From an optimization exercise on the open Yosys and OpenROAD flow, aimed at small area, a short achievable clock period and few clock cycles per item; shortcuts taken in it are not production practice.
At most, simulation tests tie the RTL to the original design; equivalence was not proved.
Not every run is shown, and edits may drop behaviour that the tests do not exercise.
Function not checked in run 2: the RTL went through the layout flow alone.

**flow/config.mk**
```make
export PLATFORM = sky130hd
export DESIGN_NAME = mac_acc_unit
export DESIGN_NICKNAME = mac_acc_unit
export VERILOG_FILES = /design/flow/design.v
export SDC_FILE = /design/flow/constraint.sdc
export NUM_CORES = 4
export LEC_CHECK = 0
export CAP_MARGIN = 20
export CORE_MARGIN = 2
export CORE_UTILIZATION = 40
export PLACE_DENSITY = 0.6
export SLEW_MARGIN = 20
```
**flow/run.sh**
```bash
#!/bin/bash
# synth_recipe.tcl (not shown) runs the flow's synth.tcl, then flattens the netlist and writes it again
# the make line also repeats each setting of config.mk as NAME=value (left out here)
make -C /OpenROAD-flow-scripts/flow DESIGN_CONFIG=/design/flow/config.mk WORK_HOME=/design/flow/orfs CLKGATE_MAP_FILE= SYNTH_SCRIPT=/design/flow/synth_recipe.tcl finish
```
**flow/constraint.sdc**
```tcl
create_clock -name core_clock -period 15.0 [get_ports {clk}]
set_input_delay 3.0000 -clock core_clock [delete_from_list [all_inputs] [get_ports {clk}]]
set_output_delay 3.0000 -clock core_clock [all_outputs]
set_load 0.01 [all_outputs]
```
**flow/design.v**
```verilog
module fp_multi_bb (
  input               aclk,
  input               areset,
  input               s_axis_a_tvalid,
  output              s_axis_a_tready,
  input      [31:0]   s_axis_a_tdata,
  input               s_axis_b_tvalid,
  output              s_axis_b_tready,
  input      [31:0]   s_axis_b_tdata,
  output reg          m_axis_result_tvalid,
  input               m_axis_result_tready,
  output reg [31:0]   m_axis_result_tdata
);
  wire        take = s_axis_a_tvalid && s_axis_b_tvalid &&
                     (!m_axis_result_tvalid || m_axis_result_tready);
  assign s_axis_a_tready = take;
  assign s_axis_b_tready = take;
  wire        sa = s_axis_a_tdata[31];
  wire [7:0]  ea = s_axis_a_tdata[30:23];
  wire [22:0] fa = s_axis_a_tdata[22:0];
  wire        sb = s_axis_b_tdata[31];
  wire [7:0]  eb = s_axis_b_tdata[30:23];
  wire [22:0] fb = s_axis_b_tdata[22:0];
  wire a_nan  = (ea == 8'hff) && (fa != 23'd0);
  wire b_nan  = (eb == 8'hff) && (fb != 23'd0);
  wire a_inf  = (ea == 8'hff) && (fa == 23'd0);
  wire b_inf  = (eb == 8'hff) && (fb == 23'd0);
  wire a_zero = (ea == 8'h00);
  wire b_zero = (eb == 8'h00);
  wire s      = sa ^ sb;
  wire [47:0] p = {1'b1, fa} * {1'b1, fb};
  wire [22:0] m_pre  = p[47] ? p[46:24] : p[45:23];
  wire        g      = p[47] ? p[23] : p[22];
  wire        st     = p[47] ? (|p[22:0]) : (|p[21:0]);
  wire        inc    = g && (st || m_pre[0]);
  wire [23:0] m_rnd  = {1'b0, m_pre} + {23'd0, inc};
  wire signed [10:0] e_res = $signed({3'b000, ea}) + $signed({3'b000, eb}) - 11'sd127
                           + $signed({10'd0, p[47]}) + $signed({10'd0, m_rnd[23]});
  reg [31:0] res;
  always @(*) begin
    if (a_nan || b_nan || (a_inf && b_zero) || (b_inf && a_zero))
      res = 32'h7fc00000;
    else if (a_inf || b_inf)
      res = {s, 8'hff, 23'd0};
    else if (a_zero || b_zero)
      res = {s, 31'd0};
    else if (e_res >= 11'sd255)
      res = {s, 8'hff, 23'd0};
    else if (e_res <= 11'sd0)
      res = {s, 31'd0};
    else
      res = {s, e_res[7:0], m_rnd[22:0]};
  end
  always @(posedge aclk or posedge areset) begin
    if (areset) begin
      m_axis_result_tvalid <= 1'b0;
    end else if (take) begin
      m_axis_result_tvalid <= 1'b1;
    end else if (m_axis_result_tready) begin
      m_axis_result_tvalid <= 1'b0;
    end
  end
  always @(posedge aclk) begin
    if (take) begin
      m_axis_result_tdata <= res;
    end
  end
endmodule
module fp_adder_bb (
  input               aclk,
  input               areset,
  input               s_axis_a_tvalid,
  output              s_axis_a_tready,
  input      [31:0]   s_axis_a_tdata,
  input               s_axis_b_tvalid,
  output              s_axis_b_tready,
  input      [31:0]   s_axis_b_tdata,
  output reg          m_axis_result_tvalid,
  input               m_axis_result_tready,
  output reg [31:0]   m_axis_result_tdata
);
  wire        take = s_axis_a_tvalid && s_axis_b_tvalid &&
                     (!m_axis_result_tvalid || m_axis_result_tready);
  assign s_axis_a_tready = take;
  assign s_axis_b_tready = take;
  wire        sa = s_axis_a_tdata[31];
  wire [7:0]  ea = s_axis_a_tdata[30:23];
  wire [22:0] fa = s_axis_a_tdata[22:0];
  wire        sb = s_axis_b_tdata[31];
  wire [7:0]  eb = s_axis_b_tdata[30:23];
  wire [22:0] fb = s_axis_b_tdata[22:0];
  wire a_nan  = (ea == 8'hff) && (fa != 23'd0);
  wire b_nan  = (eb == 8'hff) && (fb != 23'd0);
  wire a_inf  = (ea == 8'hff) && (fa == 23'd0);
  wire b_inf  = (eb == 8'hff) && (fb == 23'd0);
  wire a_zero = (ea == 8'h00);
  wire b_zero = (eb == 8'h00);
  wire        swap = {eb, fb} > {ea, fa};
  wire        sx = swap ? sb : sa;
  wire [7:0]  ex = swap ? eb : ea;
  wire [22:0] fx = swap ? fb : fa;
  wire        sy = swap ? sa : sb;
  wire [7:0]  ey = swap ? ea : eb;
  wire [22:0] fy = swap ? fa : fb;
  wire        sub = sx ^ sy;
  wire [7:0]  d = ex - ey;
  wire [26:0] x27 = {1'b1, fx, 3'b000};
  wire [26:0] y27_full = {1'b1, fy, 3'b000};
  wire [26:0] y27_sh = y27_full >> d;
  wire [26:0] lost_mask = ~(27'h7ffffff << d);
  wire        y_st = |(y27_full & lost_mask);
  wire [26:0] y27 = {y27_sh[26:1], y27_sh[0] | y_st};
  wire [27:0] sum = sub ? ({1'b0, x27} - {1'b0, y27}) : ({1'b0, x27} + {1'b0, y27});
  reg [4:0] lz;
  integer i;
  always @(*) begin
    lz = 5'd27;
    for (i = 0; i < 27; i = i + 1) begin
      if (sum[i]) lz = 5'd26 - i[4:0];
    end
  end
  wire [26:0] nrm_r = {sum[27:2], sum[1] | sum[0]};
  wire [26:0] nrm_l = sum[26:0] << lz;
  wire [26:0] nrm = sum[27] ? nrm_r : nrm_l;
  wire signed [10:0] e_nrm = sum[27] ? ($signed({3'b000, ex}) + 11'sd1)
                                     : ($signed({3'b000, ex}) - $signed({6'd0, lz}));
  wire [22:0] m_pre = nrm[25:3];
  wire        g     = nrm[2];
  wire        st    = nrm[1] | nrm[0];
  wire        inc   = g && (st || m_pre[0]);
  wire [23:0] m_rnd = {1'b0, m_pre} + {23'd0, inc};
  wire signed [10:0] e_res = e_nrm + $signed({10'd0, m_rnd[23]});
  reg [31:0] res;
  always @(*) begin
    if (a_nan || b_nan || (a_inf && b_inf && (sa != sb)))
      res = 32'h7fc00000;
    else if (a_inf)
      res = {sa, 8'hff, 23'd0};
    else if (b_inf)
      res = {sb, 8'hff, 23'd0};
    else if (a_zero && b_zero)
      res = {sa & sb, 31'd0};
    else if (a_zero)
      res = s_axis_b_tdata;
    else if (b_zero)
      res = s_axis_a_tdata;
    else if (sum == 28'd0)
      res = 32'h00000000;
    else if (e_res >= 11'sd255)
      res = {sx, 8'hff, 23'd0};
    else if (e_res <= 11'sd0)
      res = {sx, 31'd0};
    else
      res = {sx, e_res[7:0], m_rnd[22:0]};
  end
  always @(posedge aclk or posedge areset) begin
    if (areset) begin
      m_axis_result_tvalid <= 1'b0;
    end else if (take) begin
      m_axis_result_tvalid <= 1'b1;
    end else if (m_axis_result_tready) begin
      m_axis_result_tvalid <= 1'b0;
    end
  end
  always @(posedge aclk) begin
    if (take) begin
      m_axis_result_tdata <= res;
    end
  end
endmodule
module fp_multiply (
  input               ina_valid,
  output              ina_ready,
  input      [31:0]   ina_payload,
  input               inb_valid,
  output              inb_ready,
  input      [31:0]   inb_payload,
  output              out_valid,
  input               out_ready,
  output     [31:0]   out_payload,
  input               clk,
  input               reset
);
  wire                fp_multi_s_axis_a_tready;
  wire                fp_multi_s_axis_b_tready;
  wire                fp_multi_m_axis_result_tvalid;
  wire       [31:0]   fp_multi_m_axis_result_tdata;
  fp_multi_bb fp_multi (
    .aclk                    (clk                            ),  
    .areset                  (reset                          ),  
    .s_axis_a_tvalid         (ina_valid                      ),  
    .s_axis_a_tready         (fp_multi_s_axis_a_tready       ),  
    .s_axis_a_tdata          (ina_payload                    ),  
    .s_axis_b_tvalid         (inb_valid                      ),  
    .s_axis_b_tready         (fp_multi_s_axis_b_tready       ),  
    .s_axis_b_tdata          (inb_payload                    ),  
    .m_axis_result_tvalid    (fp_multi_m_axis_result_tvalid  ),  
    .m_axis_result_tready    (out_ready                      ),  
    .m_axis_result_tdata     (fp_multi_m_axis_result_tdata   )   
  );
  assign ina_ready = fp_multi_s_axis_a_tready;
  assign inb_ready = fp_multi_s_axis_b_tready;
  assign out_valid = fp_multi_m_axis_result_tvalid;
  assign out_payload = fp_multi_m_axis_result_tdata;
endmodule
module fp_adder (
  input               ina_valid,
  output              ina_ready,
  input      [31:0]   ina_payload,
  input               inb_valid,
  output              inb_ready,
  input      [31:0]   inb_payload,
  output              out_valid,
  input               out_ready,
  output     [31:0]   out_payload,
  input               clk,
  input               reset
);
  wire                fp_adder_64_s_axis_a_tready;
  wire                fp_adder_64_s_axis_b_tready;
  wire                fp_adder_64_m_axis_result_tvalid;
  wire       [31:0]   fp_adder_64_m_axis_result_tdata;
  fp_adder_bb fp_adder_64 (
    .aclk                    (clk                               ),  
    .areset                  (reset                             ),  
    .s_axis_a_tvalid         (ina_valid                         ),  
    .s_axis_a_tready         (fp_adder_64_s_axis_a_tready       ),  
    .s_axis_a_tdata          (ina_payload                       ),  
    .s_axis_b_tvalid         (inb_valid                         ),  
    .s_axis_b_tready         (fp_adder_64_s_axis_b_tready       ),  
    .s_axis_b_tdata          (inb_payload                       ),  
    .m_axis_result_tvalid    (fp_adder_64_m_axis_result_tvalid  ),  
    .m_axis_result_tready    (out_ready                         ),  
    .m_axis_result_tdata     (fp_adder_64_m_axis_result_tdata   )   
  );
  assign ina_ready = fp_adder_64_s_axis_a_tready;
  assign inb_ready = fp_adder_64_s_axis_b_tready;
  assign out_valid = fp_adder_64_m_axis_result_tvalid;
  assign out_payload = fp_adder_64_m_axis_result_tdata;
endmodule
module fp_acc (
  input               ina_valid,
  output reg          ina_ready,
  input      [31:0]   ina_payload,
  output reg          out_valid,
  input               out_ready,
  output     [31:0]   out_payload,
  input      [15:0]   par_acc_cnt,
  input               acc_enable,
  input               clk,
  input               reset
);
  wire                fp_adder_64_ina_valid;
  wire                fp_adder_64_inb_valid;
  reg                 fp_adder_64_out_ready;
  wire                fp_adder_64_ina_ready;
  wire                fp_adder_64_inb_ready;
  wire                fp_adder_64_out_valid;
  wire       [31:0]   fp_adder_64_out_payload;
  reg        [15:0]   accnt;
  reg        [15:0]   par_acc_cnt_1;
  reg        [31:0]   result;
  reg                 result_valid;
  wire                acc_fsm_wantExit;
  reg                 acc_fsm_wantStart;
  wire                acc_fsm_wantKill;
  reg        [2:0] acc_fsm_stateReg;
  reg        [2:0] acc_fsm_stateNext;
  wire                when_fp_acc_l64;
  wire                when_fp_acc_l73;
  wire                when_fp_acc_l81;
  wire                when_fp_acc_l90;
  fp_adder fp_adder_64 (
    .ina_valid      (fp_adder_64_ina_valid    ),  
    .ina_ready      (fp_adder_64_ina_ready    ),  
    .ina_payload    (ina_payload              ),  
    .inb_valid      (fp_adder_64_inb_valid    ),  
    .inb_ready      (fp_adder_64_inb_ready    ),  
    .inb_payload    (result                   ),  
    .out_valid      (fp_adder_64_out_valid    ),  
    .out_ready      (fp_adder_64_out_ready    ),  
    .out_payload    (fp_adder_64_out_payload  ),  
    .clk            (clk                      ),  
    .reset          (reset                    )   
  );
  always @(*) begin
    ina_ready = 1'b0;
    case(acc_fsm_stateReg)
      3'b001 : begin
      end
      3'b010 : begin
      end
      3'b011 : begin
        ina_ready = 1'b1;
      end
      3'b100 : begin
      end
      3'b101 : begin
      end
      3'b110 : begin
      end
      default : begin
      end
    endcase
  end
  assign fp_adder_64_ina_valid = (ina_valid && ina_ready);
  assign fp_adder_64_inb_valid = ((result_valid && ina_valid) && ina_ready);
  always @(*) begin
    fp_adder_64_out_ready = 1'b0;
    case(acc_fsm_stateReg)
      3'b001 : begin
      end
      3'b010 : begin
      end
      3'b011 : begin
      end
      3'b100 : begin
        fp_adder_64_out_ready = 1'b1;
      end
      3'b101 : begin
      end
      3'b110 : begin
      end
      default : begin
      end
    endcase
  end
  always @(*) begin
    out_valid = 1'b0;
    case(acc_fsm_stateReg)
      3'b001 : begin
      end
      3'b010 : begin
      end
      3'b011 : begin
      end
      3'b100 : begin
      end
      3'b101 : begin
      end
      3'b110 : begin
        out_valid = 1'b1;
      end
      default : begin
      end
    endcase
  end
  assign out_payload = result;
  assign acc_fsm_wantExit = 1'b0;
  always @(*) begin
    acc_fsm_wantStart = 1'b0;
    case(acc_fsm_stateReg)
      3'b001 : begin
      end
      3'b010 : begin
      end
      3'b011 : begin
      end
      3'b100 : begin
      end
      3'b101 : begin
      end
      3'b110 : begin
      end
      default : begin
        acc_fsm_wantStart = 1'b1;
      end
    endcase
  end
  assign acc_fsm_wantKill = 1'b0;
  always @(*) begin
    acc_fsm_stateNext = acc_fsm_stateReg;
    case(acc_fsm_stateReg)
      3'b001 : begin
        if(acc_enable) begin
          acc_fsm_stateNext = 3'b010;
        end
      end
      3'b010 : begin
        acc_fsm_stateNext = 3'b011;
      end
      3'b011 : begin
        if(when_fp_acc_l64) begin
          acc_fsm_stateNext = 3'b100;
        end
      end
      3'b100 : begin
        if(when_fp_acc_l73) begin
          acc_fsm_stateNext = 3'b101;
        end
      end
      3'b101 : begin
        if(when_fp_acc_l81) begin
          acc_fsm_stateNext = 3'b110;
        end else begin
          acc_fsm_stateNext = 3'b011;
        end
      end
      3'b110 : begin
        if(when_fp_acc_l90) begin
          acc_fsm_stateNext = 3'b001;
        end
      end
      default : begin
      end
    endcase
    if(acc_fsm_wantStart) begin
      acc_fsm_stateNext = 3'b001;
    end
    if(acc_fsm_wantKill) begin
      acc_fsm_stateNext = 3'b000;
    end
  end
  assign when_fp_acc_l64 = (ina_ready && ina_valid);
  assign when_fp_acc_l73 = (fp_adder_64_out_valid && fp_adder_64_out_ready);
  assign when_fp_acc_l81 = (accnt == par_acc_cnt_1);
  assign when_fp_acc_l90 = (out_valid && out_ready);
  always @(posedge clk or posedge reset) begin
    if(reset) begin
      accnt <= 16'h0;
      par_acc_cnt_1 <= 16'h0;
      result <= 32'h0;
      result_valid <= 1'b1;
      acc_fsm_stateReg <= 3'b000;
    end else begin
      acc_fsm_stateReg <= acc_fsm_stateNext;
      case(acc_fsm_stateReg)
        3'b001 : begin
        end
        3'b010 : begin
          par_acc_cnt_1 <= par_acc_cnt;
          accnt <= 16'h0;
          result <= 32'h0;
          result_valid <= 1'b1;
        end
        3'b011 : begin
          if(when_fp_acc_l64) begin
            accnt <= (accnt + 16'h0001);
            result_valid <= 1'b0;
          end
        end
        3'b100 : begin
          if(when_fp_acc_l73) begin
            result <= fp_adder_64_out_payload;
            result_valid <= 1'b1;
          end
        end
        3'b101 : begin
        end
        3'b110 : begin
        end
        default : begin
        end
      endcase
    end
  end
endmodule
module mac_acc_unit (
  input               io_ina_valid,
  output              io_ina_ready,
  input      [31:0]   io_ina_payload,
  input               io_inb_valid,
  output              io_inb_ready,
  input      [31:0]   io_inb_payload,
  output              io_out_valid,
  input               io_out_ready,
  output     [31:0]   io_out_payload,
  input               io_acc_enable,
  input      [15:0]   io_par_acc_cnt,
  input               clk,
  input               reset
);
  wire                multi_ina_ready;
  wire                multi_inb_ready;
  wire                multi_out_valid;
  wire       [31:0]   multi_out_payload;
  wire                acc_ina_ready;
  wire                acc_out_valid;
  wire       [31:0]   acc_out_payload;
  fp_multiply multi (
    .ina_valid      (io_ina_valid       ),  
    .ina_ready      (multi_ina_ready    ),  
    .ina_payload    (io_ina_payload     ),  
    .inb_valid      (io_inb_valid       ),  
    .inb_ready      (multi_inb_ready    ),  
    .inb_payload    (io_inb_payload     ),  
    .out_valid      (multi_out_valid    ),  
    .out_ready      (acc_ina_ready      ),  
    .out_payload    (multi_out_payload  ),  
    .clk            (clk                ),  
    .reset          (reset              )   
  );
  fp_acc acc (
    .ina_valid      (multi_out_valid    ),  
    .ina_ready      (acc_ina_ready      ),  
    .ina_payload    (multi_out_payload  ),  
    .out_valid      (acc_out_valid      ),  
    .out_ready      (io_out_ready       ),  
    .out_payload    (acc_out_payload    ),  
    .par_acc_cnt    (io_par_acc_cnt     ),  
    .acc_enable     (io_acc_enable      ),  
    .clk            (clk                ),  
    .reset          (reset              )   
  );
  assign io_ina_ready = multi_ina_ready;
  assign io_inb_ready = multi_inb_ready;
  assign io_out_valid = acc_out_valid;
  assign io_out_payload = acc_out_payload;
endmodule
```
### Gate families picked out, run 1

(1.5 px per um)
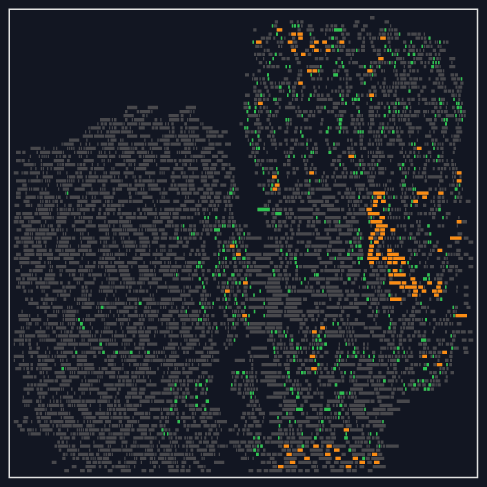
legend:
  NOR gates:
    color: green
    cells: 478
    most_used: nor2_1
  multiplexers:
    color: orange
    cells: 119
    most_used: mux2i_1
fraction of area in multi-input gates: 71.87%
commonest non-fill, non-tap cell in the layout: inv_1
Finished Layout Cells: 6105

### Nets reached from selected ports, run 1

(1 px per um)
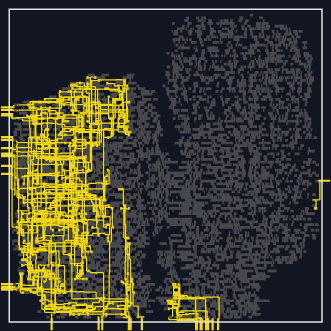
legend:
  `io_inb_payload`:
    color: yellow
    bits: 32
    direction: input
    edge: 16 left, 15 bottom, 1 right
    end_cells: 568
    buffers: 68
    wire: 11200 um

### Sequential cells grouped by signal name, run 1

(2 px per um) Other sequential cells in the stronger gray, the rest of the logic in the fainter gray.
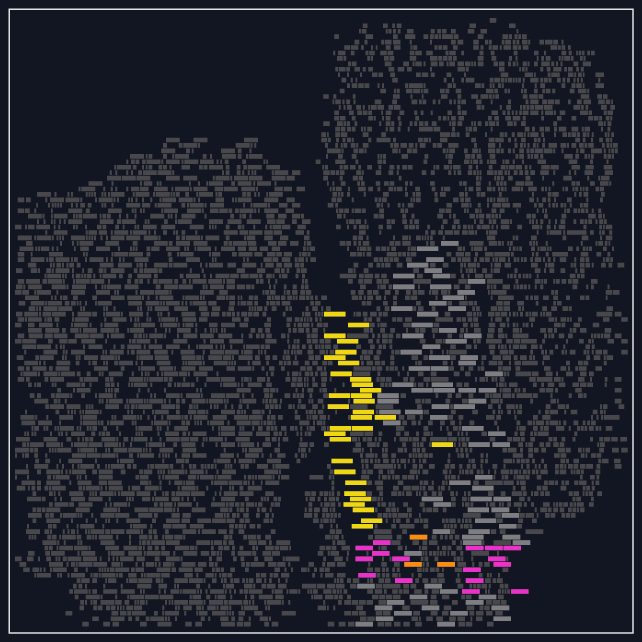
legend:
  `acc.acc_fsm_stateReg`:
    color: orange
    flops: 3
  `multi.fp_multi.m_axis_result_tdata`:
    color: yellow
    flops: 32
  `acc.accnt`:
    color: magenta
    flops: 16
    where: lower right
utilization after layout: 45.37%
sequential cell area share: 8.666%

## run 1: how the worst min path moves through the flow
| stage | startpoint | to | slack [ps] | depth (start not counted) |
|---|---|---|---|---|
| floorplan | acc.result_valid$_DFFE_PP1P_ | acc.result_valid$_DFFE_PP1P_ | 440 | 2 |
| global placement | flip-flop | acc.result[24]$_DFFE_PP0P_ | 440 | 1 |
| finish | flip-flop | acc.result[1]$_DFFE_PP0P_ | 460 | 1 |
| global route | flip-flop | acc.result[11]$_DFFE_PP0P_ | 470 | 1 |
| CTS | flip-flop | acc.result[1]$_DFFE_PP0P_ | 460 | 1 |
| detailed placement | flip-flop | acc.result[16]$_DFFE_PP0P_ | 450 | 1 |
## run 1: per-stage QoR
step	cell area, um^2	TNS [ps]
finish	42400	0
global route	42400	-22.73
CTS	42270	0
detailed placement	41750	-432.1
global placement	41750	0
floorplan	37740	0
## run 1: state kept, by name, indices dropped and copies added (netlist names)
| name | cells |
|---|---|
| acc.result_valid | 1 |
| multi.fp_multi.m_axis_result_tvalid | 1 |
| acc.fp_adder_64.fp_adder_64.m_axis_result_tvalid | 1 |
| acc.acc_fsm_stateReg | 3 |
| acc.accnt | 16 |
| acc.par_acc_cnt_1 | 16 |
| acc.result | 32 |
| multi.fp_multi.m_axis_result_tdata | 32 |
| acc.fp_adder_64.fp_adder_64.m_axis_result_tdata | 32 |
## run 1: area by class of cell
cell class	count	area share (%)
Tap cell	1254	3.700
Sequential cell	134	8.666
Timing Repair Buffer	425	8.507
Inverter	680	6.019
Clock inverter	13	0.2124
Clock buffer	19	1.021
Multi-Input combinational cell	3580	71.87
## run 1: cell usage in the layout (no fill, tap or decap), drive strengths merged, types with 19 or more instances in the layout
| master | instances |
|---|---|
| inv | 678 |
| nand2 | 567 |
| fa | 486 |
| buf | 305 |
| ha | 279 |
| nor2 | 278 |
| and2 | 244 |
| a21oi | 210 |
| o21ai | 201 |
| clkdlybuf4s50 | 120 |
| nor3 | 100 |
| nand3 | 79 |
| xnor2 | 78 |
| xor2 | 76 |
| mux2i | 74 |
| dfrtp | 69 |
| edfxtp | 64 |
| nand4 | 61 |
| a211oi | 60 |
| nor4 | 56 |
| a21o | 52 |
| a22o | 40 |
| o211ai | 37 |
| a31oi | 37 |
| mux2 | 31 |
| nand2b | 29 |
| a22oi | 28 |
| or3 | 28 |
| and3 | 28 |
| nor2b | 26 |
| o31ai | 26 |
| o22ai | 24 |
| o21a | 24 |
| or2 | 24 |
| o21bai | 21 |
| clkbuf | 19 |
## run 1: synthesized netlist by cell type (all sizes together), types with 21 or more instances
cell / instances / area share [%]
o21bai: 21 / 0.42
a211oi: 60 / 1.2
mux2i: 74 / 2.0
nand4: 61 / 1.0
or3: 28 / 0.47
and3: 28 / 0.47
nand2b: 29 / 0.48
a22oi: 28 / 0.57
and2: 244 / 4.0
buf: 67 / 1.2
ha: 279 / 9.3
mux2: 31 / 0.92
or2: 24 / 0.40
nor4: 56 / 0.93
nor2b: 26 / 0.43
xnor2: 78 / 1.8
o22ai: 24 / 0.40
o21a: 24 / 0.48
dfrtp: 69 / 4.6
o211ai: 37 / 0.77
nand3: 79 / 1.0
fa: 486 / 26
inv: 678 / 6.7
xor2: 76 / 1.8
o21ai: 201 / 2.7
a21oi: 210 / 2.8
edfxtp: 64 / 5.1
nand2: 567 / 5.6
a22o: 40 / 0.93
nor2: 278 / 2.8
a21o: 52 / 1.0
o31ai: 26 / 0.53
nor3: 100 / 1.4
clkbuf: 192 / 1.9
a31oi: 37 / 0.61
## run 1: logic make-up after synthesis
family	Yosys count
flip-flops	134
XOR/XNOR	154
adder cells (fa/ha/maj)	765
buffers and inverters	939
multiplexers	119
AO/OA/AOI/OAI	958
AND/OR/NAND/NOR	1584
## run 1: worst max-delay path: cells and delay by family, from the launching register on
kind | cells | cell delay (ps)
simple gates | 16 | 3850
xor+xnor | 1 | 140
compound gates | 31 | 6690
fa+ha+maj | 4 | 1150
flops | 1 | 570
buf+inv | 9 | 1580
==> impl_results.md, run 1 <==
- Main combinational cell family by area after synthesis: adder cells
- Share of cells above drive strength 1: 9.833%
- Post-synthesis xor/xnor area fraction: 3.574%
- Reg2reg path depth: 61
- First-pass GRT wire length: 210300 um
- Initial DRC Count: 3238
- Register area share after synthesis: 9.737%
- CP Launch Point: multi.fp_multi.m_axis_result_tdata[2]$_SDFFCE_PP0P_
- Clock buffer depth: 2
- Chip height: 311.2 um
- EDFF count, synth: 64
- Port Buffers: 120
- Detailed-route via count: 35240
- Total track usage: 27.64%
- Skew-Pair Late Insertion Delay: 430 ps
- Max Clk Rate: 69.81 MHz
- Grt total ovfl: 0
- Area growth syn-to-layout: 12.36%
- Cts bufs inserted: 17
- WL met3: 9583 um
- Reg clk slew, reported paths: 60 ps
- Post-Synth Adder-Cell Area: 35.03%
- Largest net degree at the start of global routing: 71
- Worst path required time: 15140 ps
- Final setup fails: 0
- CTS tree: built
- Final min period: 14320 ps
- Routed WL: 135400 um
- Max-cap violations: 0
- Hold_ws: 458.9 ps
- # rows: 112
- Most frequent CP cell: a21oi_1
- Ys async rst share: 52.24%
- # fillers: 9350
- Worst Setup End Kind: flip-flop
- Die Area: 96820 um^2
- Reg-to-reg setup timing slack: 680 ps
- Multiplexer share of the synthesized area: 3.723%
- Vias per inst: 5.773
- Hold crit path type: flip-flop to flip-flop
- #FFs+latches synth: 134
- DRC Markers: 0
- Vias in the first global route: 35320
- # placed instances: 6070
- CTS Root Cell: clkbuf_16
- Startpoint class of the critical path: flip-flop
- Crit-path max cell delay: 590 ps
- Syn_nets: 5504
- Max FO, Critical Path: 32
- Syn Area/Cell: 8.111 um^2
- N_diodes: 0
- Slowest-stage cell, CP: or4_1
- Mapped Area: 37740 um^2
- Hold-fix buffers at CTS: 0
- H-tree depth: 4
- Ports: 121
- RePlAce Congestion: 1.009
- FF-to-FF Start: multi.fp_multi.m_axis_result_tdata[2]$_SDFFCE_PP0P_
- Skew final: 10.72 ps
- Synth Area in Simple Gates: 20.56%
- Final worst path period share: 95.49%
- Metal2 WL: 61860 um
- Busiest grt layer: met2
- Worst-Margin Slew: 988.0 ps
- Met3 Use GR: 2.779%
- Met1 WL: 56830 um
- Initial antenna violation count: 0
- Core area: 93470 um^2
- Net count, final: 5689
- Max Slew Vio Count: 0
- # clock sinks: 134
- Final WS setup: 676.2 ps
- Setup CP Type: flip-flop to flip-flop
- Die Wd: 311.2 um
- Setup bufs post-CTS: 0
- Status: no timing/DRC/antenna violations
- GR Util met2: 45.34%
- DRT Pass-1 Iters: 7
- Main synth FF type: dfrtp_1
- Syn Inst Count: 4653
- Hpwl dp: 110100 um
- Post-DRT Antenna Nets: 0
- Relative slew slack: 33.44%
- Top Layer Used: met4
- Yosys warning total: 3
- DP Worst Slack: -90.33 ps
- Initial core utilization: 40.38%
- Synth Area in Compound Gates: 17.48%
- Synth cell types: 117
- Reg area: 3675 um^2
- Final Hold Fails: 0
- Crit path DAT: 14470 ps
- Resize count post-CTS: 0
- Met1 usage: 36.76%
- WL per Instance: 22.17 um
- Multi-input logic area: 30480 um^2
Testbench counts for the RTL of run 1, summed over its fixed seeds: cycles 64,182, items 20,434.
--- run 2 (changed files replaced; the others as in run 1) ---
==> flow/design.v <==
module fp_mul_prod (
  input      [31:0]   a,
  input      [31:0]   b,
  output              s,
  output     [9:0]    esum,     
  output     [25:0]   ph,       
  output              pl,       
  output              cn,       
  output              ci,       
  output              cz        
);
  wire [7:0]  ea = a[30:23];
  wire [7:0]  eb = b[30:23];
  wire a_ff = &ea;
  wire b_ff = &eb;
  wire a_fz = ~|a[22:0];
  wire b_fz = ~|b[22:0];
  wire a_zero = ~|ea;
  wire b_zero = ~|eb;
  wire a_nan = a_ff & ~a_fz;
  wire b_nan = b_ff & ~b_fz;
  wire a_inf = a_ff & a_fz;
  wire b_inf = b_ff & b_fz;
  assign s = a[31] ^ b[31];
  assign esum = {2'b00, ea} + {2'b00, eb} - 10'd127;
  wire [47:0] p = {1'b1, a[22:0]} * {1'b1, b[22:0]};
  assign ph = p[47:22];
  assign pl = |p[21:0];
  assign cn = a_nan | b_nan | (a_inf & b_zero) | (b_inf & a_zero);
  assign ci = a_inf | b_inf;
  assign cz = a_zero | b_zero;
endmodule
module fp_mul_round (
  input               s,
  input      [9:0]    esum,
  input      [25:0]   ph,
  input               pl,
  input               cn,
  input               ci,
  input               cz,
  output     [31:0]   res,
  output              rz,
  output              ri,
  output              rn
);
  wire        hi    = ph[25];
  wire [22:0] m_pre = hi ? ph[24:2] : ph[23:1];
  wire        g     = hi ? ph[1] : ph[0];
  wire        st    = hi ? (ph[0] | pl) : pl;
  wire        inc   = g & (st | m_pre[0]);
  wire [23:0] m_rnd = {1'b0, m_pre} + {23'd0, inc};
  wire signed [9:0] e_res = $signed(esum) + $signed({9'd0, hi}) + $signed({9'd0, m_rnd[23]});
  wire ovf = ~e_res[9] & (e_res[8] | (&e_res[7:0]));
  wire unf = e_res[9] | ~|e_res[8:0];
  assign rn = cn;
  assign ri = ~cn & (ci | (~cz & ovf));
  assign rz = ~cn & ~ci & (cz | unf);
  assign res = rn ? 32'h7fc00000 :
               ri ? {s, 8'hff, 23'd0} :
               rz ? {s, 31'd0} :
                    {s, e_res[7:0], m_rnd[22:0]};
endmodule
module fp_add_core (
  input               sa,
  input      [7:0]    ea,
  input      [23:0]   ma,
  input               za,
  input               ia,
  input               na,
  input               sb,
  input      [7:0]    eb,
  input      [23:0]   mb,
  input               zb,
  input               ib,
  input               nb,
  output reg [31:0]   res,
  output reg          rz,
  output reg          ri,
  output reg          rn
);
  wire        swap = {eb, mb[22:0]} > {ea, ma[22:0]};
  wire [7:0]  d_ab = ea - eb;
  wire [7:0]  d_ba = eb - ea;
  wire [7:0]  d    = swap ? d_ba : d_ab;
  wire        sx = swap ? sb : sa;
  wire [7:0]  ex = swap ? eb : ea;
  wire [23:0] mx = swap ? mb : ma;
  wire [23:0] my = swap ? ma : mb;
  wire        sub = sa ^ sb;
  wire [26:0] x27 = {mx, 3'b000};
  wire [26:0] yf  = {my, 3'b000};
  wire        far = |d[7:5];
  wire [26:0] ysh = far ? 27'd0 : (yf >> d[4:0]);
  wire [26:0] lost_mask = far ? 27'h7ffffff : ~(27'h7ffffff << d[4:0]);
  wire        y_st = |(yf & lost_mask);
  wire [26:0] y27 = {ysh[26:1], ysh[0] | y_st};
  wire [27:0] sum = sub ? ({1'b0, x27} - {1'b0, y27}) : ({1'b0, x27} + {1'b0, y27});
  reg [4:0] lz;
  integer i;
  always @(*) begin
    lz = 5'd27;
    for (i = 0; i < 27; i = i + 1) begin
      if (sum[i]) lz = 5'd26 - i[4:0];
    end
  end
  wire [26:0] nrm_r = {sum[27:2], sum[1] | sum[0]};
  wire [26:0] nrm_l = sum[26:0] << lz;
  wire [26:0] nrm = sum[27] ? nrm_r : nrm_l;
  wire signed [9:0] e_nrm = sum[27] ? ($signed({2'b00, ex}) + 10'sd1)
                                    : ($signed({2'b00, ex}) - $signed({5'd0, lz}));
  wire [22:0] m_pre = nrm[25:3];
  wire        g     = nrm[2];
  wire        st    = nrm[1] | nrm[0];
  wire        inc   = g && (st || m_pre[0]);
  wire [23:0] m_rnd = {1'b0, m_pre} + {23'd0, inc};
  wire signed [9:0] e_res = e_nrm + $signed({9'd0, m_rnd[23]});
  always @(*) begin
    rz = 1'b0; ri = 1'b0; rn = 1'b0;
    if (na || nb || (ia && ib && (sa != sb))) begin
      res = 32'h7fc00000; rn = 1'b1;
    end else if (ia) begin
      res = {sa, 8'hff, 23'd0}; ri = 1'b1;
    end else if (ib) begin
      res = {sb, 8'hff, 23'd0}; ri = 1'b1;
    end else if (za && zb) begin
      res = {sa & sb, 31'd0}; rz = 1'b1;
    end else if (za) begin
      res = {sb, eb, mb[22:0]};
    end else if (zb) begin
      res = {sa, ea, ma[22:0]};
    end else if (sum == 28'd0) begin
      res = 32'h00000000; rz = 1'b1;
    end else if (e_res >= 10'sd255) begin
      res = {sx, 8'hff, 23'd0}; ri = 1'b1;
    end else if (e_res <= 10'sd0) begin
      res = {sx, 31'd0}; rz = 1'b1;
    end else begin
      res = {sx, e_res[7:0], m_rnd[22:0]};
    end
  end
endmodule
module mac_acc_unit (
  input               io_ina_valid,
  output              io_ina_ready,
  input      [31:0]   io_ina_payload,
  input               io_inb_valid,
  output              io_inb_ready,
  input      [31:0]   io_inb_payload,
  output              io_out_valid,
  input               io_out_ready,
  output     [31:0]   io_out_payload,
  input               io_acc_enable,
  input      [15:0]   io_par_acc_cnt,
  input               clk,
  input               reset
);
  reg         a_v, b_v;
  reg  [31:0] a_r, b_r;
  reg         m_v;
  reg         m_s;
  reg  [9:0]  m_e;
  reg  [25:0] m_ph;
  reg         m_pl, m_cn, m_ci, m_cz;
  reg         q_v;
  reg  [31:0] q_r;
  reg         q_z, q_i, q_n;
  reg         s_s;
  reg  [30:0] s_r;
  reg         s_z, s_i, s_n;
  reg         emp;         
  reg         js;          
  reg         acc_rdy;     
  reg         lastf;       
  reg         donef;       
  reg  [15:0] cnt;         
  reg         o_v;
  reg  [31:0] o_r;
  wire consume  = q_v & acc_rdy;
  wire m_adv    = m_v & (~q_v | acc_rdy);
  wire ab_adv   = a_v & b_v & (~m_v | ~q_v | acc_rdy);
  assign io_ina_ready = ~a_v | ab_adv;
  assign io_inb_ready = ~b_v | ab_adv;
  wire start    = ~js & io_acc_enable & ~o_v;
  wire complete = js & (donef | (consume & lastf));
  wire js_n     = (js & ~complete) | start;
  wire emp_n    = complete | (emp & ~consume);
  wire [15:0] cnt_n = complete ? 16'd0 : (cnt + {15'd0, consume});
  wire donef_n  = ~emp_n & (cnt_n == io_par_acc_cnt);
  wire lastf_n  = ((cnt_n + 16'd1) == io_par_acc_cnt);
  wire acc_rdy_n = emp_n | (js_n & ~donef_n);
  wire        p_s;
  wire [9:0]  p_e;
  wire [25:0] p_ph;
  wire        p_pl, p_cn, p_ci, p_cz;
  fp_mul_prod u_prod (
    .a(a_r), .b(b_r), .s(p_s), .esum(p_e), .ph(p_ph), .pl(p_pl),
    .cn(p_cn), .ci(p_ci), .cz(p_cz));
  wire [31:0] r_w;
  wire        r_z, r_i, r_n;
  fp_mul_round u_round (
    .s(m_s), .esum(m_e), .ph(m_ph), .pl(m_pl), .cn(m_cn), .ci(m_ci), .cz(m_cz),
    .res(r_w), .rz(r_z), .ri(r_i), .rn(r_n));
  wire [31:0] add_w;
  wire        add_z, add_i, add_n;
  fp_add_core u_add (
    .sa(q_r[31]), .ea(q_r[30:23]), .ma({~q_z, q_r[22:0]}), .za(q_z), .ia(q_i), .na(q_n),
    .sb(s_s), .eb(s_r[30:23]), .mb({~s_z, s_r[22:0]}), .zb(s_z), .ib(s_i), .nb(s_n),
    .res(add_w), .rz(add_z), .ri(add_i), .rn(add_n));
  always @(posedge clk or posedge reset) begin
    if (reset) begin
      a_v <= 1'b0;
      b_v <= 1'b0;
      m_v <= 1'b0;
      q_v <= 1'b0;
      emp <= 1'b1;
      js <= 1'b0;
      acc_rdy <= 1'b1;
      lastf <= 1'b0;
      donef <= 1'b0;
      cnt <= 16'd0;
      o_v <= 1'b0;
      s_s <= 1'b0;
      s_z <= 1'b1;
      s_i <= 1'b0;
      s_n <= 1'b0;
    end else begin
      if (io_ina_ready) a_v <= io_ina_valid;
      if (io_inb_ready) b_v <= io_inb_valid;
      if (ab_adv) m_v <= 1'b1; else if (m_adv) m_v <= 1'b0;
      if (m_adv) q_v <= 1'b1; else if (consume) q_v <= 1'b0;
      emp <= emp_n;
      js <= js_n;
      acc_rdy <= acc_rdy_n;
      lastf <= lastf_n;
      donef <= donef_n;
      cnt <= cnt_n;
      if (complete) o_v <= 1'b1; else if (io_out_ready) o_v <= 1'b0;
      if (complete) begin
        s_s <= 1'b0; s_z <= 1'b1; s_i <= 1'b0; s_n <= 1'b0;
      end else if (consume) begin
        s_s <= add_w[31]; s_z <= add_z; s_i <= add_i; s_n <= add_n;
      end
    end
  end
  always @(posedge clk) begin
    if (io_ina_ready) a_r <= io_ina_payload;
    if (io_inb_ready) b_r <= io_inb_payload;
    if (ab_adv) begin
      m_s <= p_s; m_e <= p_e; m_ph <= p_ph; m_pl <= p_pl;
      m_cn <= p_cn; m_ci <= p_ci; m_cz <= p_cz;
    end
    if (m_adv) begin
      q_r <= r_w; q_z <= r_z; q_i <= r_i; q_n <= r_n;
    end
    if (consume) begin
      s_r <= add_w[30:0];
    end
    if (complete) o_r <= consume ? add_w : {s_s, s_r};
  end
  assign io_out_valid = o_v;
  assign io_out_payload = o_r;
endmodule
### Metal layers overlaid, run 2

(2 px per um)
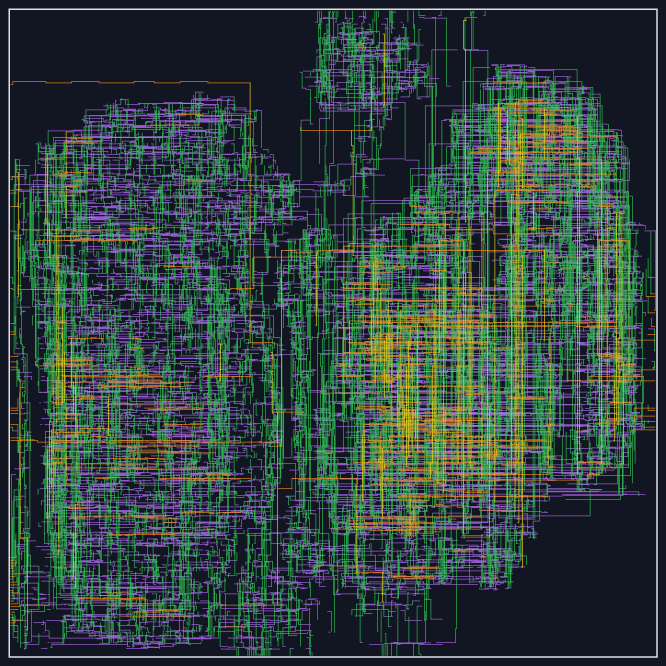
legend:
  metal 3:
    color: orange
    wire_length: 10200 um
  metal 1:
    color: purple
    wire_length: 56.0 mm
  metal 4:
    color: yellow
    wire_length: 6820 um
  metal 2:
    color: green
    wire_length: 61.8 mm

### Gate families picked out, run 2

(1.5 px per um)
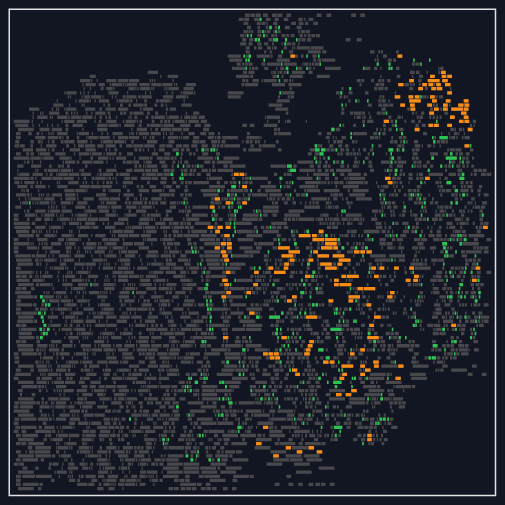
legend:
  NOR gates:
    color: green
    cells: 439
    most_used: nor2_1
  multiplexers:
    color: orange
    cells: 179
    most_used: mux2i_1
Finished Layout Cells: 6110
fraction of area in multi-input gates: 67.64%

==> run 2 against run 1 <==
  * Still clean
  * Area after synthesis is 7.9% higher
  * Synthesized cell count is 0.30% higher
  * Utilization is 1.0 points lower
  * Flip-flop and latch count is 99 higher
  * Cell area is 6.1% higher
  * Highest routed layer unchanged
==> impl_results.md, run 2 <==
- # rows: 117 (was 112)
- Final WS setup: 936.9 ps (was 676.2 ps)
- Yosys warning total: 2 (was 3)
- Final min period: 14060 ps (was 14320 ps)
- Routed WL: 134900 um (was 135400 um)
- Ys async rst share: 12.88% (was 52.24%)
- Setup CP Type: flip-flop to flip-flop (unchanged)
- Setup bufs post-CTS: 0 (unchanged)
- Die Area: 104400 um^2 (was 96820 um^2)
- Total track usage: 25.90% (was 27.64%)
- Top cells by count, synth: inv_1 (673), nand2_1 (568), fa_1 (488) (was inv_1 (674), nand2_1 (567), fa_1 (486))
- # clock sinks: 233 (was 134)
- Skew-Pair Late Insertion Delay: 640 ps (was 430 ps)
- Post-route cell area: 45000 um^2 (was 42400 um^2)
- Cts bufs inserted: 31 (was 17)
- Die Wd: 323.1 um (was 311.2 um)
- Hold crit path type: flip-flop to flip-flop (unchanged)
- Share of cells above drive strength 1: 7.381% (was 9.833%)
- Register area share after synthesis: 16.82% (was 9.737%)
- DRT Pass-1 Iters: 6 (was 7)
- Initial core utilization: 40.15% (was 40.38%)
- Slowest-stage cell, CP: nor3_4 (was or4_1)
- Post-DRT Antenna Nets: 0 (unchanged)
- Yosys top cell area share: 23.98% (was 25.78%)
- Core area: 101400 um^2 (was 93470 um^2)
- Reg2reg path depth: 55 (was 61)
- Clock buffer depth: 3 (was 2)
- Startpoint class of the critical path: flip-flop (unchanged)
- Area growth syn-to-layout: 10.49% (was 12.36%)
- Crit-path max cell delay: 630 ps (was 590 ps)
- Largest net degree at the start of global routing: 55 (was 71)
- # fillers: 10060 (was 9350)
- N_diodes: 0 (unchanged)
- Utilization after layout: 44.36% (was 45.37%)
- Hold-fix buffers at CTS: 0 (unchanged)
- Skew final: 56.24 ps (was 10.72 ps)
- DP Worst Slack: 849.7 ps (was -90.33 ps)
- Hold path depth: 1 (unchanged)
- Max Slew Vio Count: 0 (unchanged)
- Vias in the first global route: 34920 (was 35320)
- H-tree depth: 1 (was 4)
- CTS Root Cell: clkbuf_16 (unchanged)
- Reg clk slew, reported paths: 60 ps (about the same)
- Commonest non-fill, non-tap cells in the layout: inv_1 (671), nand2_1 (565), fa_1 (486) (was inv_1 (673), nand2_1 (566), fa_1 (486))
- Synth cell types: 111 (was 117)
- Grt total ovfl: 0 (unchanged)
- First-pass GRT wire length: 209000 um (was 210300 um)
- Crit path DAT: 14500 ps (was 14470 ps)
- Synth area leaders: fa_1 (24%), edfxtp_1 (15%), ha_1 (8.8%) (was fa_1 (26%), ha_1 (9.3%), inv_1 (6.7%))
- Relative slew slack: 26.66% (was 33.44%)
- Placement Cell Area: 43790 um^2 (was 41750 um^2)
- Initial DRC Count: 3311 (was 3238)
- DRC Markers: 0 (unchanged)
- Mapped Area: 40730 um^2 (was 37740 um^2)
- Syn_nets: 5528 (was 5504)
- Status: no timing/DRC/antenna violations (unchanged)
- #FFs+latches synth: 233 (was 134)
- Max-cap violations: 0 (unchanged)
- Worst-Margin Slew: 1100 ps (was 988.0 ps)
- Commonest non-fill, non-tap cell in the layout: inv_1 (unchanged)
- Worst Setup End Kind: flip-flop (unchanged)
- Initial antenna violation count: 2 (was 0)
- Net count, final: 5578 (was 5689)
- CTS tree: built (unchanged)
- Max FO, Critical Path: 21 (was 32)
- Detailed-route via count: 34890 (was 35240)
- Count leader, synth: inv_1 (unchanged)
- EDFF count, synth: 203 (was 64)
- Final setup fails: 0 (unchanged)
- WL per Instance: 22.07 um (was 22.17 um)
- Max Clk Rate: 71.11 MHz (was 69.81 MHz)
==> run 2: logic make-up after synthesis <==
logic type / Yosys count / share of synthesized area, %
AO/OA/AOI/OAI: 835 / 13.98
XOR/XNOR: 176 / 3.803
adder cells (fa/ha/maj): 775 / 32.80
buffers and inverters: 929 / 8.693
flip-flops: 233 / 16.82
multiplexers: 179 / 5.277
AND/OR/NAND/NOR: 1540 / 18.63
==> run 2: worst max-delay path, delay by kind of cell, from the launching register on <==
family | cells | cell delay [ps]
mux | 4 | 1380
xor+xnor | 1 | 200
fa+ha+maj | 4 | 1200
simple gates | 18 | 4400
buf+inv | 7 | 1730
compound gates | 21 | 4480
flops | 1 | 450
==> run 2: area by class of cell <==
type	instances	area, um^2	share of cell area, %
timing repair buffer	264	2290	5.088
multi-input combinational	3506	30440	67.64
clock buffer	34	787.0	1.749
inverter	681	2556	5.680
sequential	233	6850	15.22
tap	1368	1712	3.803
clock inverter	24	369.1	0.8202
==> run 2: path summary, 6_finish.rpt <==
kind | from | endpoint | slack [ps]
setup / recovery | s_r[29]$_DFFE_PP_ | s_r[21]$_DFFE_PP_ | 940
hold / removal | m_v$_DFFE_PP0P_ | q_v$_DFFE_PP0P_ | 490
setup reg to reg | s_r[29]$_DFFE_PP_ | s_r[21]$_DFFE_PP_ | 940
hold reg to reg | m_v$_DFFE_PP0P_ | q_v$_DFFE_PP0P_ | 490
max in group asynchronous | reset | emp$_DFF_PP1_ | 11850
min in group asynchronous | reset | s_s$_DFFE_PP0P_ | 2790
==> run 2: stage by stage <==
stage | TNS [ps] | std cells | hold slack [ps]
after floorplan | 0 | 4667 | 448.7
after global routing | -19.78 | 6110 | 532.8
after detailed placement | 0 | 6051 | 478.6
after CTS | 0 | 6109 | 490.8
final | 0 | 6110 | 486.6
after global placement | 0 | 6050 | 458.6
==> run 2: layer usage <==
metal	part of all wire (%)	GRT usage, %	up-vias
li1	-	-	15800
met1	42	34.24	17230
met2	46	42.38	1578
met3	7.6	3.600	288
met4	5.1	11.26	0
met5	0	0	-
--- run 3 (changed files replaced; the others as in run 2) ---
removed: flow/run.sh
==> flow/design.v <==
module fp_mul_prod (
  input      [31:0]   a,
  input      [31:0]   b,
  output              s,
  output     [9:0]    esum,     
  output     [25:0]   ph,       
  output              pl,       
  output              cn,       
  output              ci,       
  output              cz        
);
  wire [7:0]  ea = a[30:23];
  wire [7:0]  eb = b[30:23];
  wire a_ff = &ea;
  wire b_ff = &eb;
  wire a_fz = ~|a[22:0];
  wire b_fz = ~|b[22:0];
  wire a_zero = ~|ea;
  wire b_zero = ~|eb;
  wire a_nan = a_ff & ~a_fz;
  wire b_nan = b_ff & ~b_fz;
  wire a_inf = a_ff & a_fz;
  wire b_inf = b_ff & b_fz;
  assign s = a[31] ^ b[31];
  assign esum = {2'b00, ea} + {2'b00, eb} - 10'd127;
  wire [47:0] p;
  booth24 u_mul (.a({1'b1, a[22:0]}), .b({1'b1, b[22:0]}), .p(p));
  assign ph = p[47:22];
  assign pl = |p[21:0];
  assign cn = a_nan | b_nan | (a_inf & b_zero) | (b_inf & a_zero);
  assign ci = a_inf | b_inf;
  assign cz = a_zero | b_zero;
endmodule
module fp_mul_round (
  input               s,
  input      [9:0]    esum,
  input      [25:0]   ph,
  input               pl,
  input               cn,
  input               ci,
  input               cz,
  output     [31:0]   res,
  output              rz,
  output              ri,
  output              rn
);
  wire        hi    = ph[25];
  wire [22:0] m_pre = hi ? ph[24:2] : ph[23:1];
  wire        g     = hi ? ph[1] : ph[0];
  wire        st    = hi ? (ph[0] | pl) : pl;
  wire        inc   = g & (st | m_pre[0]);
  wire [23:0] m_rnd = {1'b0, m_pre} + {23'd0, inc};
  wire signed [9:0] e_res = $signed(esum) + $signed({9'd0, hi}) + $signed({9'd0, m_rnd[23]});
  wire ovf = ~e_res[9] & (e_res[8] | (&e_res[7:0]));
  wire unf = e_res[9] | ~|e_res[8:0];
  assign rn = cn;
  assign ri = ~cn & (ci | (~cz & ovf));
  assign rz = ~cn & ~ci & (cz | unf);
  assign res = rn ? 32'h7fc00000 :
               ri ? {s, 8'hff, 23'd0} :
               rz ? {s, 31'd0} :
                    {s, e_res[7:0], m_rnd[22:0]};
endmodule
module booth24 (input [23:0] a, input [23:0] b, output [47:0] p);
  wire [26:0] bb = {2'b00, b, 1'b0};
  reg  [47:0] acc;
  integer i;
  reg n, o, t;
  reg [24:0] mag;
  always @(*) begin
    acc = 48'd0;
    for (i = 0; i < 12; i = i + 1) begin
      n = bb[2*i+2] & ~(bb[2*i+1] & bb[2*i]);
      o = bb[2*i+1] ^ bb[2*i];
      t = (bb[2*i+2] & ~bb[2*i+1] & ~bb[2*i]) | (~bb[2*i+2] & bb[2*i+1] & bb[2*i]);
      mag = o ? {1'b0, a} : t ? {a, 1'b0} : 25'd0;
      acc = acc + ({22'd0, ~n, mag ^ {25{n}}} << (2*i)) + ({47'd0, n} << (2*i));
    end
    acc = acc + ({24'd0, bb[24] ? a : 24'd0} << 24);
    acc = acc + 48'h555556000000 ;
  end
  assign p = acc;
endmodule
module fp_add_core (
  input               sa,
  input      [7:0]    ea,
  input      [23:0]   ma,
  input               za,
  input               ia,
  input               na,
  input               sb,
  input      [7:0]    eb,
  input      [23:0]   mb,
  input               zb,
  input               ib,
  input               nb,
  input      [9:0]    v,        
  input      [9:0]    nv,       
  input      [7:0]    en,       
  output reg [31:0]   res,
  output reg          rz,
  output reg          ri,
  output reg          rn,
  output reg [9:0]    vn,       
  output reg [9:0]    nvn       
);
  wire        sub  = sa ^ sb;
  wire        a_ge = ~v[9];                     
  wire [9:0]  d    = a_ge ? v : nv;             
  wire        d0   = ~|v;
  wire        d1   = (v == 10'd1) | (nv == 10'd1);
  wire        near = sub & (d0 | d1);
  wire [7:0]  emax = a_ge ? ea : eb;
  wire        fsx = a_ge ? sa : sb;
  wire [23:0] fmx = a_ge ? ma : mb;
  wire [23:0] fmy = a_ge ? mb : ma;
  wire [26:0] yf  = {fmy, 3'b000};
  wire        dbig = |d[9:5];
  wire [26:0] ysh = dbig ? 27'd0 : (yf >> d[4:0]);
  wire [26:0] lost_mask = dbig ? 27'h7ffffff : ~(27'h7ffffff << d[4:0]);
  wire        y_st = |(yf & lost_mask);
  wire [26:0] y27 = {ysh[26:1], ysh[0] | y_st};
  wire [26:0] x27 = {fmx, 3'b000};
  wire [27:0] fsum = {1'b0, x27} + ({1'b0, y27} ^ {28{sub}}) + {27'd0, sub};
  reg  [22:0] f_pre;
  reg         f_g, f_st;
  always @(*) begin
    if (fsum[27]) begin
      f_pre = fsum[26:4]; f_g = fsum[3]; f_st = |fsum[2:0];
    end else if (fsum[26]) begin
      f_pre = fsum[25:3]; f_g = fsum[2]; f_st = |fsum[1:0];
    end else begin
      f_pre = fsum[24:2]; f_g = fsum[1]; f_st = fsum[0];
    end
  end
  wire        f_inc = f_g & (f_st | f_pre[0]);
  wire [23:0] f_rnd = {1'b0, f_pre} + {23'd0, f_inc};
  wire        f_cy  = f_rnd[23];
  wire [9:0]  f_e   = {2'b00, emax} + (fsum[27] ? 10'd1 : fsum[26] ? 10'd0 : 10'h3ff);
  wire [9:0]  f_er  = f_e + {9'd0, f_cy};
  wire        f_ovf = ~f_er[9] & (f_er[8] | (&f_er[7:0]));
  wire        f_unf = f_er[9] | ~|f_er[8:0];
  wire [25:0] n_ab = {1'b0, ma, 1'b0} - (d0 ? {1'b0, mb, 1'b0} : {2'b00, mb});
  wire [25:0] n_ba = {1'b0, mb, 1'b0} - (d0 ? {1'b0, ma, 1'b0} : {2'b00, ma});
  wire        n_pick_a = d0 ? ~n_ab[25] : a_ge;
  wire [24:0] nd  = n_pick_a ? n_ab[24:0] : n_ba[24:0];
  wire        nsx = n_pick_a ? sa : sb;
  wire [31:0] nd32 = {nd, 7'h7f};
  wire        z16 = ~|nd32[31:16];
  wire [15:0] t16 = z16 ? nd32[15:0] : nd32[31:16];
  wire        z8  = ~|t16[15:8];
  wire [7:0]  t8  = z8 ? t16[7:0] : t16[15:8];
  wire        z4  = ~|t8[7:4];
  wire [3:0]  t4  = z4 ? t8[3:0] : t8[7:4];
  wire        z2  = ~|t4[3:2];
  wire [1:0]  t2  = z2 ? t4[1:0] : t4[3:2];
  wire        z1  = ~t2[1];
  wire [4:0]  nlz = {z16, z8, z4, z2, z1};
  wire [24:0] ns1 = z16 ? {nd[8:0], 16'd0} : nd;
  wire [24:0] ns2 = z8  ? {ns1[16:0], 8'd0} : ns1;
  wire [24:0] ns3 = z4  ? {ns2[20:0], 4'd0} : ns2;
  wire [24:0] ns4 = z2  ? {ns3[22:0], 2'd0} : ns3;
  wire [24:0] nsh = z1  ? {ns4[23:0], 1'd0} : ns4;
  wire        n_inc = nd[0] & nd[1];                  
  wire [22:0] n_m  = (nlz == 5'd0) ? (nd[23:1] + {22'd0, n_inc}) : nsh[23:1];
  wire [9:0]  n_e  = {2'b00, emax} - {5'd0, nlz};
  wire        n_zero = ~|nd;
  wire        n_unf = n_e[9] | ~|n_e[8:0];
  wire c_nan  = na | nb | (ia & ib & (sa != sb));
  wire c_spec = c_nan | ia | ib | (za & zb);
  always @(*) begin
    rz = 1'b0; ri = 1'b0; rn = 1'b0;
    if (c_nan) begin
      res = 32'h7fc00000; rn = 1'b1;
    end else if (ia) begin
      res = {sa, 8'hff, 23'd0}; ri = 1'b1;
    end else if (ib) begin
      res = {sb, 8'hff, 23'd0}; ri = 1'b1;
    end else if (za && zb) begin
      res = {sa & sb, 31'd0}; rz = 1'b1;
    end else if (za) begin
      res = {sb, eb, mb[22:0]};
    end else if (zb) begin
      res = {sa, ea, ma[22:0]};
    end else if (near) begin
      if (n_zero) begin
        res = 32'h00000000; rz = 1'b1;
      end else if (n_unf) begin
        res = {nsx, 31'd0}; rz = 1'b1;
      end else begin
        res = {nsx, n_e[7:0], n_m};
      end
    end else begin
      if (f_ovf) begin
        res = {fsx, 8'hff, 23'd0}; ri = 1'b1;
      end else if (f_unf) begin
        res = {fsx, 31'd0}; rz = 1'b1;
      end else begin
        res = {fsx, f_er[7:0], f_rnd[22:0]};
      end
    end
  end
  wire [9:0] t  = {2'b00, en} - {2'b00, emax};
  wire [9:0] nt = {2'b00, emax} - {2'b00, en};
  wire [1:0] fsel = fsum[27] ? 2'd2 : fsum[26] ? 2'd1 : 2'd0;    
  reg  [9:0] vf, nvf;
  always @(*) begin
    case ({fsel, f_cy})
      3'b000:  begin vf = t + 10'd1;   nvf = nt - 10'd1; end
      3'b001:  begin vf = t;           nvf = nt;         end
      3'b010:  begin vf = t;           nvf = nt;         end
      3'b011:  begin vf = t - 10'd1;   nvf = nt + 10'd1; end
      3'b100:  begin vf = t - 10'd1;   nvf = nt + 10'd1; end
      default: begin vf = t - 10'd2;   nvf = nt + 10'd2; end
    endcase
  end
  always @(*) begin
    if (za) begin
      vn = {2'b00, en} - {2'b00, eb}; nvn = {2'b00, eb} - {2'b00, en};
    end else if (zb) begin
      vn = {2'b00, en} - {2'b00, ea}; nvn = {2'b00, ea} - {2'b00, en};
    end else if (near) begin
      vn = t + {5'd0, nlz}; nvn = nt - {5'd0, nlz};
    end else begin
      vn = vf; nvn = nvf;
    end
  end
endmodule
module mac_acc_unit (
  input               io_ina_valid,
  output              io_ina_ready,
  input      [31:0]   io_ina_payload,
  input               io_inb_valid,
  output              io_inb_ready,
  input      [31:0]   io_inb_payload,
  output              io_out_valid,
  input               io_out_ready,
  output     [31:0]   io_out_payload,
  input               io_acc_enable,
  input      [15:0]   io_par_acc_cnt,
  input               clk,
  input               reset
);
  reg         a_v, b_v;
  reg  [31:0] a_r, b_r;
  reg         m_v;
  reg         m_s;
  reg  [9:0]  m_e;
  reg  [25:0] m_ph;
  reg         m_pl, m_cn, m_ci, m_cz;
  reg         r_v;
  reg  [31:0] r_r;
  reg         r_z, r_i, r_n;
  reg         q_v;
  reg  [9:0]  q_d, q_nd;   
  reg  [31:0] q_r;
  reg         q_z, q_i, q_n;
  reg         s_s;
  reg  [30:0] s_r;
  reg         s_z, s_i, s_n;
  reg         emp;         
  reg         js;          
  reg         acc_rdy;     
  reg         lastf;       
  reg         donef;       
  reg  [15:0] cnt;         
  reg         o_v;
  reg  [31:0] o_r;
  wire consume  = q_v & acc_rdy;
  wire q_adv    = r_v & (~q_v | acc_rdy);
  wire m_adv    = m_v & (~r_v | ~q_v | acc_rdy);
  wire ab_adv   = a_v & b_v & (~m_v | ~r_v | ~q_v | acc_rdy);
  assign io_ina_ready = ~a_v | ab_adv;
  assign io_inb_ready = ~b_v | ab_adv;
  wire start    = ~js & io_acc_enable & ~o_v;
  wire complete = js & (donef | (consume & lastf));
  wire js_n     = (js & ~complete) | start;
  wire emp_n    = complete | (emp & ~consume);
  wire [15:0] cnt_n = complete ? 16'd0 : (cnt + {15'd0, consume});
  wire donef_n  = ~emp_n & (cnt_n == io_par_acc_cnt);
  wire lastf_n  = ((cnt_n + 16'd1) == io_par_acc_cnt);
  wire acc_rdy_n = emp_n | (js_n & ~donef_n);
  wire        p_s;
  wire [9:0]  p_e;
  wire [25:0] p_ph;
  wire        p_pl, p_cn, p_ci, p_cz;
  fp_mul_prod u_prod (
    .a(a_r), .b(b_r), .s(p_s), .esum(p_e), .ph(p_ph), .pl(p_pl),
    .cn(p_cn), .ci(p_ci), .cz(p_cz));
  wire [31:0] r_w;
  wire        r_z_w, r_i_w, r_n_w;
  fp_mul_round u_round (
    .s(m_s), .esum(m_e), .ph(m_ph), .pl(m_pl), .cn(m_cn), .ci(m_ci), .cz(m_cz),
    .res(r_w), .rz(r_z_w), .ri(r_i_w), .rn(r_n_w));
  wire [31:0] add_w;
  wire        add_z, add_i, add_n;
  wire [9:0]  add_vn, add_nvn;
  fp_add_core u_add (
    .sa(q_r[31]), .ea(q_r[30:23]), .ma({~q_z, q_r[22:0]}), .za(q_z), .ia(q_i), .na(q_n),
    .sb(s_s), .eb(s_r[30:23]), .mb({~s_z, s_r[22:0]}), .zb(s_z), .ib(s_i), .nb(s_n),
    .v(q_d), .nv(q_nd), .en(r_r[30:23]),
    .res(add_w), .rz(add_z), .ri(add_i), .rn(add_n), .vn(add_vn), .nvn(add_nvn));
  always @(posedge clk or posedge reset) begin
    if (reset) begin
      a_v <= 1'b0;
      b_v <= 1'b0;
      m_v <= 1'b0;
      r_v <= 1'b0;
      q_v <= 1'b0;
      emp <= 1'b1;
      js <= 1'b0;
      acc_rdy <= 1'b1;
      lastf <= 1'b0;
      donef <= 1'b0;
      cnt <= 16'd0;
      o_v <= 1'b0;
      s_s <= 1'b0;
      s_z <= 1'b1;
      s_i <= 1'b0;
      s_n <= 1'b0;
    end else begin
      if (io_ina_ready) a_v <= io_ina_valid;
      if (io_inb_ready) b_v <= io_inb_valid;
      if (ab_adv) m_v <= 1'b1; else if (m_adv) m_v <= 1'b0;
      if (m_adv) r_v <= 1'b1; else if (q_adv) r_v <= 1'b0;
      if (q_adv) q_v <= 1'b1; else if (consume) q_v <= 1'b0;
      emp <= emp_n;
      js <= js_n;
      acc_rdy <= acc_rdy_n;
      lastf <= lastf_n;
      donef <= donef_n;
      cnt <= cnt_n;
      if (complete) o_v <= 1'b1; else if (io_out_ready) o_v <= 1'b0;
      if (complete) begin
        s_s <= 1'b0; s_z <= 1'b1; s_i <= 1'b0; s_n <= 1'b0;
      end else if (consume) begin
        s_s <= add_w[31]; s_z <= add_z; s_i <= add_i; s_n <= add_n;
      end
    end
  end
  always @(posedge clk) begin
    if (io_ina_ready) a_r <= io_ina_payload;
    if (io_inb_ready) b_r <= io_inb_payload;
    if (ab_adv) begin
      m_s <= p_s; m_e <= p_e; m_ph <= p_ph; m_pl <= p_pl;
      m_cn <= p_cn; m_ci <= p_ci; m_cz <= p_cz;
    end
    if (m_adv) begin
      r_r <= r_w; r_z <= r_z_w; r_i <= r_i_w; r_n <= r_n_w;
    end
    if (q_adv) begin
      q_r <= r_r; q_z <= r_z; q_i <= r_i; q_n <= r_n;
    end
    if (consume) begin
      q_d <= add_vn; q_nd <= add_nvn;
    end else if (q_adv) begin
      q_d <= {2'b00, r_r[30:23]} - {2'b00, s_r[30:23]};
      q_nd <= {2'b00, s_r[30:23]} - {2'b00, r_r[30:23]};
    end
    if (consume) begin
      s_r <= add_w[30:0];
    end
    if (complete) o_r <= consume ? add_w : {s_s, s_r};
  end
  assign io_out_valid = o_v;
  assign io_out_payload = o_r;
endmodule
==> flow/flow/run.sh <==
#!/bin/bash
set -euo pipefail
bash standard.sh synth > synth.log 2>&1
bash standard.sh SETUP_SLACK_MARGIN=8 finish > layout.log 2>&1
==> flow/standard.sh <==
#!/bin/bash
# synth_recipe.tcl (not shown) runs the flow's synth.tcl, then flattens the netlist and writes it again
# the make line also repeats each setting of config.mk as NAME=value (left out here)
make -C /OpenROAD-flow-scripts/flow DESIGN_CONFIG=/design/flow/config.mk WORK_HOME=/design/flow/orfs CLKGATE_MAP_FILE= SYNTH_SCRIPT=/design/flow/synth_recipe.tcl "${@:-finish}"
==> flow/config.mk <==
export PLATFORM = sky130hd
export DESIGN_NAME = mac_acc_unit
export DESIGN_NICKNAME = mac_acc_unit
export VERILOG_FILES = /design/flow/design.v
export SDC_FILE = /design/flow/constraint.sdc
export NUM_CORES = 4
export LEC_CHECK = 0
export CAP_MARGIN = 20
export CORE_MARGIN = 2
export CORE_UTILIZATION = 55
export PLACE_DENSITY = 0.7
export SETUP_SLACK_MARGIN = 5
export SLEW_MARGIN = 20
### Metal layers overlaid, run 3

(2 px per um)
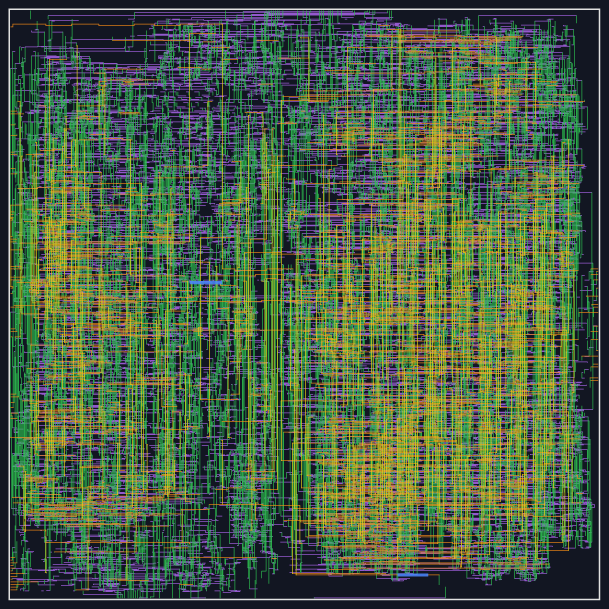
legend:
  metal 1:
    color: purple
    wire_length: 66.9 mm
  metal 3:
    color: orange
    wire_length: 21.7 mm
  metal 2:
    color: green
    wire_length: 85.5 mm
  metal 5:
    color: blue
    wire_length: 28.5 um
  metal 4:
    color: yellow
    wire_length: 18700 um
Routed WL: 192900 um
WL per Instance: 27.49 um
detailed-route via count: 47670
total track usage: 42.49%

### Nets reached from selected ports, run 3

(1 px per um)
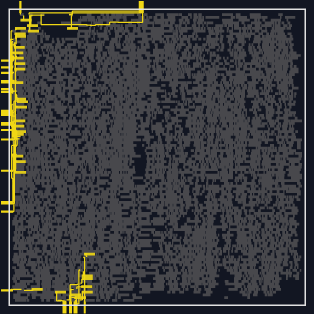
legend:
  `io_inb_payload`:
    color: yellow
    bits: 32
    direction: input
    edge: 20 left, 8 bottom, 4 top
    end_cells: 32
    buffers: 32
    wire: 1560 um

==> run 3 against run 2 <==
  * Flip-flop and latch count increased by 55
  * Die area decreased by 17%
  * Setup slack improved by 3800 ps
  * Area after synthesis increased by 14%
  * Routed wire length increased by 43%
  * Maximum frequency increased by 37%
  * Synthesized cell count increased by 18%
  * Largest cell class unchanged
==> impl_results.md, run 3 <==
- Delay-heaviest family, CP: adder cells (was compound AO/OA/AOI/OAI gates)
- Port Buffers: 120 (unchanged)
- Worst-Margin Slew: 1251 ps (was 1100 ps)
- Final setup fails: 0 (unchanged)
- Utilization after layout: 71.54% (was 44.36%)
- CTS tree: built (unchanged)
- Core area: 83560 um^2 (was 101400 um^2)
- Vias in the first global route: 46010 (was 34920)
- Final Hold Fails: 0 (unchanged)
- Final worst path period share: 68.32% (was 93.75%)
- Max-cap violations: 0 (unchanged)
- DRT Pass-1 Iters: 8 (was 6)
- Top cells by count, synth: nand2_1 (408), ha_1 (376), inv_1 (360) (was inv_1 (673), nand2_1 (568), fa_1 (488))
- Hold crit path type: flip-flop to flip-flop (unchanged)
- EDFF count, synth: 257 (was 203)
- Die Area: 86670 um^2 (was 104400 um^2)
- Worst path required time: 15320 ps (was 15440 ps)
- Reg clk slew, reported paths: 60 ps (about the same)
- Max Clk Rate: 97.58 MHz (was 71.11 MHz)
- H-tree depth: 2 (was 1)
- Status: no timing/DRC/antenna violations (unchanged)
- Max FO, Critical Path: 11 (was 21)
- Syn_nets: 6199 (was 5528)
- Register area share after synthesis: 18.32% (was 16.82%)
- #FFs+latches synth: 288 (was 233)
- First-pass GRT wire length: 281200 um (was 209000 um)
- # fillers: 6189 (was 10060)
- Slowest-stage cell, CP: fa_1 (was nor3_4)
- Largest net degree at the start of global routing: 66 (was 55)
- Ports: 121 (unchanged)
- Area growth syn-to-layout: 28.88% (was 10.49%)
- Initial core utilization: 55.51% (was 40.15%)
- Max Slew Vio Count: 0 (unchanged)
- Final TNS setup: 0 ps (unchanged)
- Yosys warning total: 3 (was 2)
- Initial antenna violation count: 6 (was 2)
- Crit-path max cell delay: 570 ps (was 630 ps)
- Crit path DAT: 10570 ps (was 14500 ps)
Testbench counts for the RTL of run 3, summed over its fixed seeds: cycles 21,443, items 20,434.
==> run 3: worst paths after layout <==
kind                                           start                  to  slack (ps)  depth (start not counted)
min in group asynchronous                      reset     lastf$_DFF_PP0_        2800                          3
max in group asynchronous                      reset     s_z$_DFFE_PP1P_       11810                          3
worst min-delay path            r_r[8]$_SDFFCE_PP0P_    q_r[8]$_DFFE_PP_         420                          0
worst max register to register      b_r[5]$_DFFE_PP_  m_ph[25]$_DFFE_PP_        4750                         40
worst min register to register  r_r[8]$_SDFFCE_PP0P_    q_r[8]$_DFFE_PP_         420                          0
worst max-delay path                b_r[5]$_DFFE_PP_  m_ph[25]$_DFFE_PP_        4750                         40
==> run 3: cells by family after synthesis <==
group	synth area share, %
AO/OA/AOI/OAI	21.71
AND/OR/NAND/NOR	15.65
buffers and inverters	6.178
XOR/XNOR	11.75
adder cells (fa/ha/maj)	20.67
flip-flops	18.32
multiplexers	5.727
==> run 3: stage by stage <==
| stage | hold slack [ps] | worst slack [ps] | cells | cell area, um^2 |
|---|---|---|---|---|
| 3_5_place_dp | 404.5 | 3657 | 6453 | 49080 |
| 5_1_grt | 423.9 | 4443 | 7007 | 59750 |
| 6_report | 420.1 | 4752 | 7016 | 59770 |
| 3_3_place_gp | 400.7 | 3584 | 6452 | 49070 |
| 4_1_cts | 419.5 | 4967 | 6883 | 57040 |
| 2_1_floorplan | 400.3 | 5535 | 5493 | 47330 |
==> run 3: timing repair <==
| item | in CTS | in global routing |
|---|---|---|
| resized for setup | 701 | 334 |
| setup buffers | 325 | 118 |
| pin swaps | 366 | 289 |
| endpoints found under the setup margin | 137 | 141 |
| cloned | 31 | 6 |
==> run 3: area by class of cell <==
type                    count  area, um^2  share of cell area (%)
flip-flops and latches    288        8497                   14.21
well taps                1080        1351                   2.261
inverters                 371        1445                   2.418
diodes                      9       22.52                 0.03768
repair buffers            717        7054                   11.80
clock buffers              51        1082                   1.811
clock inverters            23       254.0                  0.4249
multi-input cells        4477       40070                   67.03
==> run 3: per-layer routing <==
layer  part of all wire (%)  up-vias  GRT usage (%)  wire, um
met5                  0.015        -              0        28
met4                    9.7        4          32.99     18680
met3                     11     1059          9.939     21720
met2                     44     3419          67.25     85500
met1                     35    22490          49.84     66930
li1                       -    20700              -         -
==> run 3: worst register-to-register path: cells and delay by family (launching register included) <==
family / cells / cell delay (ps)
xor gates and xnor gates: 3 / 420
AOI/OAI and AO/OA: 16 / 2860
DFF: 1 / 520
and+or+nand+nor: 3 / 920
adders and majority gates: 10 / 4310
buffers and inverters: 8 / 930
==> run 4: changes to the inputs <==
==> flow/run.sh (new file) <==
#!/bin/bash
# synth_recipe.tcl (not shown) runs the flow's synth.tcl, then flattens the netlist and writes it again
# the make line also repeats each setting of config.mk as NAME=value (left out here)
make -C /OpenROAD-flow-scripts/flow DESIGN_CONFIG=/design/flow/config.mk WORK_HOME=/design/flow/orfs CLKGATE_MAP_FILE= SYNTH_SCRIPT=/design/flow/synth_recipe.tcl finish
removed: flow/flow/run.sh
removed: flow/standard.sh
### Gate families picked out, run 4

(1.5 px per um)
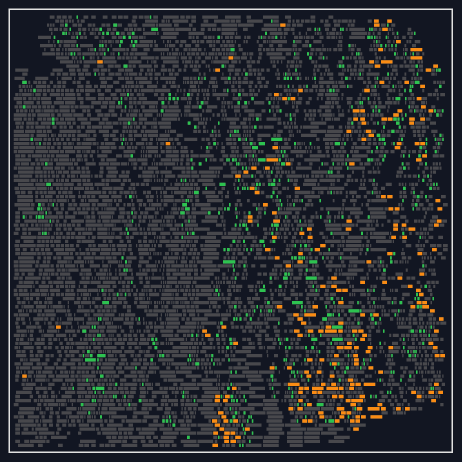
fraction of area in multi-input gates: 68.41%
commonest non-fill, non-tap cell in the layout: nand2_1
Finished Layout Cells: 6745

### Metal layers overlaid, run 4

(2 px per um)
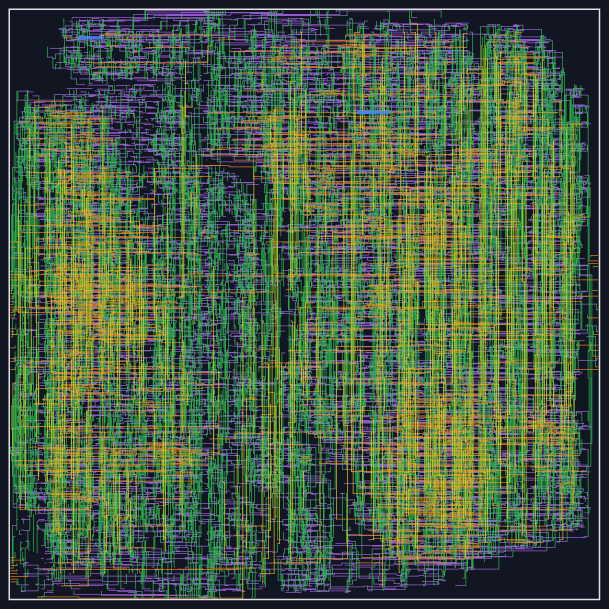
legend:
  metal 4:
    color: yellow
    wire_length: 20.3 mm
  metal 2:
    color: green
    wire_length: 82.7 mm
  metal 1:
    color: purple
    wire_length: 65.6 mm
  metal 5:
    color: blue
    wire_length: 25.8 um
  metal 3:
    color: orange
    wire_length: 18700 um
total track usage: 41.10%
Routed WL: 187300 um
WL per Instance: 27.77 um
detailed-route via count: 45920

==> run 4 against run 3 <==
  * Still clean
  * Synthesized cell count did not move
  * Clock-buffer cell count is 13 lower
  * Critical path depth increased by 1
==> impl_results.md, run 4 <==
- CTS Root Cell: clkbuf_16 (unchanged)
- Grt total ovfl: 0 (unchanged)
- Mapped Area: 46380 um^2 (unchanged)
- Hpwl dp: 131200 um (was 126900 um)
- Register area share after synthesis: 18.32% (unchanged)
- Dominant cell type by area after synthesis: edfxtp_1 (unchanged)
- Final worst path period share: 68.91% (was 68.32%)
- Port Buffers: 120 (unchanged)
- Chip height: 294.4 um (unchanged)
- DP Worst Slack: 3174 ps (was 3657 ps)
- Commonest non-fill, non-tap cells in the layout: nand2_1 (401), inv_1 (345), nor2_1 (325) (was buf_4 (453), nand2_1 (390), inv_1 (323))
- Worst-Margin Slew: 1172 ps (was 1251 ps)
- # rows: 106 (unchanged)
- #FFs+latches synth: 288 (unchanged)
- Relative slew slack: 19.61% (was 16.00%)
- Vias in the first global route: 43110 (was 46010)
- Max FO, Critical Path: 5 (was 11)
- Syn Inst Count: 5493 (unchanged)
- Vias per inst: 6.808 (was 6.795)
- Final TNS setup: 0 ps (unchanged)
- Count leader, synth: nand2_1 (unchanged)
- Ys async rst share: 10.76% (unchanged)
- Final min period: 10340 ps (was 10250 ps)
- EDFF count, synth: 257 (unchanged)
- Syn_nets: 6199 (unchanged)
- Worst path required time: 15300 ps (was 15320 ps)
- Status: no timing/DRC/antenna violations (unchanged)
- # placed instances: 6456 (was 6453)
- Final setup fails: 0 (unchanged)
- Area growth syn-to-layout: 17.20% (was 28.88%)
- Initial antenna violation count: 5 (was 6)
- Final WS setup: 4663 ps (was 4752 ps)
- Cts bufs inserted: 34 (was 40)
- Main synth FF type: edfxtp_1 (unchanged)
- Worst Setup End Kind: flip-flop (unchanged)
- Setup CP Type: flip-flop to flip-flop (unchanged)
- Net count, final: 6342 (was 6601)
- First-pass GRT wire length: 270300 um (was 281200 um)
- Die Area: 86670 um^2 (unchanged)
- Startpoint class of the critical path: flip-flop (unchanged)
- Yosys warning total: 3 (unchanged)
- Final Hold Fails: 0 (unchanged)
- Synth cell types: 109 (unchanged)
- # clock sinks: 288 (unchanged)
- DRC Markers: 0 (unchanged)
- Die Wd: 294.4 um (unchanged)
- RePlAce Congestion: 1.027 (was 1.061)
- Hold crit path type: flip-flop to flip-flop (unchanged)
- Multi-input logic area: 37190 um^2 (was 40070 um^2)
- Delay-heaviest family, CP: adder cells (unchanged)
- Initial core utilization: 55.51% (unchanged)
- Skew-Pair Late Insertion Delay: 580 ps (was 600 ps)
- Max Clk Rate: 96.74 MHz (was 97.58 MHz)
- # fillers: 6884 (was 6189)
- Syn Area/Cell: 8.444 um^2 (unchanged)
- Initial DRC Count: 4989 (was 5739)
- Crit-path max cell delay: 570 ps (about the same)
- Share of cells above drive strength 1: 15.46% (was 25.48%)
- Synth area leaders: edfxtp_1 (17%), fa_1 (11%), ha_1 (10%) (unchanged)
- Core area: 83560 um^2 (unchanged)
- Max-cap violations: 0 (unchanged)
- Largest net degree at the start of global routing: 54 (was 66)
- Worst Path Buf+Inv: 8 (unchanged)
- Ports: 121 (unchanged)
- CTS tree: built (unchanged)
- Top cells by count, synth: nand2_1 (408), ha_1 (376), inv_1 (360) (unchanged)
- Reg area: 8497 um^2 (unchanged)
- Reg clk slew, reported paths: 70 ps (was 60 ps)
- Max Slew Vio Count: 0 (unchanged)
- Yosys top cell area share: 16.64% (unchanged)
- H-tree depth: 2 (unchanged)
- Slowest-stage cell, CP: fa_1 (unchanged)
- Post-DRT Antenna Nets: 0 (unchanged)
- Clock buffer depth: 3 (unchanged)
- Crit path DAT: 10640 ps (was 10570 ps)
- DRT Pass-1 Iters: 9 (was 8)
- Skew final: 38.88 ps (was 30.37 ps)
==> run 4: cells by family (layout without fill, tap and decap cells) <==
kind of cell / after synthesis / in the layout / share of synthesized area (%)
AO/OA/AOI/OAI: 1507 / 1508 / 21.71
AND/OR/NAND/NOR: 1479 / 1479 / 15.65
buffers and inverters: 733 / 900 / 6.178
XOR/XNOR: 622 / 622 / 11.75
adder cells (fa/ha/maj): 620 / 620 / 20.67
flip-flops: 288 / 288 / 18.32
multiplexers: 244 / 244 / 5.727
other: 0 / 4 / 0
==> run 4: area by class of cell <==
cell class | count | area share, %
Timing Repair Buffer | 468 | 8.664
Antenna cell | 4 | 0.01841
Inverter | 371 | 2.606
Multi-Input combinational cell | 4473 | 68.41
Clock buffer | 38 | 1.637
Clock inverter | 23 | 0.5478
Sequential cell | 288 | 15.63
Tap cell | 1080 | 2.486
==> run 4: layer usage <==
layer / vias to the layer above / global-route usage, % / part of all wire, %
met1: 21910 / 47.79 / 35
met5: - / 0 / 0.013
li1: 20140 / - / -
met4: 4 / 34.52 / 11
met3: 956 / 7.993 / 10
met2: 2906 / 65.55 / 44
==> run 4: final timing paths <==
| kind | end | slack [ps] | startpoint | cells after the start |
|---|---|---|---|---|
| setup reg to reg | m_ph[25]$_DFFE_PP_ | 4660 | b_r[5]$_DFFE_PP_ | 41 |
| setup / recovery | m_ph[25]$_DFFE_PP_ | 4660 | b_r[5]$_DFFE_PP_ | 41 |
| max in group asynchronous | emp$_DFF_PP1_ | 11750 | reset | 3 |
| hold / removal | q_z$_DFFE_PP_ | 410 | r_z$_DFFE_PP_ | 0 |
| hold reg to reg | q_z$_DFFE_PP_ | 410 | r_z$_DFFE_PP_ | 0 |
| min in group asynchronous | b_v$_DFFE_PP0P_ | 2840 | reset | 3 |
==> run 4: per-stage QoR <==
stage                     cell area, um^2  hold WS, ps  util (%)
after floorplan                     46440        400.3         -
after global routing                54350        415.8     65.04
after detailed placement            48520        404.5     58.06
after global placement              48500        400.4     58.05
after CTS                           52260        404.4     62.55
final                               54360        405.3     65.06
==> run 4: what timing repair did <==
| action | 4_1_cts | 5_1_grt |
|---|---|---|
| endpoints found under the setup margin | 95 | 84 |
| hold buffers | 0 | 0 |
| gates cloned | 12 | 11 |
| gates resized for setup | 289 | 220 |
| buffers inserted | 96 | 105 |
| pin swaps | 120 | 111 |
--- run 5: outline of the changes from run 4 ---
flow/design.v: 367 -> 1327 lines; modules unchanged: 2
  booth24: edited, 20 -> 962 lines
  fp_add_core: edited, 145 -> 155 lines
  mac_acc_unit: edited, 139 -> 147 lines
==> module fp_add_core as of run 5 <==
module fp_add_core (
  input               sa,
  input      [7:0]    ea,
  input      [23:0]   ma,
  input               za,
  input               ia,
  input               na,
  input               sb,
  input      [7:0]    eb,
  input      [23:0]   mb,
  input               zb,
  input               ib,
  input               nb,
  input      [9:0]    d,        
  input               a_ge,     
  input               b_gt,     
  input               d0,       
  input               d1,       
  input      [7:0]    en,       
  input      [9:0]    dz,       
  input               dz_ge,    
  output reg [31:0]   res,
  output reg          rz,
  output reg          ri,
  output reg          rn,
  output     [9:0]    dn,       
  output              dn_ge,    
  output              dn0,      
  output              dn1       
);
  wire        sub  = sa ^ sb;
  wire        near = sub & (d0 | d1);
  wire [7:0]  emax = b_gt ? eb : ea;
  wire        fsx = b_gt ? sb : sa;
  wire [23:0] fmx = a_ge ? ma : mb;
  wire [23:0] fmy = b_gt ? ma : mb;
  wire [26:0] yf  = {fmy, 3'b000};
  wire        dbig = |d[9:5];
  wire [26:0] ysh = dbig ? 27'd0 : (yf >> d[4:0]);
  wire [26:0] lost_mask = dbig ? 27'h7ffffff : ~(27'h7ffffff << d[4:0]);
  wire        y_st = |(yf & lost_mask);
  wire [26:0] y27 = {ysh[26:1], ysh[0] | y_st};
  wire [26:0] x27 = {fmx, 3'b000};
  wire [28:0] fs2  = {1'b0, x27, 1'b1} + {sub, y27 ^ {27{sub}}, sub};
  wire [27:0] fsum = fs2[28:1];
  reg  [22:0] f_pre;
  reg         f_g, f_st;
  always @(*) begin
    if (fsum[27]) begin
      f_pre = fsum[26:4]; f_g = fsum[3]; f_st = |fsum[2:0];
    end else if (fsum[26]) begin
      f_pre = fsum[25:3]; f_g = fsum[2]; f_st = |fsum[1:0];
    end else begin
      f_pre = fsum[24:2]; f_g = fsum[1]; f_st = fsum[0];
    end
  end
  wire        f_inc = f_g & (f_st | f_pre[0]);
  wire [23:0] f_rnd = {1'b0, f_pre} + {23'd0, f_inc};
  wire        f_cy  = f_rnd[23];
  wire [9:0]  f_e   = {2'b00, emax} + (fsum[27] ? 10'd1 : fsum[26] ? 10'd0 : 10'h3ff);
  wire [9:0]  f_er  = f_e + {9'd0, f_cy};
  wire        f_ovf = ~f_er[9] & (f_er[8] | (&f_er[7:0]));
  wire        f_unf = f_er[9] | ~|f_er[8:0];
  wire [25:0] n_ab = {1'b0, ma, 1'b0} - (d0 ? {1'b0, mb, 1'b0} : {2'b00, mb});
  wire [25:0] n_ba = {1'b0, mb, 1'b0} - (d0 ? {1'b0, ma, 1'b0} : {2'b00, ma});
  wire        n_pick_a = d0 ? ~n_ab[25] : a_ge;
  wire [24:0] nd  = n_pick_a ? n_ab[24:0] : n_ba[24:0];
  wire        nsx = n_pick_a ? sa : sb;
  wire [31:0] nd32 = {nd, 7'h7f};
  wire        z16 = ~|nd32[31:16];
  wire [15:0] t16 = z16 ? nd32[15:0] : nd32[31:16];
  wire        z8  = ~|t16[15:8];
  wire [7:0]  t8  = z8 ? t16[7:0] : t16[15:8];
  wire        z4  = ~|t8[7:4];
  wire [3:0]  t4  = z4 ? t8[3:0] : t8[7:4];
  wire        z2  = ~|t4[3:2];
  wire [1:0]  t2  = z2 ? t4[1:0] : t4[3:2];
  wire        z1  = ~t2[1];
  wire [4:0]  nlz = {z16, z8, z4, z2, z1};
  wire [24:0] ns1 = z16 ? {nd[8:0], 16'd0} : nd;
  wire [24:0] ns2 = z8  ? {ns1[16:0], 8'd0} : ns1;
  wire [24:0] ns3 = z4  ? {ns2[20:0], 4'd0} : ns2;
  wire [24:0] ns4 = z2  ? {ns3[22:0], 2'd0} : ns3;
  wire [24:0] nsh = z1  ? {ns4[23:0], 1'd0} : ns4;
  wire        n_inc = nd[0] & nd[1];                  
  wire [22:0] n_m  = (nlz == 5'd0) ? (nd[23:1] + {22'd0, n_inc}) : nsh[23:1];
  wire [9:0]  n_e  = {2'b00, emax} - {5'd0, nlz};
  wire        n_zero = ~|nd;
  wire        n_unf = n_e[9] | ~|n_e[8:0];
  wire c_nan  = na | nb | (ia & ib & (sa != sb));
  wire c_spec = c_nan | ia | ib | (za & zb);
  always @(*) begin
    rz = 1'b0; ri = 1'b0; rn = 1'b0;
    if (c_nan) begin
      res = 32'h7fc00000; rn = 1'b1;
    end else if (ia) begin
      res = {sa, 8'hff, 23'd0}; ri = 1'b1;
    end else if (ib) begin
      res = {sb, 8'hff, 23'd0}; ri = 1'b1;
    end else if (za && zb) begin
      res = {sa & sb, 31'd0}; rz = 1'b1;
    end else if (za) begin
      res = {sb, eb, mb[22:0]};
    end else if (zb) begin
      res = {sa, ea, ma[22:0]};
    end else if (near) begin
      if (n_zero) begin
        res = 32'h00000000; rz = 1'b1;
      end else if (n_unf) begin
        res = {nsx, 31'd0}; rz = 1'b1;
      end else begin
        res = {nsx, n_e[7:0], n_m};
      end
    end else begin
      if (f_ovf) begin
        res = {fsx, 8'hff, 23'd0}; ri = 1'b1;
      end else if (f_unf) begin
        res = {fsx, 31'd0}; rz = 1'b1;
      end else begin
        res = {fsx, f_er[7:0], f_rnd[22:0]};
      end
    end
  end
  wire [7:0] ebase = zb ? ea : emax;
  wire [9:0] t  = {2'b00, en} - {2'b00, ebase};
  wire [9:0] nt = {2'b00, ebase} - {2'b00, en};
  wire [1:0] fsel = fsum[27] ? 2'd2 : fsum[26] ? 2'd1 : 2'd0;    
  reg  [9:0] vf, nvf;
  always @(*) begin
    case ({zb, fsel, f_cy})
      4'b0000: begin vf = t + 10'd1;   nvf = nt - 10'd1; end
      4'b0011: begin vf = t - 10'd1;   nvf = nt + 10'd1; end
      4'b0100: begin vf = t - 10'd1;   nvf = nt + 10'd1; end
      4'b0101: begin vf = t - 10'd2;   nvf = nt + 10'd2; end
      default: begin vf = t;           nvf = nt;         end
    endcase
  end
  reg  [9:0] dm;
  reg        dm_ge;
  always @(*) begin
    if (za) begin
      dm = dz; dm_ge = dz_ge;
    end else if (near & ~zb) begin
      dm_ge = ~t[9] | (nt <= {5'd0, nlz});
      dm = dm_ge ? t + {5'd0, nlz} : nt - {5'd0, nlz};
    end else begin
      dm_ge = ~vf[9];
      dm = vf[9] ? nvf : vf;
    end
  end
  assign dn = dm;
  assign dn_ge = dm_ge;
  assign dn0 = ~|dm;
  assign dn1 = (dm == 10'd1);
endmodule
### Gate families picked out, run 5

(1.5 px per um)
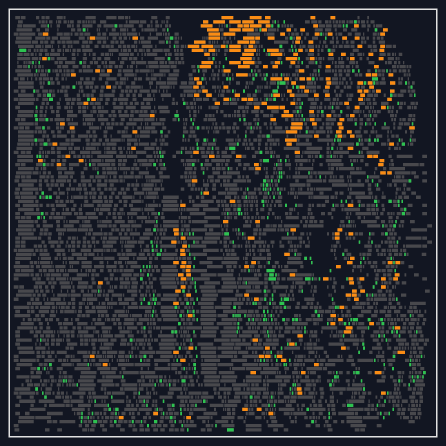
commonest non-fill, non-tap cell in the layout: xnor2_1
fraction of area in multi-input gates: 67.80%
Finished Layout Cells: 6057

### The routed nets, run 5

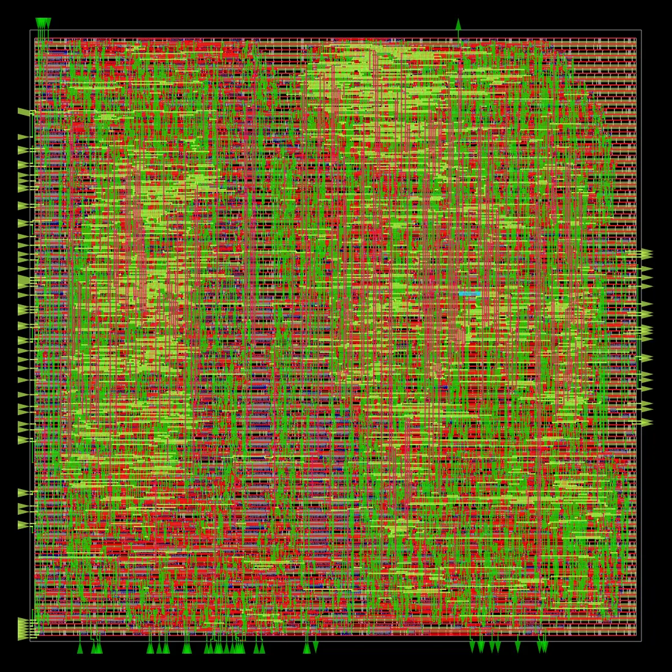
WL met3: 14840 um
Top Layer Used: met5

==> run 5 against run 4 <==
  * Still clean
  * Via count decreased by 14%
  * Die area decreased by 7.0%
  * Synthesized cell count decreased by 9.9%
  * Clock-buffer cell count increased by 8
  * Critical path type unchanged
==> impl_results.md, run 5 <==
- Max Slew Vio Count: 0 (unchanged)
- # rows: 102 (was 106)
- Vias in the first global route: 37950 (was 43110)
- Area growth syn-to-layout: 11.12% (was 17.20%)
- Initial antenna violation count: 1 (was 5)
- Final min period: 9707 ps (was 10340 ps)
- Reg clk slew, reported paths: 60 ps (was 70 ps)
- RePlAce Congestion: 1.032 (was 1.027)
- Placement Cell Area: 45260 um^2 (was 48520 um^2)
- Busiest grt layer: met2 (unchanged)
- FF-to-FF Start: s_r[14]$_DFFE_PP_ (was b_r[5]$_DFFE_PP_)
- Vias per inst: 6.549 (was 6.808)
- Hpwl dp: 110200 um (was 131200 um)
- Core area: 77470 um^2 (was 83560 um^2)
- #FFs+latches synth: 283 (was 288)
- DRC Markers: 0 (unchanged)
- Synth area leaders: edfxtp_1 (18%), fa_1 (12%), ha_1 (7.7%) (was edfxtp_1 (17%), fa_1 (11%), ha_1 (10%))
- First-pass GRT wire length: 228000 um (was 270300 um)
- Relative slew slack: 24.22% (was 19.61%)
- CTS tree: built (unchanged)
- Post-DRT Antenna Nets: 0 (unchanged)
- Max-cap violations: 0 (unchanged)
- Skew final: 26.74 ps (was 38.88 ps)
- Commonest non-fill, non-tap cells in the layout: xnor2_1 (373), inv_1 (369), nand2_1 (343) (was nand2_1 (401), inv_1 (345), nor2_1 (325))
- Register area share after synthesis: 19.36% (was 18.32%)
- Worst Setup End Kind: flip-flop (unchanged)
- Max FO, Critical Path: 18 (was 5)
- Hold crit path type: flip-flop to flip-flop (unchanged)
- Ports: 121 (unchanged)
- Yosys warning total: 2 (was 3)
- Top cells by count, synth: inv_1 (376), xnor2_1 (376), nand2_1 (346) (was nand2_1 (408), ha_1 (376), inv_1 (360))
- # clock sinks: 283 (was 288)
- Dominant cell type by area after synthesis: edfxtp_1 (unchanged)
- Initial DRC Count: 4609 (was 4989)
- Met3 Use GR: 6.608% (was 7.993%)
- Status: no timing/DRC/antenna violations (unchanged)
- Hold-fix buffers at CTS: 0 (unchanged)
- Crit path DAT: 10020 ps (was 10640 ps)
- Max Clk Rate: 103.0 MHz (was 96.74 MHz)
- Syn Area/Cell: 8.714 um^2 (was 8.444 um^2)
- Post-route cell area: 47900 um^2 (was 54360 um^2)
- Net count, final: 5596 (was 6342)
- Largest net degree at the start of global routing: 58 (was 54)
- Hold path depth: 0 (unchanged)
- Initial core utilization: 55.64% (was 55.51%)
- Final worst path period share: 64.71% (was 68.91%)
- Final TNS setup: 0 ps (unchanged)
- Ys async rst share: 10.95% (was 10.76%)
- Clock buffer depth: 3 (unchanged)
- GR Util met2: 56.93% (was 65.55%)
- Crit-path max cell delay: 780 ps (was 570 ps)
- Share of cells above drive strength 1: 10.94% (was 15.46%)
- Cts bufs inserted: 37 (was 34)
- CTS Root Cell: clkbuf_16 (unchanged)
- Main synth FF type: edfxtp_1 (unchanged)
- Synth cell types: 103 (was 109)
- Yosys top cell area share: 17.55% (was 16.64%)
- Total track usage: 36.27% (was 41.10%)
- R2r endpoint: o_r[5]$_DFFE_PP_ (was m_ph[25]$_DFFE_PP_)
- Reg-to-reg setup timing slack: 5290 ps (was 4660 ps)
- Startpoint class of the critical path: flip-flop (unchanged)
- H-tree depth: 2 (unchanged)
- Final Hold Fails: 0 (unchanged)
- Setup CP Type: flip-flop to flip-flop (unchanged)
- Port Buffers: 120 (unchanged)
- Die Area: 80630 um^2 (was 86670 um^2)
- Hold_sp: r_r[14]$_SDFFCE_PP0P_ (was r_z$_DFFE_PP_)
- Detailed-route via count: 39670 (was 45920)
- Final setup fails: 0 (unchanged)
- Chip height: 284.0 um (was 294.4 um)
- Slowest-stage cell, CP: edfxtp_1 (was fa_1)
Testbench counts for the RTL of run 5, summed over its fixed seeds: cycles 21,443, items 20,434.
## run 5: cell count changes after synthesis, moves of 35 or more
cell,delta
a22oi_1,+35
ha_1,-112
nand2_1,-62
nor3_1,-59
o21ai_0,-68
xnor2_1,+38
xor2_1,-87
## run 5: what timing repair did
action	in CTS	in global routing
buffers inserted	10	75
gates resized for setup	41	85
endpoints found under the setup margin	76	72
pin swaps	6	14
cloned	5	4
## run 5: kinds of logic (layout without fill, tap and decap cells)
| logic type | Yosys count | in the layout | share of synthesized area [%] |
|---|---|---|---|
| AO/OA/AOI/OAI | 1343 | 1343 | 21.13 |
| other | 0 | 1 | 0 |
| adder cells (fa/ha/maj) | 523 | 523 | 19.67 |
| XOR/XNOR | 574 | 576 | 11.68 |
| buffers and inverters | 712 | 779 | 6.322 |
| AND/OR/NAND/NOR | 1230 | 1230 | 13.83 |
| flip-flops | 283 | 283 | 19.36 |
| multiplexers | 282 | 282 | 8.005 |
## run 5: final cells by class
cell class	count	area (um^2)
antenna	1	2.502
multi-input combinational	3954	32480
fill	6835	29570
inverter	386	1478
tap	1040	1301
clock inverter	21	260.3
clock buffer	46	969.7
timing repair buffer	323	3042
timing repair inverter	3	20.02
sequential	283	8351
## run 5: metal layers
metal,routed length [um],part of all wire (%),up-vias
met3,14840,9.8,608
li1,-,-,17860
met2,67120,44,2376
met4,10880,7.2,2
met1,58920,39,18820
met5,8,0.0053,-
## run 5: metrics by stage
| stage | instances | hold WS, ps | setup WS [ps] |
|---|---|---|---|
| floorplan | 4947 | 400.3 | 5317 |
| global route | 6056 | 409.3 | 4823 |
| CTS | 5977 | 395.6 | 4988 |
| finish | 6057 | 402.3 | 5293 |
| detailed placement | 5895 | 404.5 | 3337 |
| global placement | 5895 | 401.0 | 3412 |
## run 5: worst max-delay path: cells and delay by family, from the launching register on
| family | cells | cell delay, ps |
|---|---|---|
| simple gates | 10 | 1380 |
| xor+xnor | 3 | 240 |
| compound gates | 15 | 3320 |
| mux | 4 | 1710 |
| buf+inv | 5 | 760 |
| fa+ha+maj | 3 | 1230 |
| flops | 1 | 780 |
## run 5: how the worst max path moves through the flow
stage / start / end / slack (ps) / cells after the start
floorplan: q_lt$_DFFE_PP_ / q_d1$_DFFE_PP_ / 5320 / 45
global placement: q_d0$_DFFE_PP_ / o_r[18]$_DFFE_PP_ / 3410 / 38
detailed placement: q_d0$_DFFE_PP_ / o_r[18]$_DFFE_PP_ / 3340 / 38
CTS: q_d0$_DFFE_PP_ / o_r[18]$_DFFE_PP_ / 4990 / 34
global route: q_lt$_DFFE_PP_ / q_d1$_DFFE_PP_ / 4820 / 45
finish: s_r[14]$_DFFE_PP_ / o_r[5]$_DFFE_PP_ / 5290 / 40
==> run 6: changes to the inputs <==
--- a/flow/design.v
+++ b/flow/design.v
@@ -1069,26 +1069,31 @@
   wire [28:0] fs2  = {1'b0, x27, 1'b1} + {sub, y27 ^ {27{sub}}, sub};
   wire [27:0] fsum = fs2[28:1];
-  reg  [22:0] f_pre;
-  reg         f_g, f_st;
-  always @(*) begin
-    if (fsum[27]) begin
-      f_pre = fsum[26:4]; f_g = fsum[3]; f_st = |fsum[2:0];
-    end else if (fsum[26]) begin
-      f_pre = fsum[25:3]; f_g = fsum[2]; f_st = |fsum[1:0];
-    end else begin
-      f_pre = fsum[24:2]; f_g = fsum[1]; f_st = fsum[0];
-    end
-  end
-  wire        f_inc = f_g & (f_st | f_pre[0]);
-  wire [23:0] f_rnd = {1'b0, f_pre} + {23'd0, f_inc};
-  wire        f_cy  = f_rnd[23];
-  wire [9:0]  f_e   = {2'b00, emax} + (fsum[27] ? 10'd1 : fsum[26] ? 10'd0 : 10'h3ff);
-  wire [9:0]  f_er  = f_e + {9'd0, f_cy};
-  wire        f_ovf = ~f_er[9] & (f_er[8] | (&f_er[7:0]));
-  wire        f_unf = f_er[9] | ~|f_er[8:0];
-  wire [25:0] n_ab = {1'b0, ma, 1'b0} - (d0 ? {1'b0, mb, 1'b0} : {2'b00, mb});
-  wire [25:0] n_ba = {1'b0, mb, 1'b0} - (d0 ? {1'b0, ma, 1'b0} : {2'b00, ma});
-  wire        n_pick_a = d0 ? ~n_ab[25] : a_ge;
-  wire [24:0] nd  = n_pick_a ? n_ab[24:0] : n_ba[24:0];
+  wire        selA = fsum[27];
+  wire        selB = ~fsum[27] & fsum[26];
+  wire        selC = ~fsum[27] & ~fsum[26];
+  wire        incA = fsum[3] & ((|fsum[2:0]) | fsum[4]);
+  wire        incB = fsum[2] & ((|fsum[1:0]) | fsum[3]);
+  wire        incC = fsum[1] & (fsum[0] | fsum[2]);
+  wire [23:0] rndA = {1'b0, fsum[26:4]} + {23'd0, incA};
+  wire [23:0] rndB = {1'b0, fsum[25:3]} + {23'd0, incB};
+  wire [23:0] rndC = {1'b0, fsum[24:2]} + {23'd0, incC};
+  wire [22:0] f_man = ({23{selA}} & rndA[22:0]) | ({23{selB}} & rndB[22:0]) | ({23{selC}} & rndC[22:0]);
+  wire        fdm1 = selC & ~rndC[23];
+  wire        fd0  = (selC & rndC[23]) | (selB & ~rndB[23]);
+  wire        fd1  = (selB & rndB[23]) | (selA & ~rndA[23]);
+  wire        fd2  = selA & rndA[23];
+  wire [9:0]  em1 = {2'b00, emax} - 10'd1;
+  wire [9:0]  ep1 = {2'b00, emax} + 10'd1;
+  wire [9:0]  ep2 = {2'b00, emax} + 10'd2;
+  wire [7:0]  f_exp = ({8{fdm1}} & em1[7:0]) | ({8{fd0}} & emax) | ({8{fd1}} & ep1[7:0]) | ({8{fd2}} & ep2[7:0]);
+  wire        f_ovf = (fd1 & (emax == 8'd254)) | (fd2 & (emax >= 8'd253));
+  wire        f_unf = (fdm1 & (emax == 8'd1)) | (fd0 & (emax == 8'd0));
+  wire [24:0] n_ab0 = {1'b0, ma} - {1'b0, mb};           
+  wire [24:0] n_ba0 = {1'b0, mb} - {1'b0, ma};
+  wire [25:0] n_ab1 = {1'b0, ma, 1'b0} - {2'b00, mb};    
+  wire [25:0] n_ba1 = {1'b0, mb, 1'b0} - {2'b00, ma};    
+  wire        n_pick_a = d0 ? ~n_ab0[24] : a_ge;
+  wire [24:0] nd  = d0 ? (n_ab0[24] ? {n_ba0[23:0], 1'b0} : {n_ab0[23:0], 1'b0})
+                       : (a_ge ? n_ab1[24:0] : n_ba1[24:0]);
   wire        nsx = n_pick_a ? sa : sb;
   wire [31:0] nd32 = {nd, 7'h7f};
@@ -1112,5 +1117,5 @@
   wire [9:0]  n_e  = {2'b00, emax} - {5'd0, nlz};
   wire        n_zero = ~|nd;
-  wire        n_unf = n_e[9] | ~|n_e[8:0];
+  wire        n_unf = ~|emax[7:5] & (emax[4:0] <= nlz);    
   wire c_nan  = na | nb | (ia & ib & (sa != sb));
   wire c_spec = c_nan | ia | ib | (za & zb);
@@ -1143,39 +1148,35 @@
         res = {fsx, 31'd0}; rz = 1'b1;
       end else begin
-        res = {fsx, f_er[7:0], f_rnd[22:0]};
+        res = {fsx, f_exp, f_man};
       end
     end
   end
   wire [7:0] ebase = zb ? ea : emax;
-  wire [9:0] t  = {2'b00, en} - {2'b00, ebase};
-  wire [9:0] nt = {2'b00, ebase} - {2'b00, en};
-  wire [1:0] fsel = fsum[27] ? 2'd2 : fsum[26] ? 2'd1 : 2'd0;    
-  reg  [9:0] vf, nvf;
-  always @(*) begin
-    case ({zb, fsel, f_cy})
-      4'b0000: begin vf = t + 10'd1;   nvf = nt - 10'd1; end
-      4'b0011: begin vf = t - 10'd1;   nvf = nt + 10'd1; end
-      4'b0100: begin vf = t - 10'd1;   nvf = nt + 10'd1; end
-      4'b0101: begin vf = t - 10'd2;   nvf = nt + 10'd2; end
-      default: begin vf = t;           nvf = nt;         end
-    endcase
-  end
-  reg  [9:0] dm;
-  reg        dm_ge;
-  always @(*) begin
-    if (za) begin
-      dm = dz; dm_ge = dz_ge;
-    end else if (near & ~zb) begin
-      dm_ge = ~t[9] | (nt <= {5'd0, nlz});
-      dm = dm_ge ? t + {5'd0, nlz} : nt - {5'd0, nlz};
-    end else begin
-      dm_ge = ~vf[9];
-      dm = vf[9] ? nvf : vf;
-    end
-  end
-  assign dn = dm;
-  assign dn_ge = dm_ge;
-  assign dn0 = ~|dm;
-  assign dn1 = (dm == 10'd1);
+  wire [9:0] t   = {2'b00, en} - {2'b00, ebase};
+  wire [9:0] nt  = {2'b00, ebase} - {2'b00, en};
+  wire [9:0] tm1 = t + 10'd1,  ntm1 = nt - 10'd1;      
+  wire [9:0] tp1 = t - 10'd1,  ntp1 = nt + 10'd1;      
+  wire [9:0] tp2 = t - 10'd2,  ntp2 = nt + 10'd2;      
+  wire [9:0] am1 = tm1[9] ? ntm1 : tm1;
+  wire [9:0] a0  = t[9]   ? nt   : t;
+  wire [9:0] ap1 = tp1[9] ? ntp1 : tp1;
+  wire [9:0] ap2 = tp2[9] ? ntp2 : tp2;
+  wire [9:0] tn  = t + {5'd0, nlz};
+  wire [9:0] ntn = nt - {5'd0, nlz};
+  wire [9:0] an  = tn[9] ? ntn : tn;
+  wire       s_z  = za;
+  wire       s_n  = ~za & near & ~zb;
+  wire       s_f  = ~za & ~s_n;
+  wire       s_m1 = s_f & ~zb & fdm1;
+  wire       s_0  = s_f & (zb | fd0);
+  wire       s_p1 = s_f & ~zb & fd1;
+  wire       s_p2 = s_f & ~zb & fd2;
+  assign dn = ({10{s_z}} & dz) | ({10{s_n}} & an) | ({10{s_m1}} & am1) | ({10{s_0}} & a0) |
+              ({10{s_p1}} & ap1) | ({10{s_p2}} & ap2);
+  assign dn_ge = (s_z & dz_ge) | (s_n & ~tn[9]) | (s_m1 & ~tm1[9]) | (s_0 & ~t[9]) |
+                 (s_p1 & ~tp1[9]) | (s_p2 & ~tp2[9]);
+  assign dn0 = (s_z & ~|dz) | (s_n & ~|tn) | (s_m1 & ~|tm1) | (s_0 & ~|t) | (s_p1 & ~|tp1) | (s_p2 & ~|tp2);
+  assign dn1 = (s_z & (dz == 10'd1)) | (s_n & (an == 10'd1)) | (s_m1 & (am1 == 10'd1)) | (s_0 & (a0 == 10'd1)) |
+               (s_p1 & (ap1 == 10'd1)) | (s_p2 & (ap2 == 10'd1));
 endmodule
 module mac_acc_unit (
### Sequential cells grouped by signal name, run 6

(2 px per um) Other sequential cells in the stronger gray, the rest of the logic in the fainter gray.
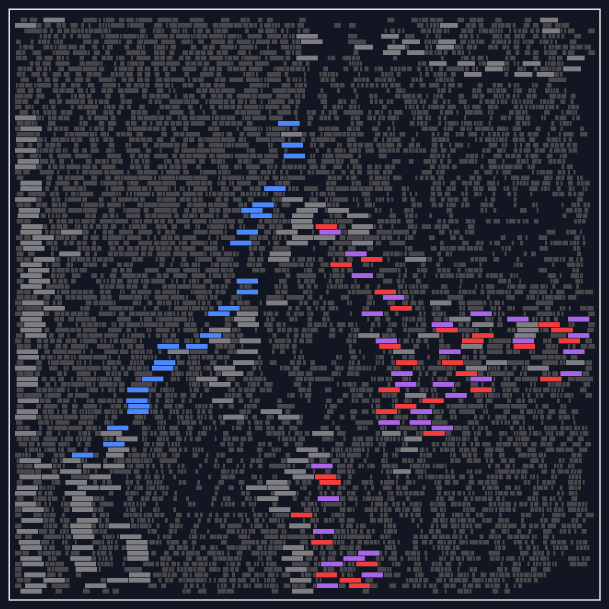
legend:
  `s_r`:
    color: red
    flops: 31
  `o_r`:
    color: purple
    flops: 32
  `m_ph`:
    color: blue
    flops: 26
not colored: 194
utilization after layout: 60.10%
sequential cell area share: 16.59%

### Gate families picked out, run 6

(1.5 px per um)
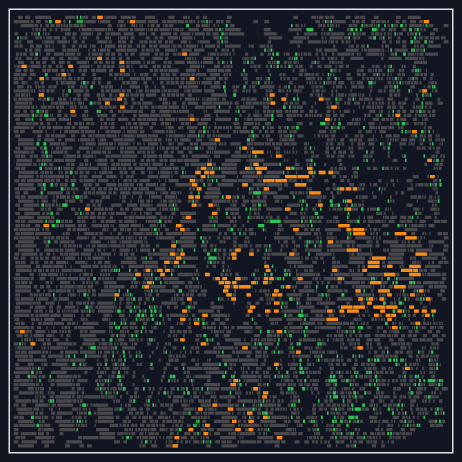
legend:
  multiplexers:
    color: orange
    cells: 218
    most_used: mux2i_1
  NOR gates:
    color: green
    cells: 642
    most_used: nor2_1
    where: spread over the die

==> run 6 against run 5 <==
  * Still clean on timing, DRC and antenna
  * Critical path depth decreased by 4
  * Sequential share of layout area decreased by 0.84 points
  * Global-route usage increased by 3.3 points
  * Synthesized cell count increased by 14%
==> impl_results.md, run 6 <==
- Detailed-route via count: 44980 (was 39670)
- # clock sinks: 283 (unchanged)
- Hold_ws: 418.1 ps (was 402.3 ps)
- Count leader, synth: inv_1
- Reg clk slew, reported paths: 60 ps (about the same)
- Commonest non-fill, non-tap cell in the layout: inv_1 (was xnor2_1)
- Worst-Margin Slew: 1307 ps (was 1130 ps)
- Clock buffer depth: 3 (unchanged)
- Area growth syn-to-layout: 8.245% (was 11.12%)
- Final setup fails: 0 (unchanged)
- Die Wd: 294.7 um (was 284.0 um)
- Vias per inst: 6.667 (was 6.549)
- Share of cells above drive strength 1: 7.413% (was 10.94%)
- Initial core utilization: 55.52% (was 55.64%)
- Worst Setup End Kind: flip-flop (unchanged)
- WL per Instance: 26.06 um (was 25.05 um)
- Synth area leaders: edfxtp_1 (16%), fa_1 (11%), ha_1 (8.4%) (was edfxtp_1 (18%), fa_1 (12%), ha_1 (7.7%))
- # rows: 106 (was 102)
- Final TNS setup: 0 ps (unchanged)
- Synth cell types: 107 (was 103)
- CTS tree: built (unchanged)
- Grt total ovfl: 0 (unchanged)
- Setup CP Type: flip-flop to flip-flop (unchanged)
- Relative slew slack: 11.98% (was 24.22%)
- Final min period: 9671 ps (was 9707 ps)
- Slowest-stage cell, CP: edfxtp_1 (unchanged)
- Syn Area/Cell: 8.249 um^2 (was 8.714 um^2)
- DRC Markers: 0 (unchanged)
- Status: no timing/DRC/antenna violations (unchanged)
- Cts bufs inserted: 38 (was 37)
- #FFs+latches synth: 283 (unchanged)
- Largest net degree at the start of global routing: 63 (was 58)
- DRT Pass-1 Iters: 8 (unchanged)
- Commonest non-fill, non-tap cells in the layout: inv_1 (472), nand2_1 (429), xnor2_1 (419) (was xnor2_1 (373), inv_1 (369), nand2_1 (343))
- Crit-path max cell delay: 580 ps (was 780 ps)
- Port Buffers: 120 (unchanged)
- Ys async rst share: 10.95% (unchanged)
- Total track usage: 39.57% (was 36.27%)
- Syn Inst Count: 5633 (was 4947)
- Final worst path period share: 64.48% (was 64.71%)
- Chip height: 294.7 um (was 284.0 um)
- Ports: 121 (unchanged)
- Initial DRC Count: 5198 (was 4609)
- Mapped Area: 46470 um^2 (was 43110 um^2)
- Vias in the first global route: 42200 (was 37950)
- Skew-Pair Late Insertion Delay: 620 ps (was 590 ps)
- Final Hold Fails: 0 (unchanged)
- Skew final: 36.59 ps (was 26.74 ps)
- Max-cap violations: 0 (unchanged)
- Register area share after synthesis: 17.96% (was 19.36%)
- Worst path required time: 15470 ps (was 15320 ps)
- Core area: 83690 um^2 (was 77470 um^2)
Testbench counts for the RTL of run 6, summed over its fixed seeds: cycles 21,443, items 20,434.
[run 6: cell types whose count changed after synthesis, sizes merged, moves of 38 or more]
cell / previous run / this run
xnor2: 377 / 421
a31oi: 35 / 85
mux2i: 158 / 120
ha: 264 / 311
nand2: 346 / 433
a21oi: 306 / 351
nor3: 85 / 127
inv: 382 / 483
o21ai: 238 / 307
nor2: 304 / 386
[run 6: through the flow]
stage,util (%),setup slack (ps),cell area (um^2),instances
global placement,58.36,3924,48840,6670
global route,60.10,5003,50290,6746
CTS,59.90,4941,50130,6739
detailed placement,58.36,3541,48840,6670
floorplan,-,6991,46470,5633
finish,60.10,5329,50300,6747
[run 6: final timing paths]
path,from,end,slack [ps],cells past startpoint
min in group asynchronous,reset,js$_DFF_PP0_,2940,2
hold reg to reg,r_r[31]$_SDFFCE_PP0P_,q_r[31]$_DFFE_PP_,420,0
setup / recovery,s_r[0]$_DFFE_PP_,o_r[28]$_DFFE_PP_,5330,36
setup reg to reg,s_r[0]$_DFFE_PP_,o_r[28]$_DFFE_PP_,5330,36
hold / removal,r_r[31]$_SDFFCE_PP0P_,q_r[31]$_DFFE_PP_,420,0
max in group asynchronous,reset,q_v$_DFFE_PP0P_,11380,2
[run 6: what timing repair did]
item | in CTS | in global routing
endpoints found under the setup margin | 76 | 75
pin swaps | 1 | 1
cloned | 0 | 0
setup buffers | 1 | 7
resized for setup | 12 | 22
[run 6: cell families after synthesis]
logic type                 after synthesis  synth area share, %
DFF                                    283                17.96
xor gates and xnor gates               618                11.65
adders and majority gates              570                19.43
AOI/OAI and AO/OA                     1573                22.41
and+or+nand+nor                       1529                15.92
buffers and inverters                  842                6.891
muxes                                  218                5.744
[run 6: routing by layer]
layer / track usage [%] / wire, um / vias up
li1: - / - / 20110
met1: 51.72 / 68520 / 21460
met2: 60.73 / 75620 / 2754
met3: 7.586 / 18720 / 648
met4: 23.93 / 12920 / 4
met5: 0 / 32 / -
[run 6: area by class of cell]
type / instances / area (um^2)
multi-input cells: 4508 / 35150
diodes: 1 / 2.502
clock inverters: 19 / 209.0
inverters: 485 / 1832
fillers: 7569 / 33390
clock buffers: 49 / 1022
flip-flops and latches: 283 / 8347
well taps: 1134 / 1419
repair buffers: 268 / 2316
[run 6: worst register-to-register path: cells and delay by family, from the launching register on]
kind | cells | cell delay [ps]
xor gates and xnor gates | 1 | 170
and+or+nand+nor | 8 | 1780
AOI/OAI and AO/OA | 17 | 4490
adders and majority gates | 3 | 890
DFF | 1 | 580
buffers and inverters | 7 | 1610
## Run 7: large edit since run 6, in outline
flow/design.v: 1328 -> 1331 lines; modules unchanged: 2
  fp_mul_round: edited, 30 -> 34 lines
  fp_add_core: edited, 156 -> 163 lines
  mac_acc_unit: edited, 147 -> 139 lines
==> module fp_mul_round as of run 7 <==
module fp_mul_round (
  input               s,
  input      [9:0]    esum,
  input      [25:0]   ph,
  input               pl,
  input               cn,
  input               ci,
  input               cz,
  output     [31:0]   res,
  output              rz,
  output              ri,
  output              rn,
  output     [7:0]    en        
);
  wire        hi    = ph[25];
  wire [22:0] m_pre = hi ? ph[24:2] : ph[23:1];
  wire        g     = hi ? ph[1] : ph[0];
  wire        st    = hi ? (ph[0] | pl) : pl;
  wire        inc   = g & (st | m_pre[0]);
  wire [23:0] m_rnd = {1'b0, m_pre} + {23'd0, inc};
  wire signed [9:0] e_res = $signed(esum) + $signed({9'd0, hi}) + $signed({9'd0, m_rnd[23]});
  wire        cy    = inc & (&m_pre);
  wire [7:0]  en_hi = esum[7:0] + 8'd1;
  assign en = (hi ? en_hi : esum[7:0]) + {7'd0, cy};
  wire ovf = ~e_res[9] & (e_res[8] | (&e_res[7:0]));
  wire unf = e_res[9] | ~|e_res[8:0];
  assign rn = cn;
  assign ri = ~cn & (ci | (~cz & ovf));
  assign rz = ~cn & ~ci & (cz | unf);
  assign res = rn ? 32'h7fc00000 :
               ri ? {s, 8'hff, 23'd0} :
               rz ? {s, 31'd0} :
                    {s, e_res[7:0], m_rnd[22:0]};
endmodule
==> flow/flow/run.sh (new file) <==
#!/bin/bash
set -euo pipefail
bash standard.sh synth > synth.log 2>&1
bash standard.sh SETUP_SLACK_MARGIN=9 finish > layout.log 2>&1
==> flow/standard.sh (new file) <==
#!/bin/bash
# synth_recipe.tcl (not shown) runs the flow's synth.tcl, then flattens the netlist and writes it again
# the make line also repeats each setting of config.mk as NAME=value (left out here)
make -C /OpenROAD-flow-scripts/flow DESIGN_CONFIG=/design/flow/config.mk WORK_HOME=/design/flow/orfs CLKGATE_MAP_FILE= SYNTH_SCRIPT=/design/flow/synth_recipe.tcl "${@:-finish}"
--- a/flow/config.mk
+++ b/flow/config.mk
@@ -12,2 +12,3 @@
 export SETUP_SLACK_MARGIN = 5
 export SLEW_MARGIN = 20
+export TNS_END_PERCENT = 0
removed: flow/run.sh
### Sequential cells grouped by signal name, run 7

(2 px per um) Other sequential cells in the stronger gray, the rest of the logic in the fainter gray.
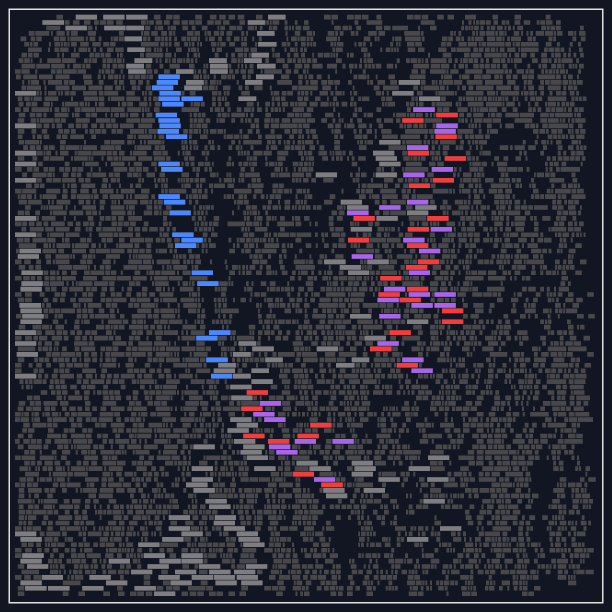
sequential cell area share: 13.44%
utilization after layout: 63.71%
Reg area: 7271 um^2

### Nets reached from selected ports, run 7

(1 px per um)
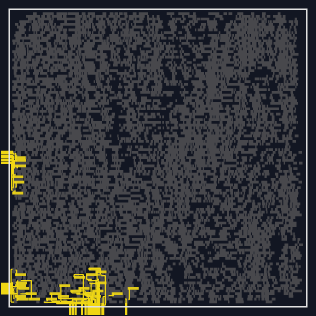
legend:
  `io_inb_payload`:
    color: yellow
    bits: 32
    direction: input
    edge: 18 bottom, 14 left
    end_cells: 32
    buffers: 32
    wire: 895 um

==> run 7 against run 6 <==
  * Largest cell class unchanged
  * Highest routed layer unchanged
  * Still clean
  * Critical path depth shrank 3
  * Clock-buffer cell count down 13
==> impl_results.md, run 7 <==
- H-tree depth: 1 (was 2)
- Hold_sp: m_v$_DFFE_PP0P_ (was r_r[31]$_SDFFCE_PP0P_)
- Hold_ws: 474.0 ps (was 418.1 ps)
- Crit path DAT: 7780 ps (was 10140 ps)
- Skew-Pair Late Insertion Delay: 610 ps (was 620 ps)
- Share of cells above drive strength 1: 13.98% (was 7.413%)
- Hold crit path type: flip-flop to flip-flop (unchanged)
- Yosys warning total: 2 (unchanged)
- Reg-to-reg setup timing slack: 7560 ps (was 5330 ps)
- Die Wd: 296.0 um (was 294.7 um)
- Largest net degree at the start of global routing: 93 (was 63)
- Hold path depth: 2 (was 0)
- Startpoint class of the critical path: flip-flop (unchanged)
- Skew final: 21.71 ps (was 36.59 ps)
- Port Buffers: 120 (unchanged)
- Routed WL: 185800 um (was 175800 um)
- # placed instances: 6791 (was 6670)
- Top cells by count, synth: nand2_1 (455), xnor2_1 (455), inv_1 (426) (was inv_1 (477), nand2_1 (432), xnor2_1 (421))
- Synth cell types: 115 (was 107)
- Area growth syn-to-layout: 15.36% (was 8.245%)
- Main synth FF type: edfxtp_1 (unchanged)
- Synth area leaders: edfxtp_1 (14%), fa_1 (11%), ha_1 (8.8%) (was edfxtp_1 (16%), fa_1 (11%), ha_1 (8.4%))
- Crit-path max cell delay: 640 ps (was 580 ps)
- First-pass GRT wire length: 274400 um (was 261800 um)
- # clock sinks: 247 (was 283)
- Commonest non-fill, non-tap cell in the layout: xnor2_1 (was inv_1)
- Max Slew Vio Count: 0 (unchanged)
- Register area share after synthesis: 15.51% (was 17.96%)
- Status: no timing/DRC/antenna violations (unchanged)
- Die Area: 87590 um^2 (was 86820 um^2)
- R2r endpoint: q_d1$_DFFE_PP_ (was o_r[28]$_DFFE_PP_)
- Initial antenna violation count: 6 (was 3)
- Final worst path period share: 49.60% (was 64.48%)
- Max-cap violations: 0 (unchanged)
- CTS tree: built (unchanged)
- Worst Setup End Kind: flip-flop (unchanged)
- Final setup fails: 0 (unchanged)
- Final Hold Fails: 0 (unchanged)
- Setup CP Type: flip-flop to flip-flop (unchanged)
- DRC Markers: 0 (unchanged)
- Hold-critical path endpoint: q_v$_DFFE_PP0P_ (was q_r[31]$_DFFE_PP_)
- Net count, final: 6586 (was 6235)
- Final TNS setup: 0 ps (unchanged)
- Most frequent CP cell: buf_4
- Post-DRT Antenna Nets: 0 (unchanged)
Testbench counts for the RTL of run 7, summed over its fixed seeds: cycles 21,435, items 20,434.
[run 7: cell types whose count changed after synthesis, moves of 17 or more]
cell,before,now
nand3_1,122,166
a31oi_1,85,60
o22ai_1,24,41
edfxtp_1,252,217
xnor2_1,421,455
o21a_1,29,50
a21oi_1,350,322
mux2i_1,120,142
inv_1,477,426
nor2_1,384,406
ha_1,311,330
nand2_1,432,455
mux2_2,66,38
[run 7: metrics by stage]
step                cell area (um^2)  setup slack, ps  utilization, %
floorplan                      47070             7784               -
global placement               49280             5472           58.06
detailed placement             49280             5256           58.06
CTS                            52640             7630           62.02
global route                   54070             7415           63.70
finish                         54080             7560           63.71
[run 7: cell type report]
cell class	count	area [um^2]	share of cell area [%]
tap	1144	1431	2.647
antenna	5	12.51	0.02314
clock inverter	20	132.6	0.2453
sequential	247	7271	13.44
timing repair buffer	481	4337	8.019
multi-input combinational	4710	38380	70.97
clock buffer	36	794.5	1.469
timing repair inverter	2	16.27	0.03008
inverter	442	1702	3.147
[run 7: worst max path at each step]
stage	endpoint	depth (start not counted)	slack, ps
after floorplan	q_d[8]$_DFFE_PP_	33	7780
after global placement	q_d[6]$_DFFE_PP_	24	5470
after detailed placement	o_r[11]$_DFFE_PP_	28	5260
after CTS	q_d[8]$_DFFE_PP_	30	7630
after global routing	s_r[20]$_DFFE_PP_	29	7410
final	q_d1$_DFFE_PP_	33	7560
[run 7: worst max-delay path: cells and delay by family (launching register included)]
| family | cells | cell delay, ps |
|---|---|---|
| DFF | 1 | 640 |
| adders and majority gates | 2 | 710 |
| buffers and inverters | 10 | 1370 |
| and+or+nand+nor | 7 | 1600 |
| AOI/OAI and AO/OA | 12 | 2440 |
| muxes | 2 | 400 |
[run 7: per-layer routing]
metal	routed length, um	track usage, %	part of all wire, %	vias to the layer above
li1	-	-	-	21180
met1	69670	52.00	37	22710
met2	82640	64.68	44	3107
met3	19170	6.715	10	641
met4	14310	26.56	7.7	4
met5	21	0.1663	0.011	-
[run 7: timing repair]
action | CTS | global route
hold buffers | 0 | 0
pin swaps | 69 | 94
resized for setup | 235 | 186
endpoints found under the setup margin | 139 | 137
gates cloned | 9 | 1
endpoints found under the hold margin | 0 | 0
buffers inserted | 158 | 67
[run 7: kinds of logic after synthesis]
family                     share of synthesized area, %
and+or+nand+nor                                   17.04
AOI/OAI and AO/OA                                 23.58
buffers and inverters                             6.614
xor gates and xnor gates                          11.96
adders and majority gates                         19.80
DFF                                               15.51
muxes                                             5.490

## Gallery

The routed nets.
(a)
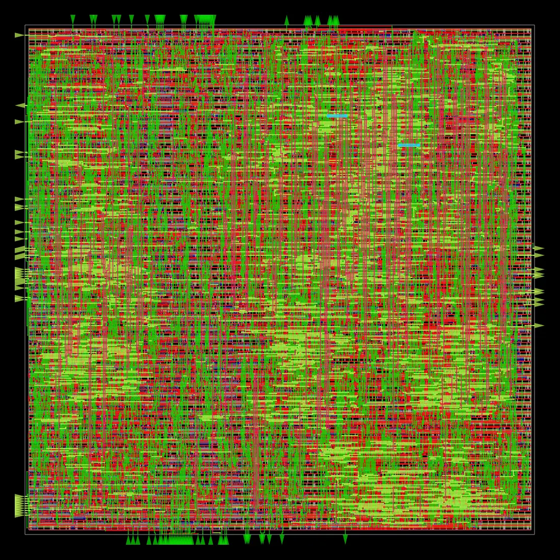
(b)
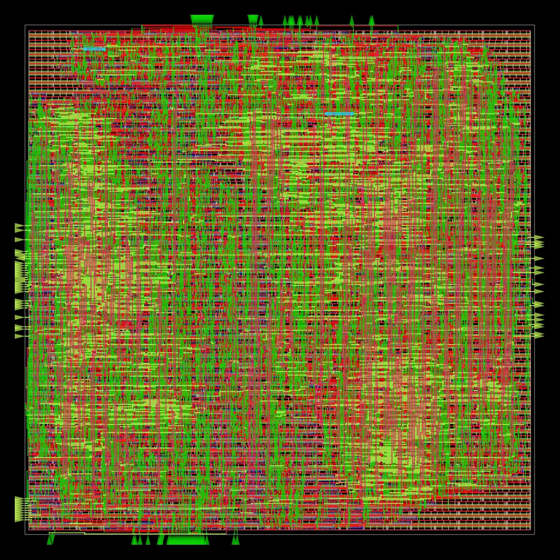
(c)
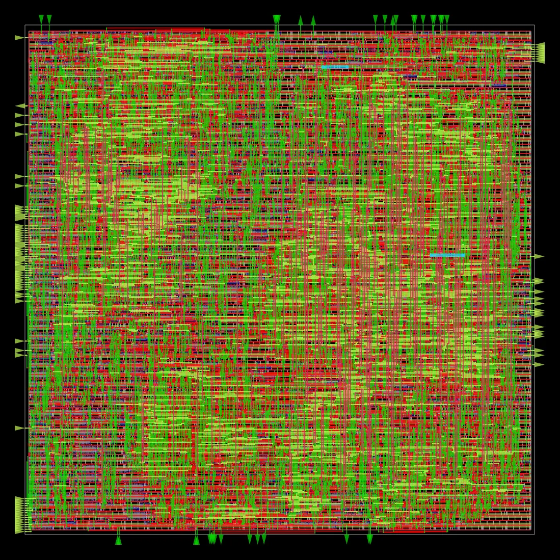
(d)
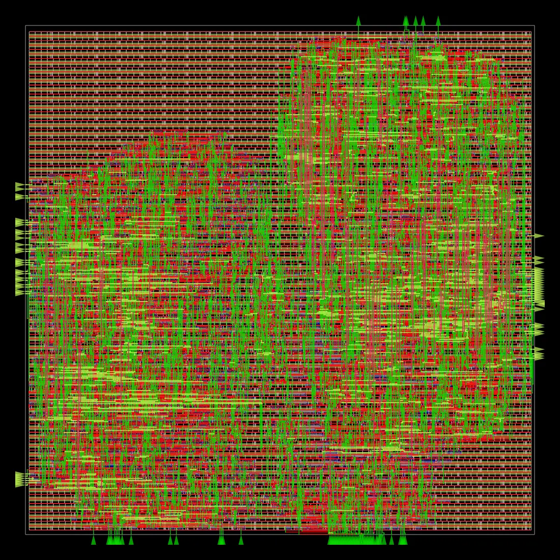
(e)
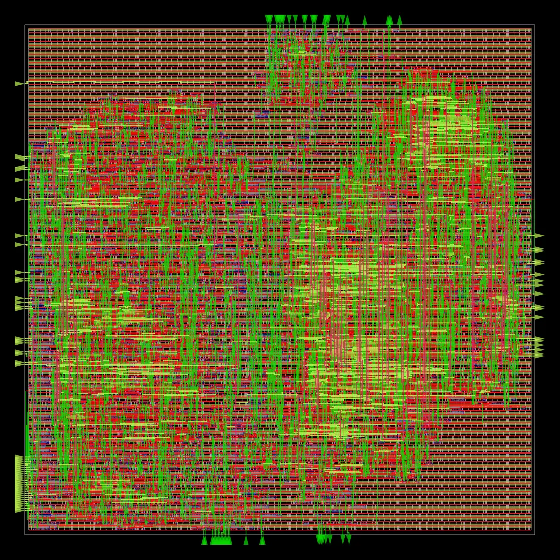
(f)
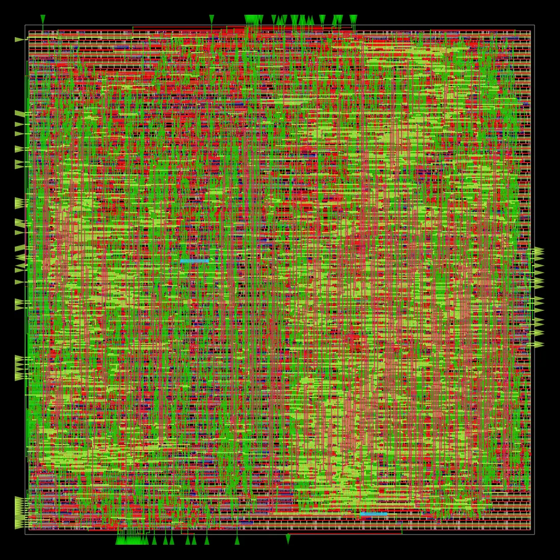
For run 2, see (e).
For run 7, see (a).
For run 6, see (c).
For run 4, see (b).
For run 1, see (d).
For run 3, see (f).


==> layout pictures side by side <==
Sequential cells grouped by signal name.
(2 px per um) Other sequential cells in the stronger gray, the rest of the logic in the fainter gray.
picture 1
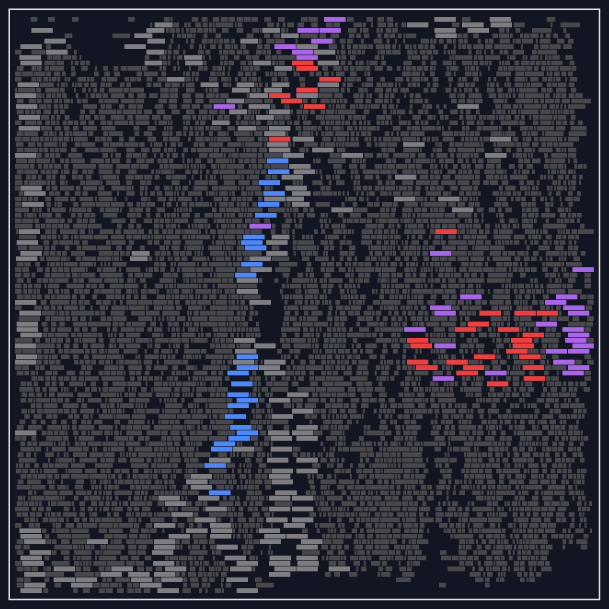
picture 2
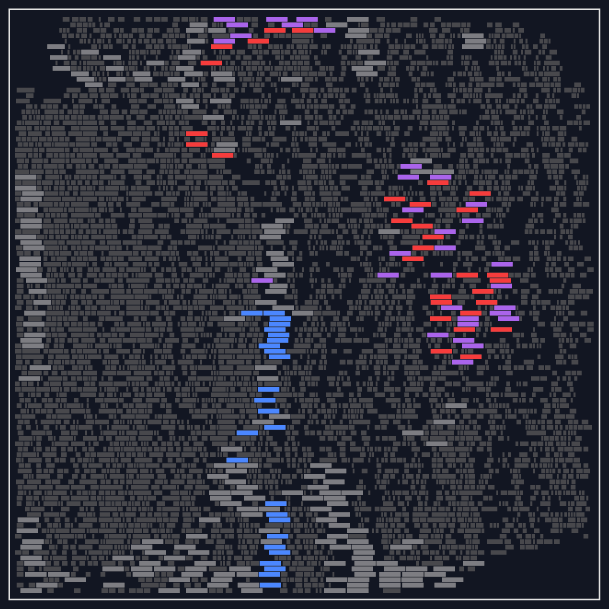
picture 3
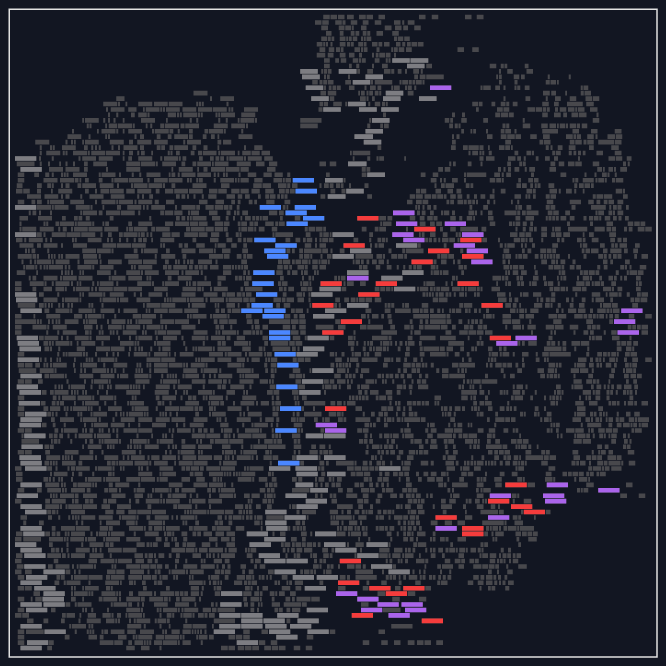
picture 4
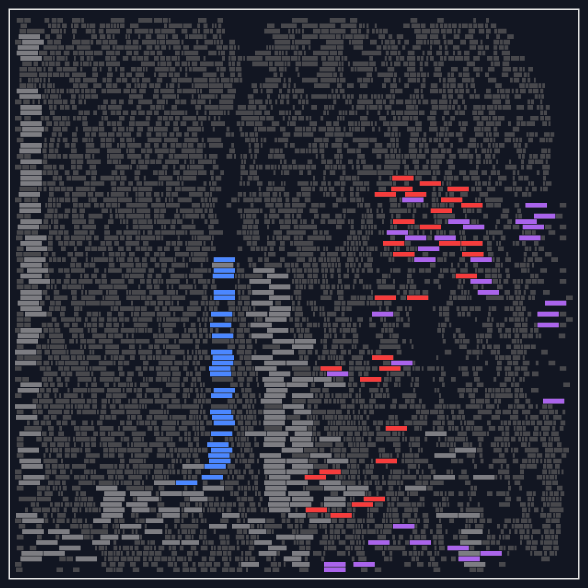
| picture | from |
|---|---|
| picture 1 | run 3 |
| picture 3 | run 2 |
| picture 2 | run 4 |
| picture 4 | run 5 |
- largest die: picture 3

Key to picture 1:
legend:
  `s_r`:
    color: red
    flops: 31
  `m_ph`:
    color: blue
    flops: 26
  `o_r`:
    color: purple
    flops: 32

## separate check: timing with driven ports
The results above use ideal ports. As a check the final layouts listed here were re-extracted and re-timed, cells and wires unchanged.
Step 1 assumes that a clkbuf_16 drives the clock port and a buf_2 every other input.
Step 2 times the ports against the registers' clock, not the clock port: input delays grow and output delays shrink by t, the midpoint of the rising clock arrivals with the driver on.
Slacks: no drivers / after step 1 / after step 2; pairs: no drivers / after step 1.
| run | t, ns | setup WS [ns] | clock arrival spread, ns | worst register clock-pin slew, ns | worst data-port slew with drivers (ns) |
|---|---|---|---|---|---|
| run 1 | 0.462 | 0.676 / 0.676 / 0.389 | 0.011 / 0.011 | 0.06 / 0.06 | 0.07 |
| run 2 | 0.674 | 0.937 / 0.937 / 0.937 | 0.056 / 0.056 | 0.08 / 0.08 | 0.07 |
| run 3 | 0.657 | 4.752 / 4.752 / 4.752 | 0.030 / 0.030 | 0.07 / 0.07 | 0.13 |
| run 4 | 0.627 | 4.663 / 4.663 / 4.663 | 0.039 / 0.039 | 0.07 / 0.07 | 0.10 |
| run 5 | 0.639 | 5.293 / 5.293 / 5.293 | 0.029 / 0.030 | 0.07 / 0.07 | 0.05 |
| run 6 | 0.672 | 5.329 / 5.329 / 5.329 | 0.038 / 0.038 | 0.07 / 0.07 | 0.08 |
| run 7 | 0.669 | 7.560 / 7.560 / 7.560 | 0.022 / 0.022 | 0.08 / 0.08 | 0.11 |
After both steps setup and hold are still met in every run listed. For run 1, which loses most, drivers alone change the setup slack by 0.000 ns; drivers and shift together by -0.287 ns.
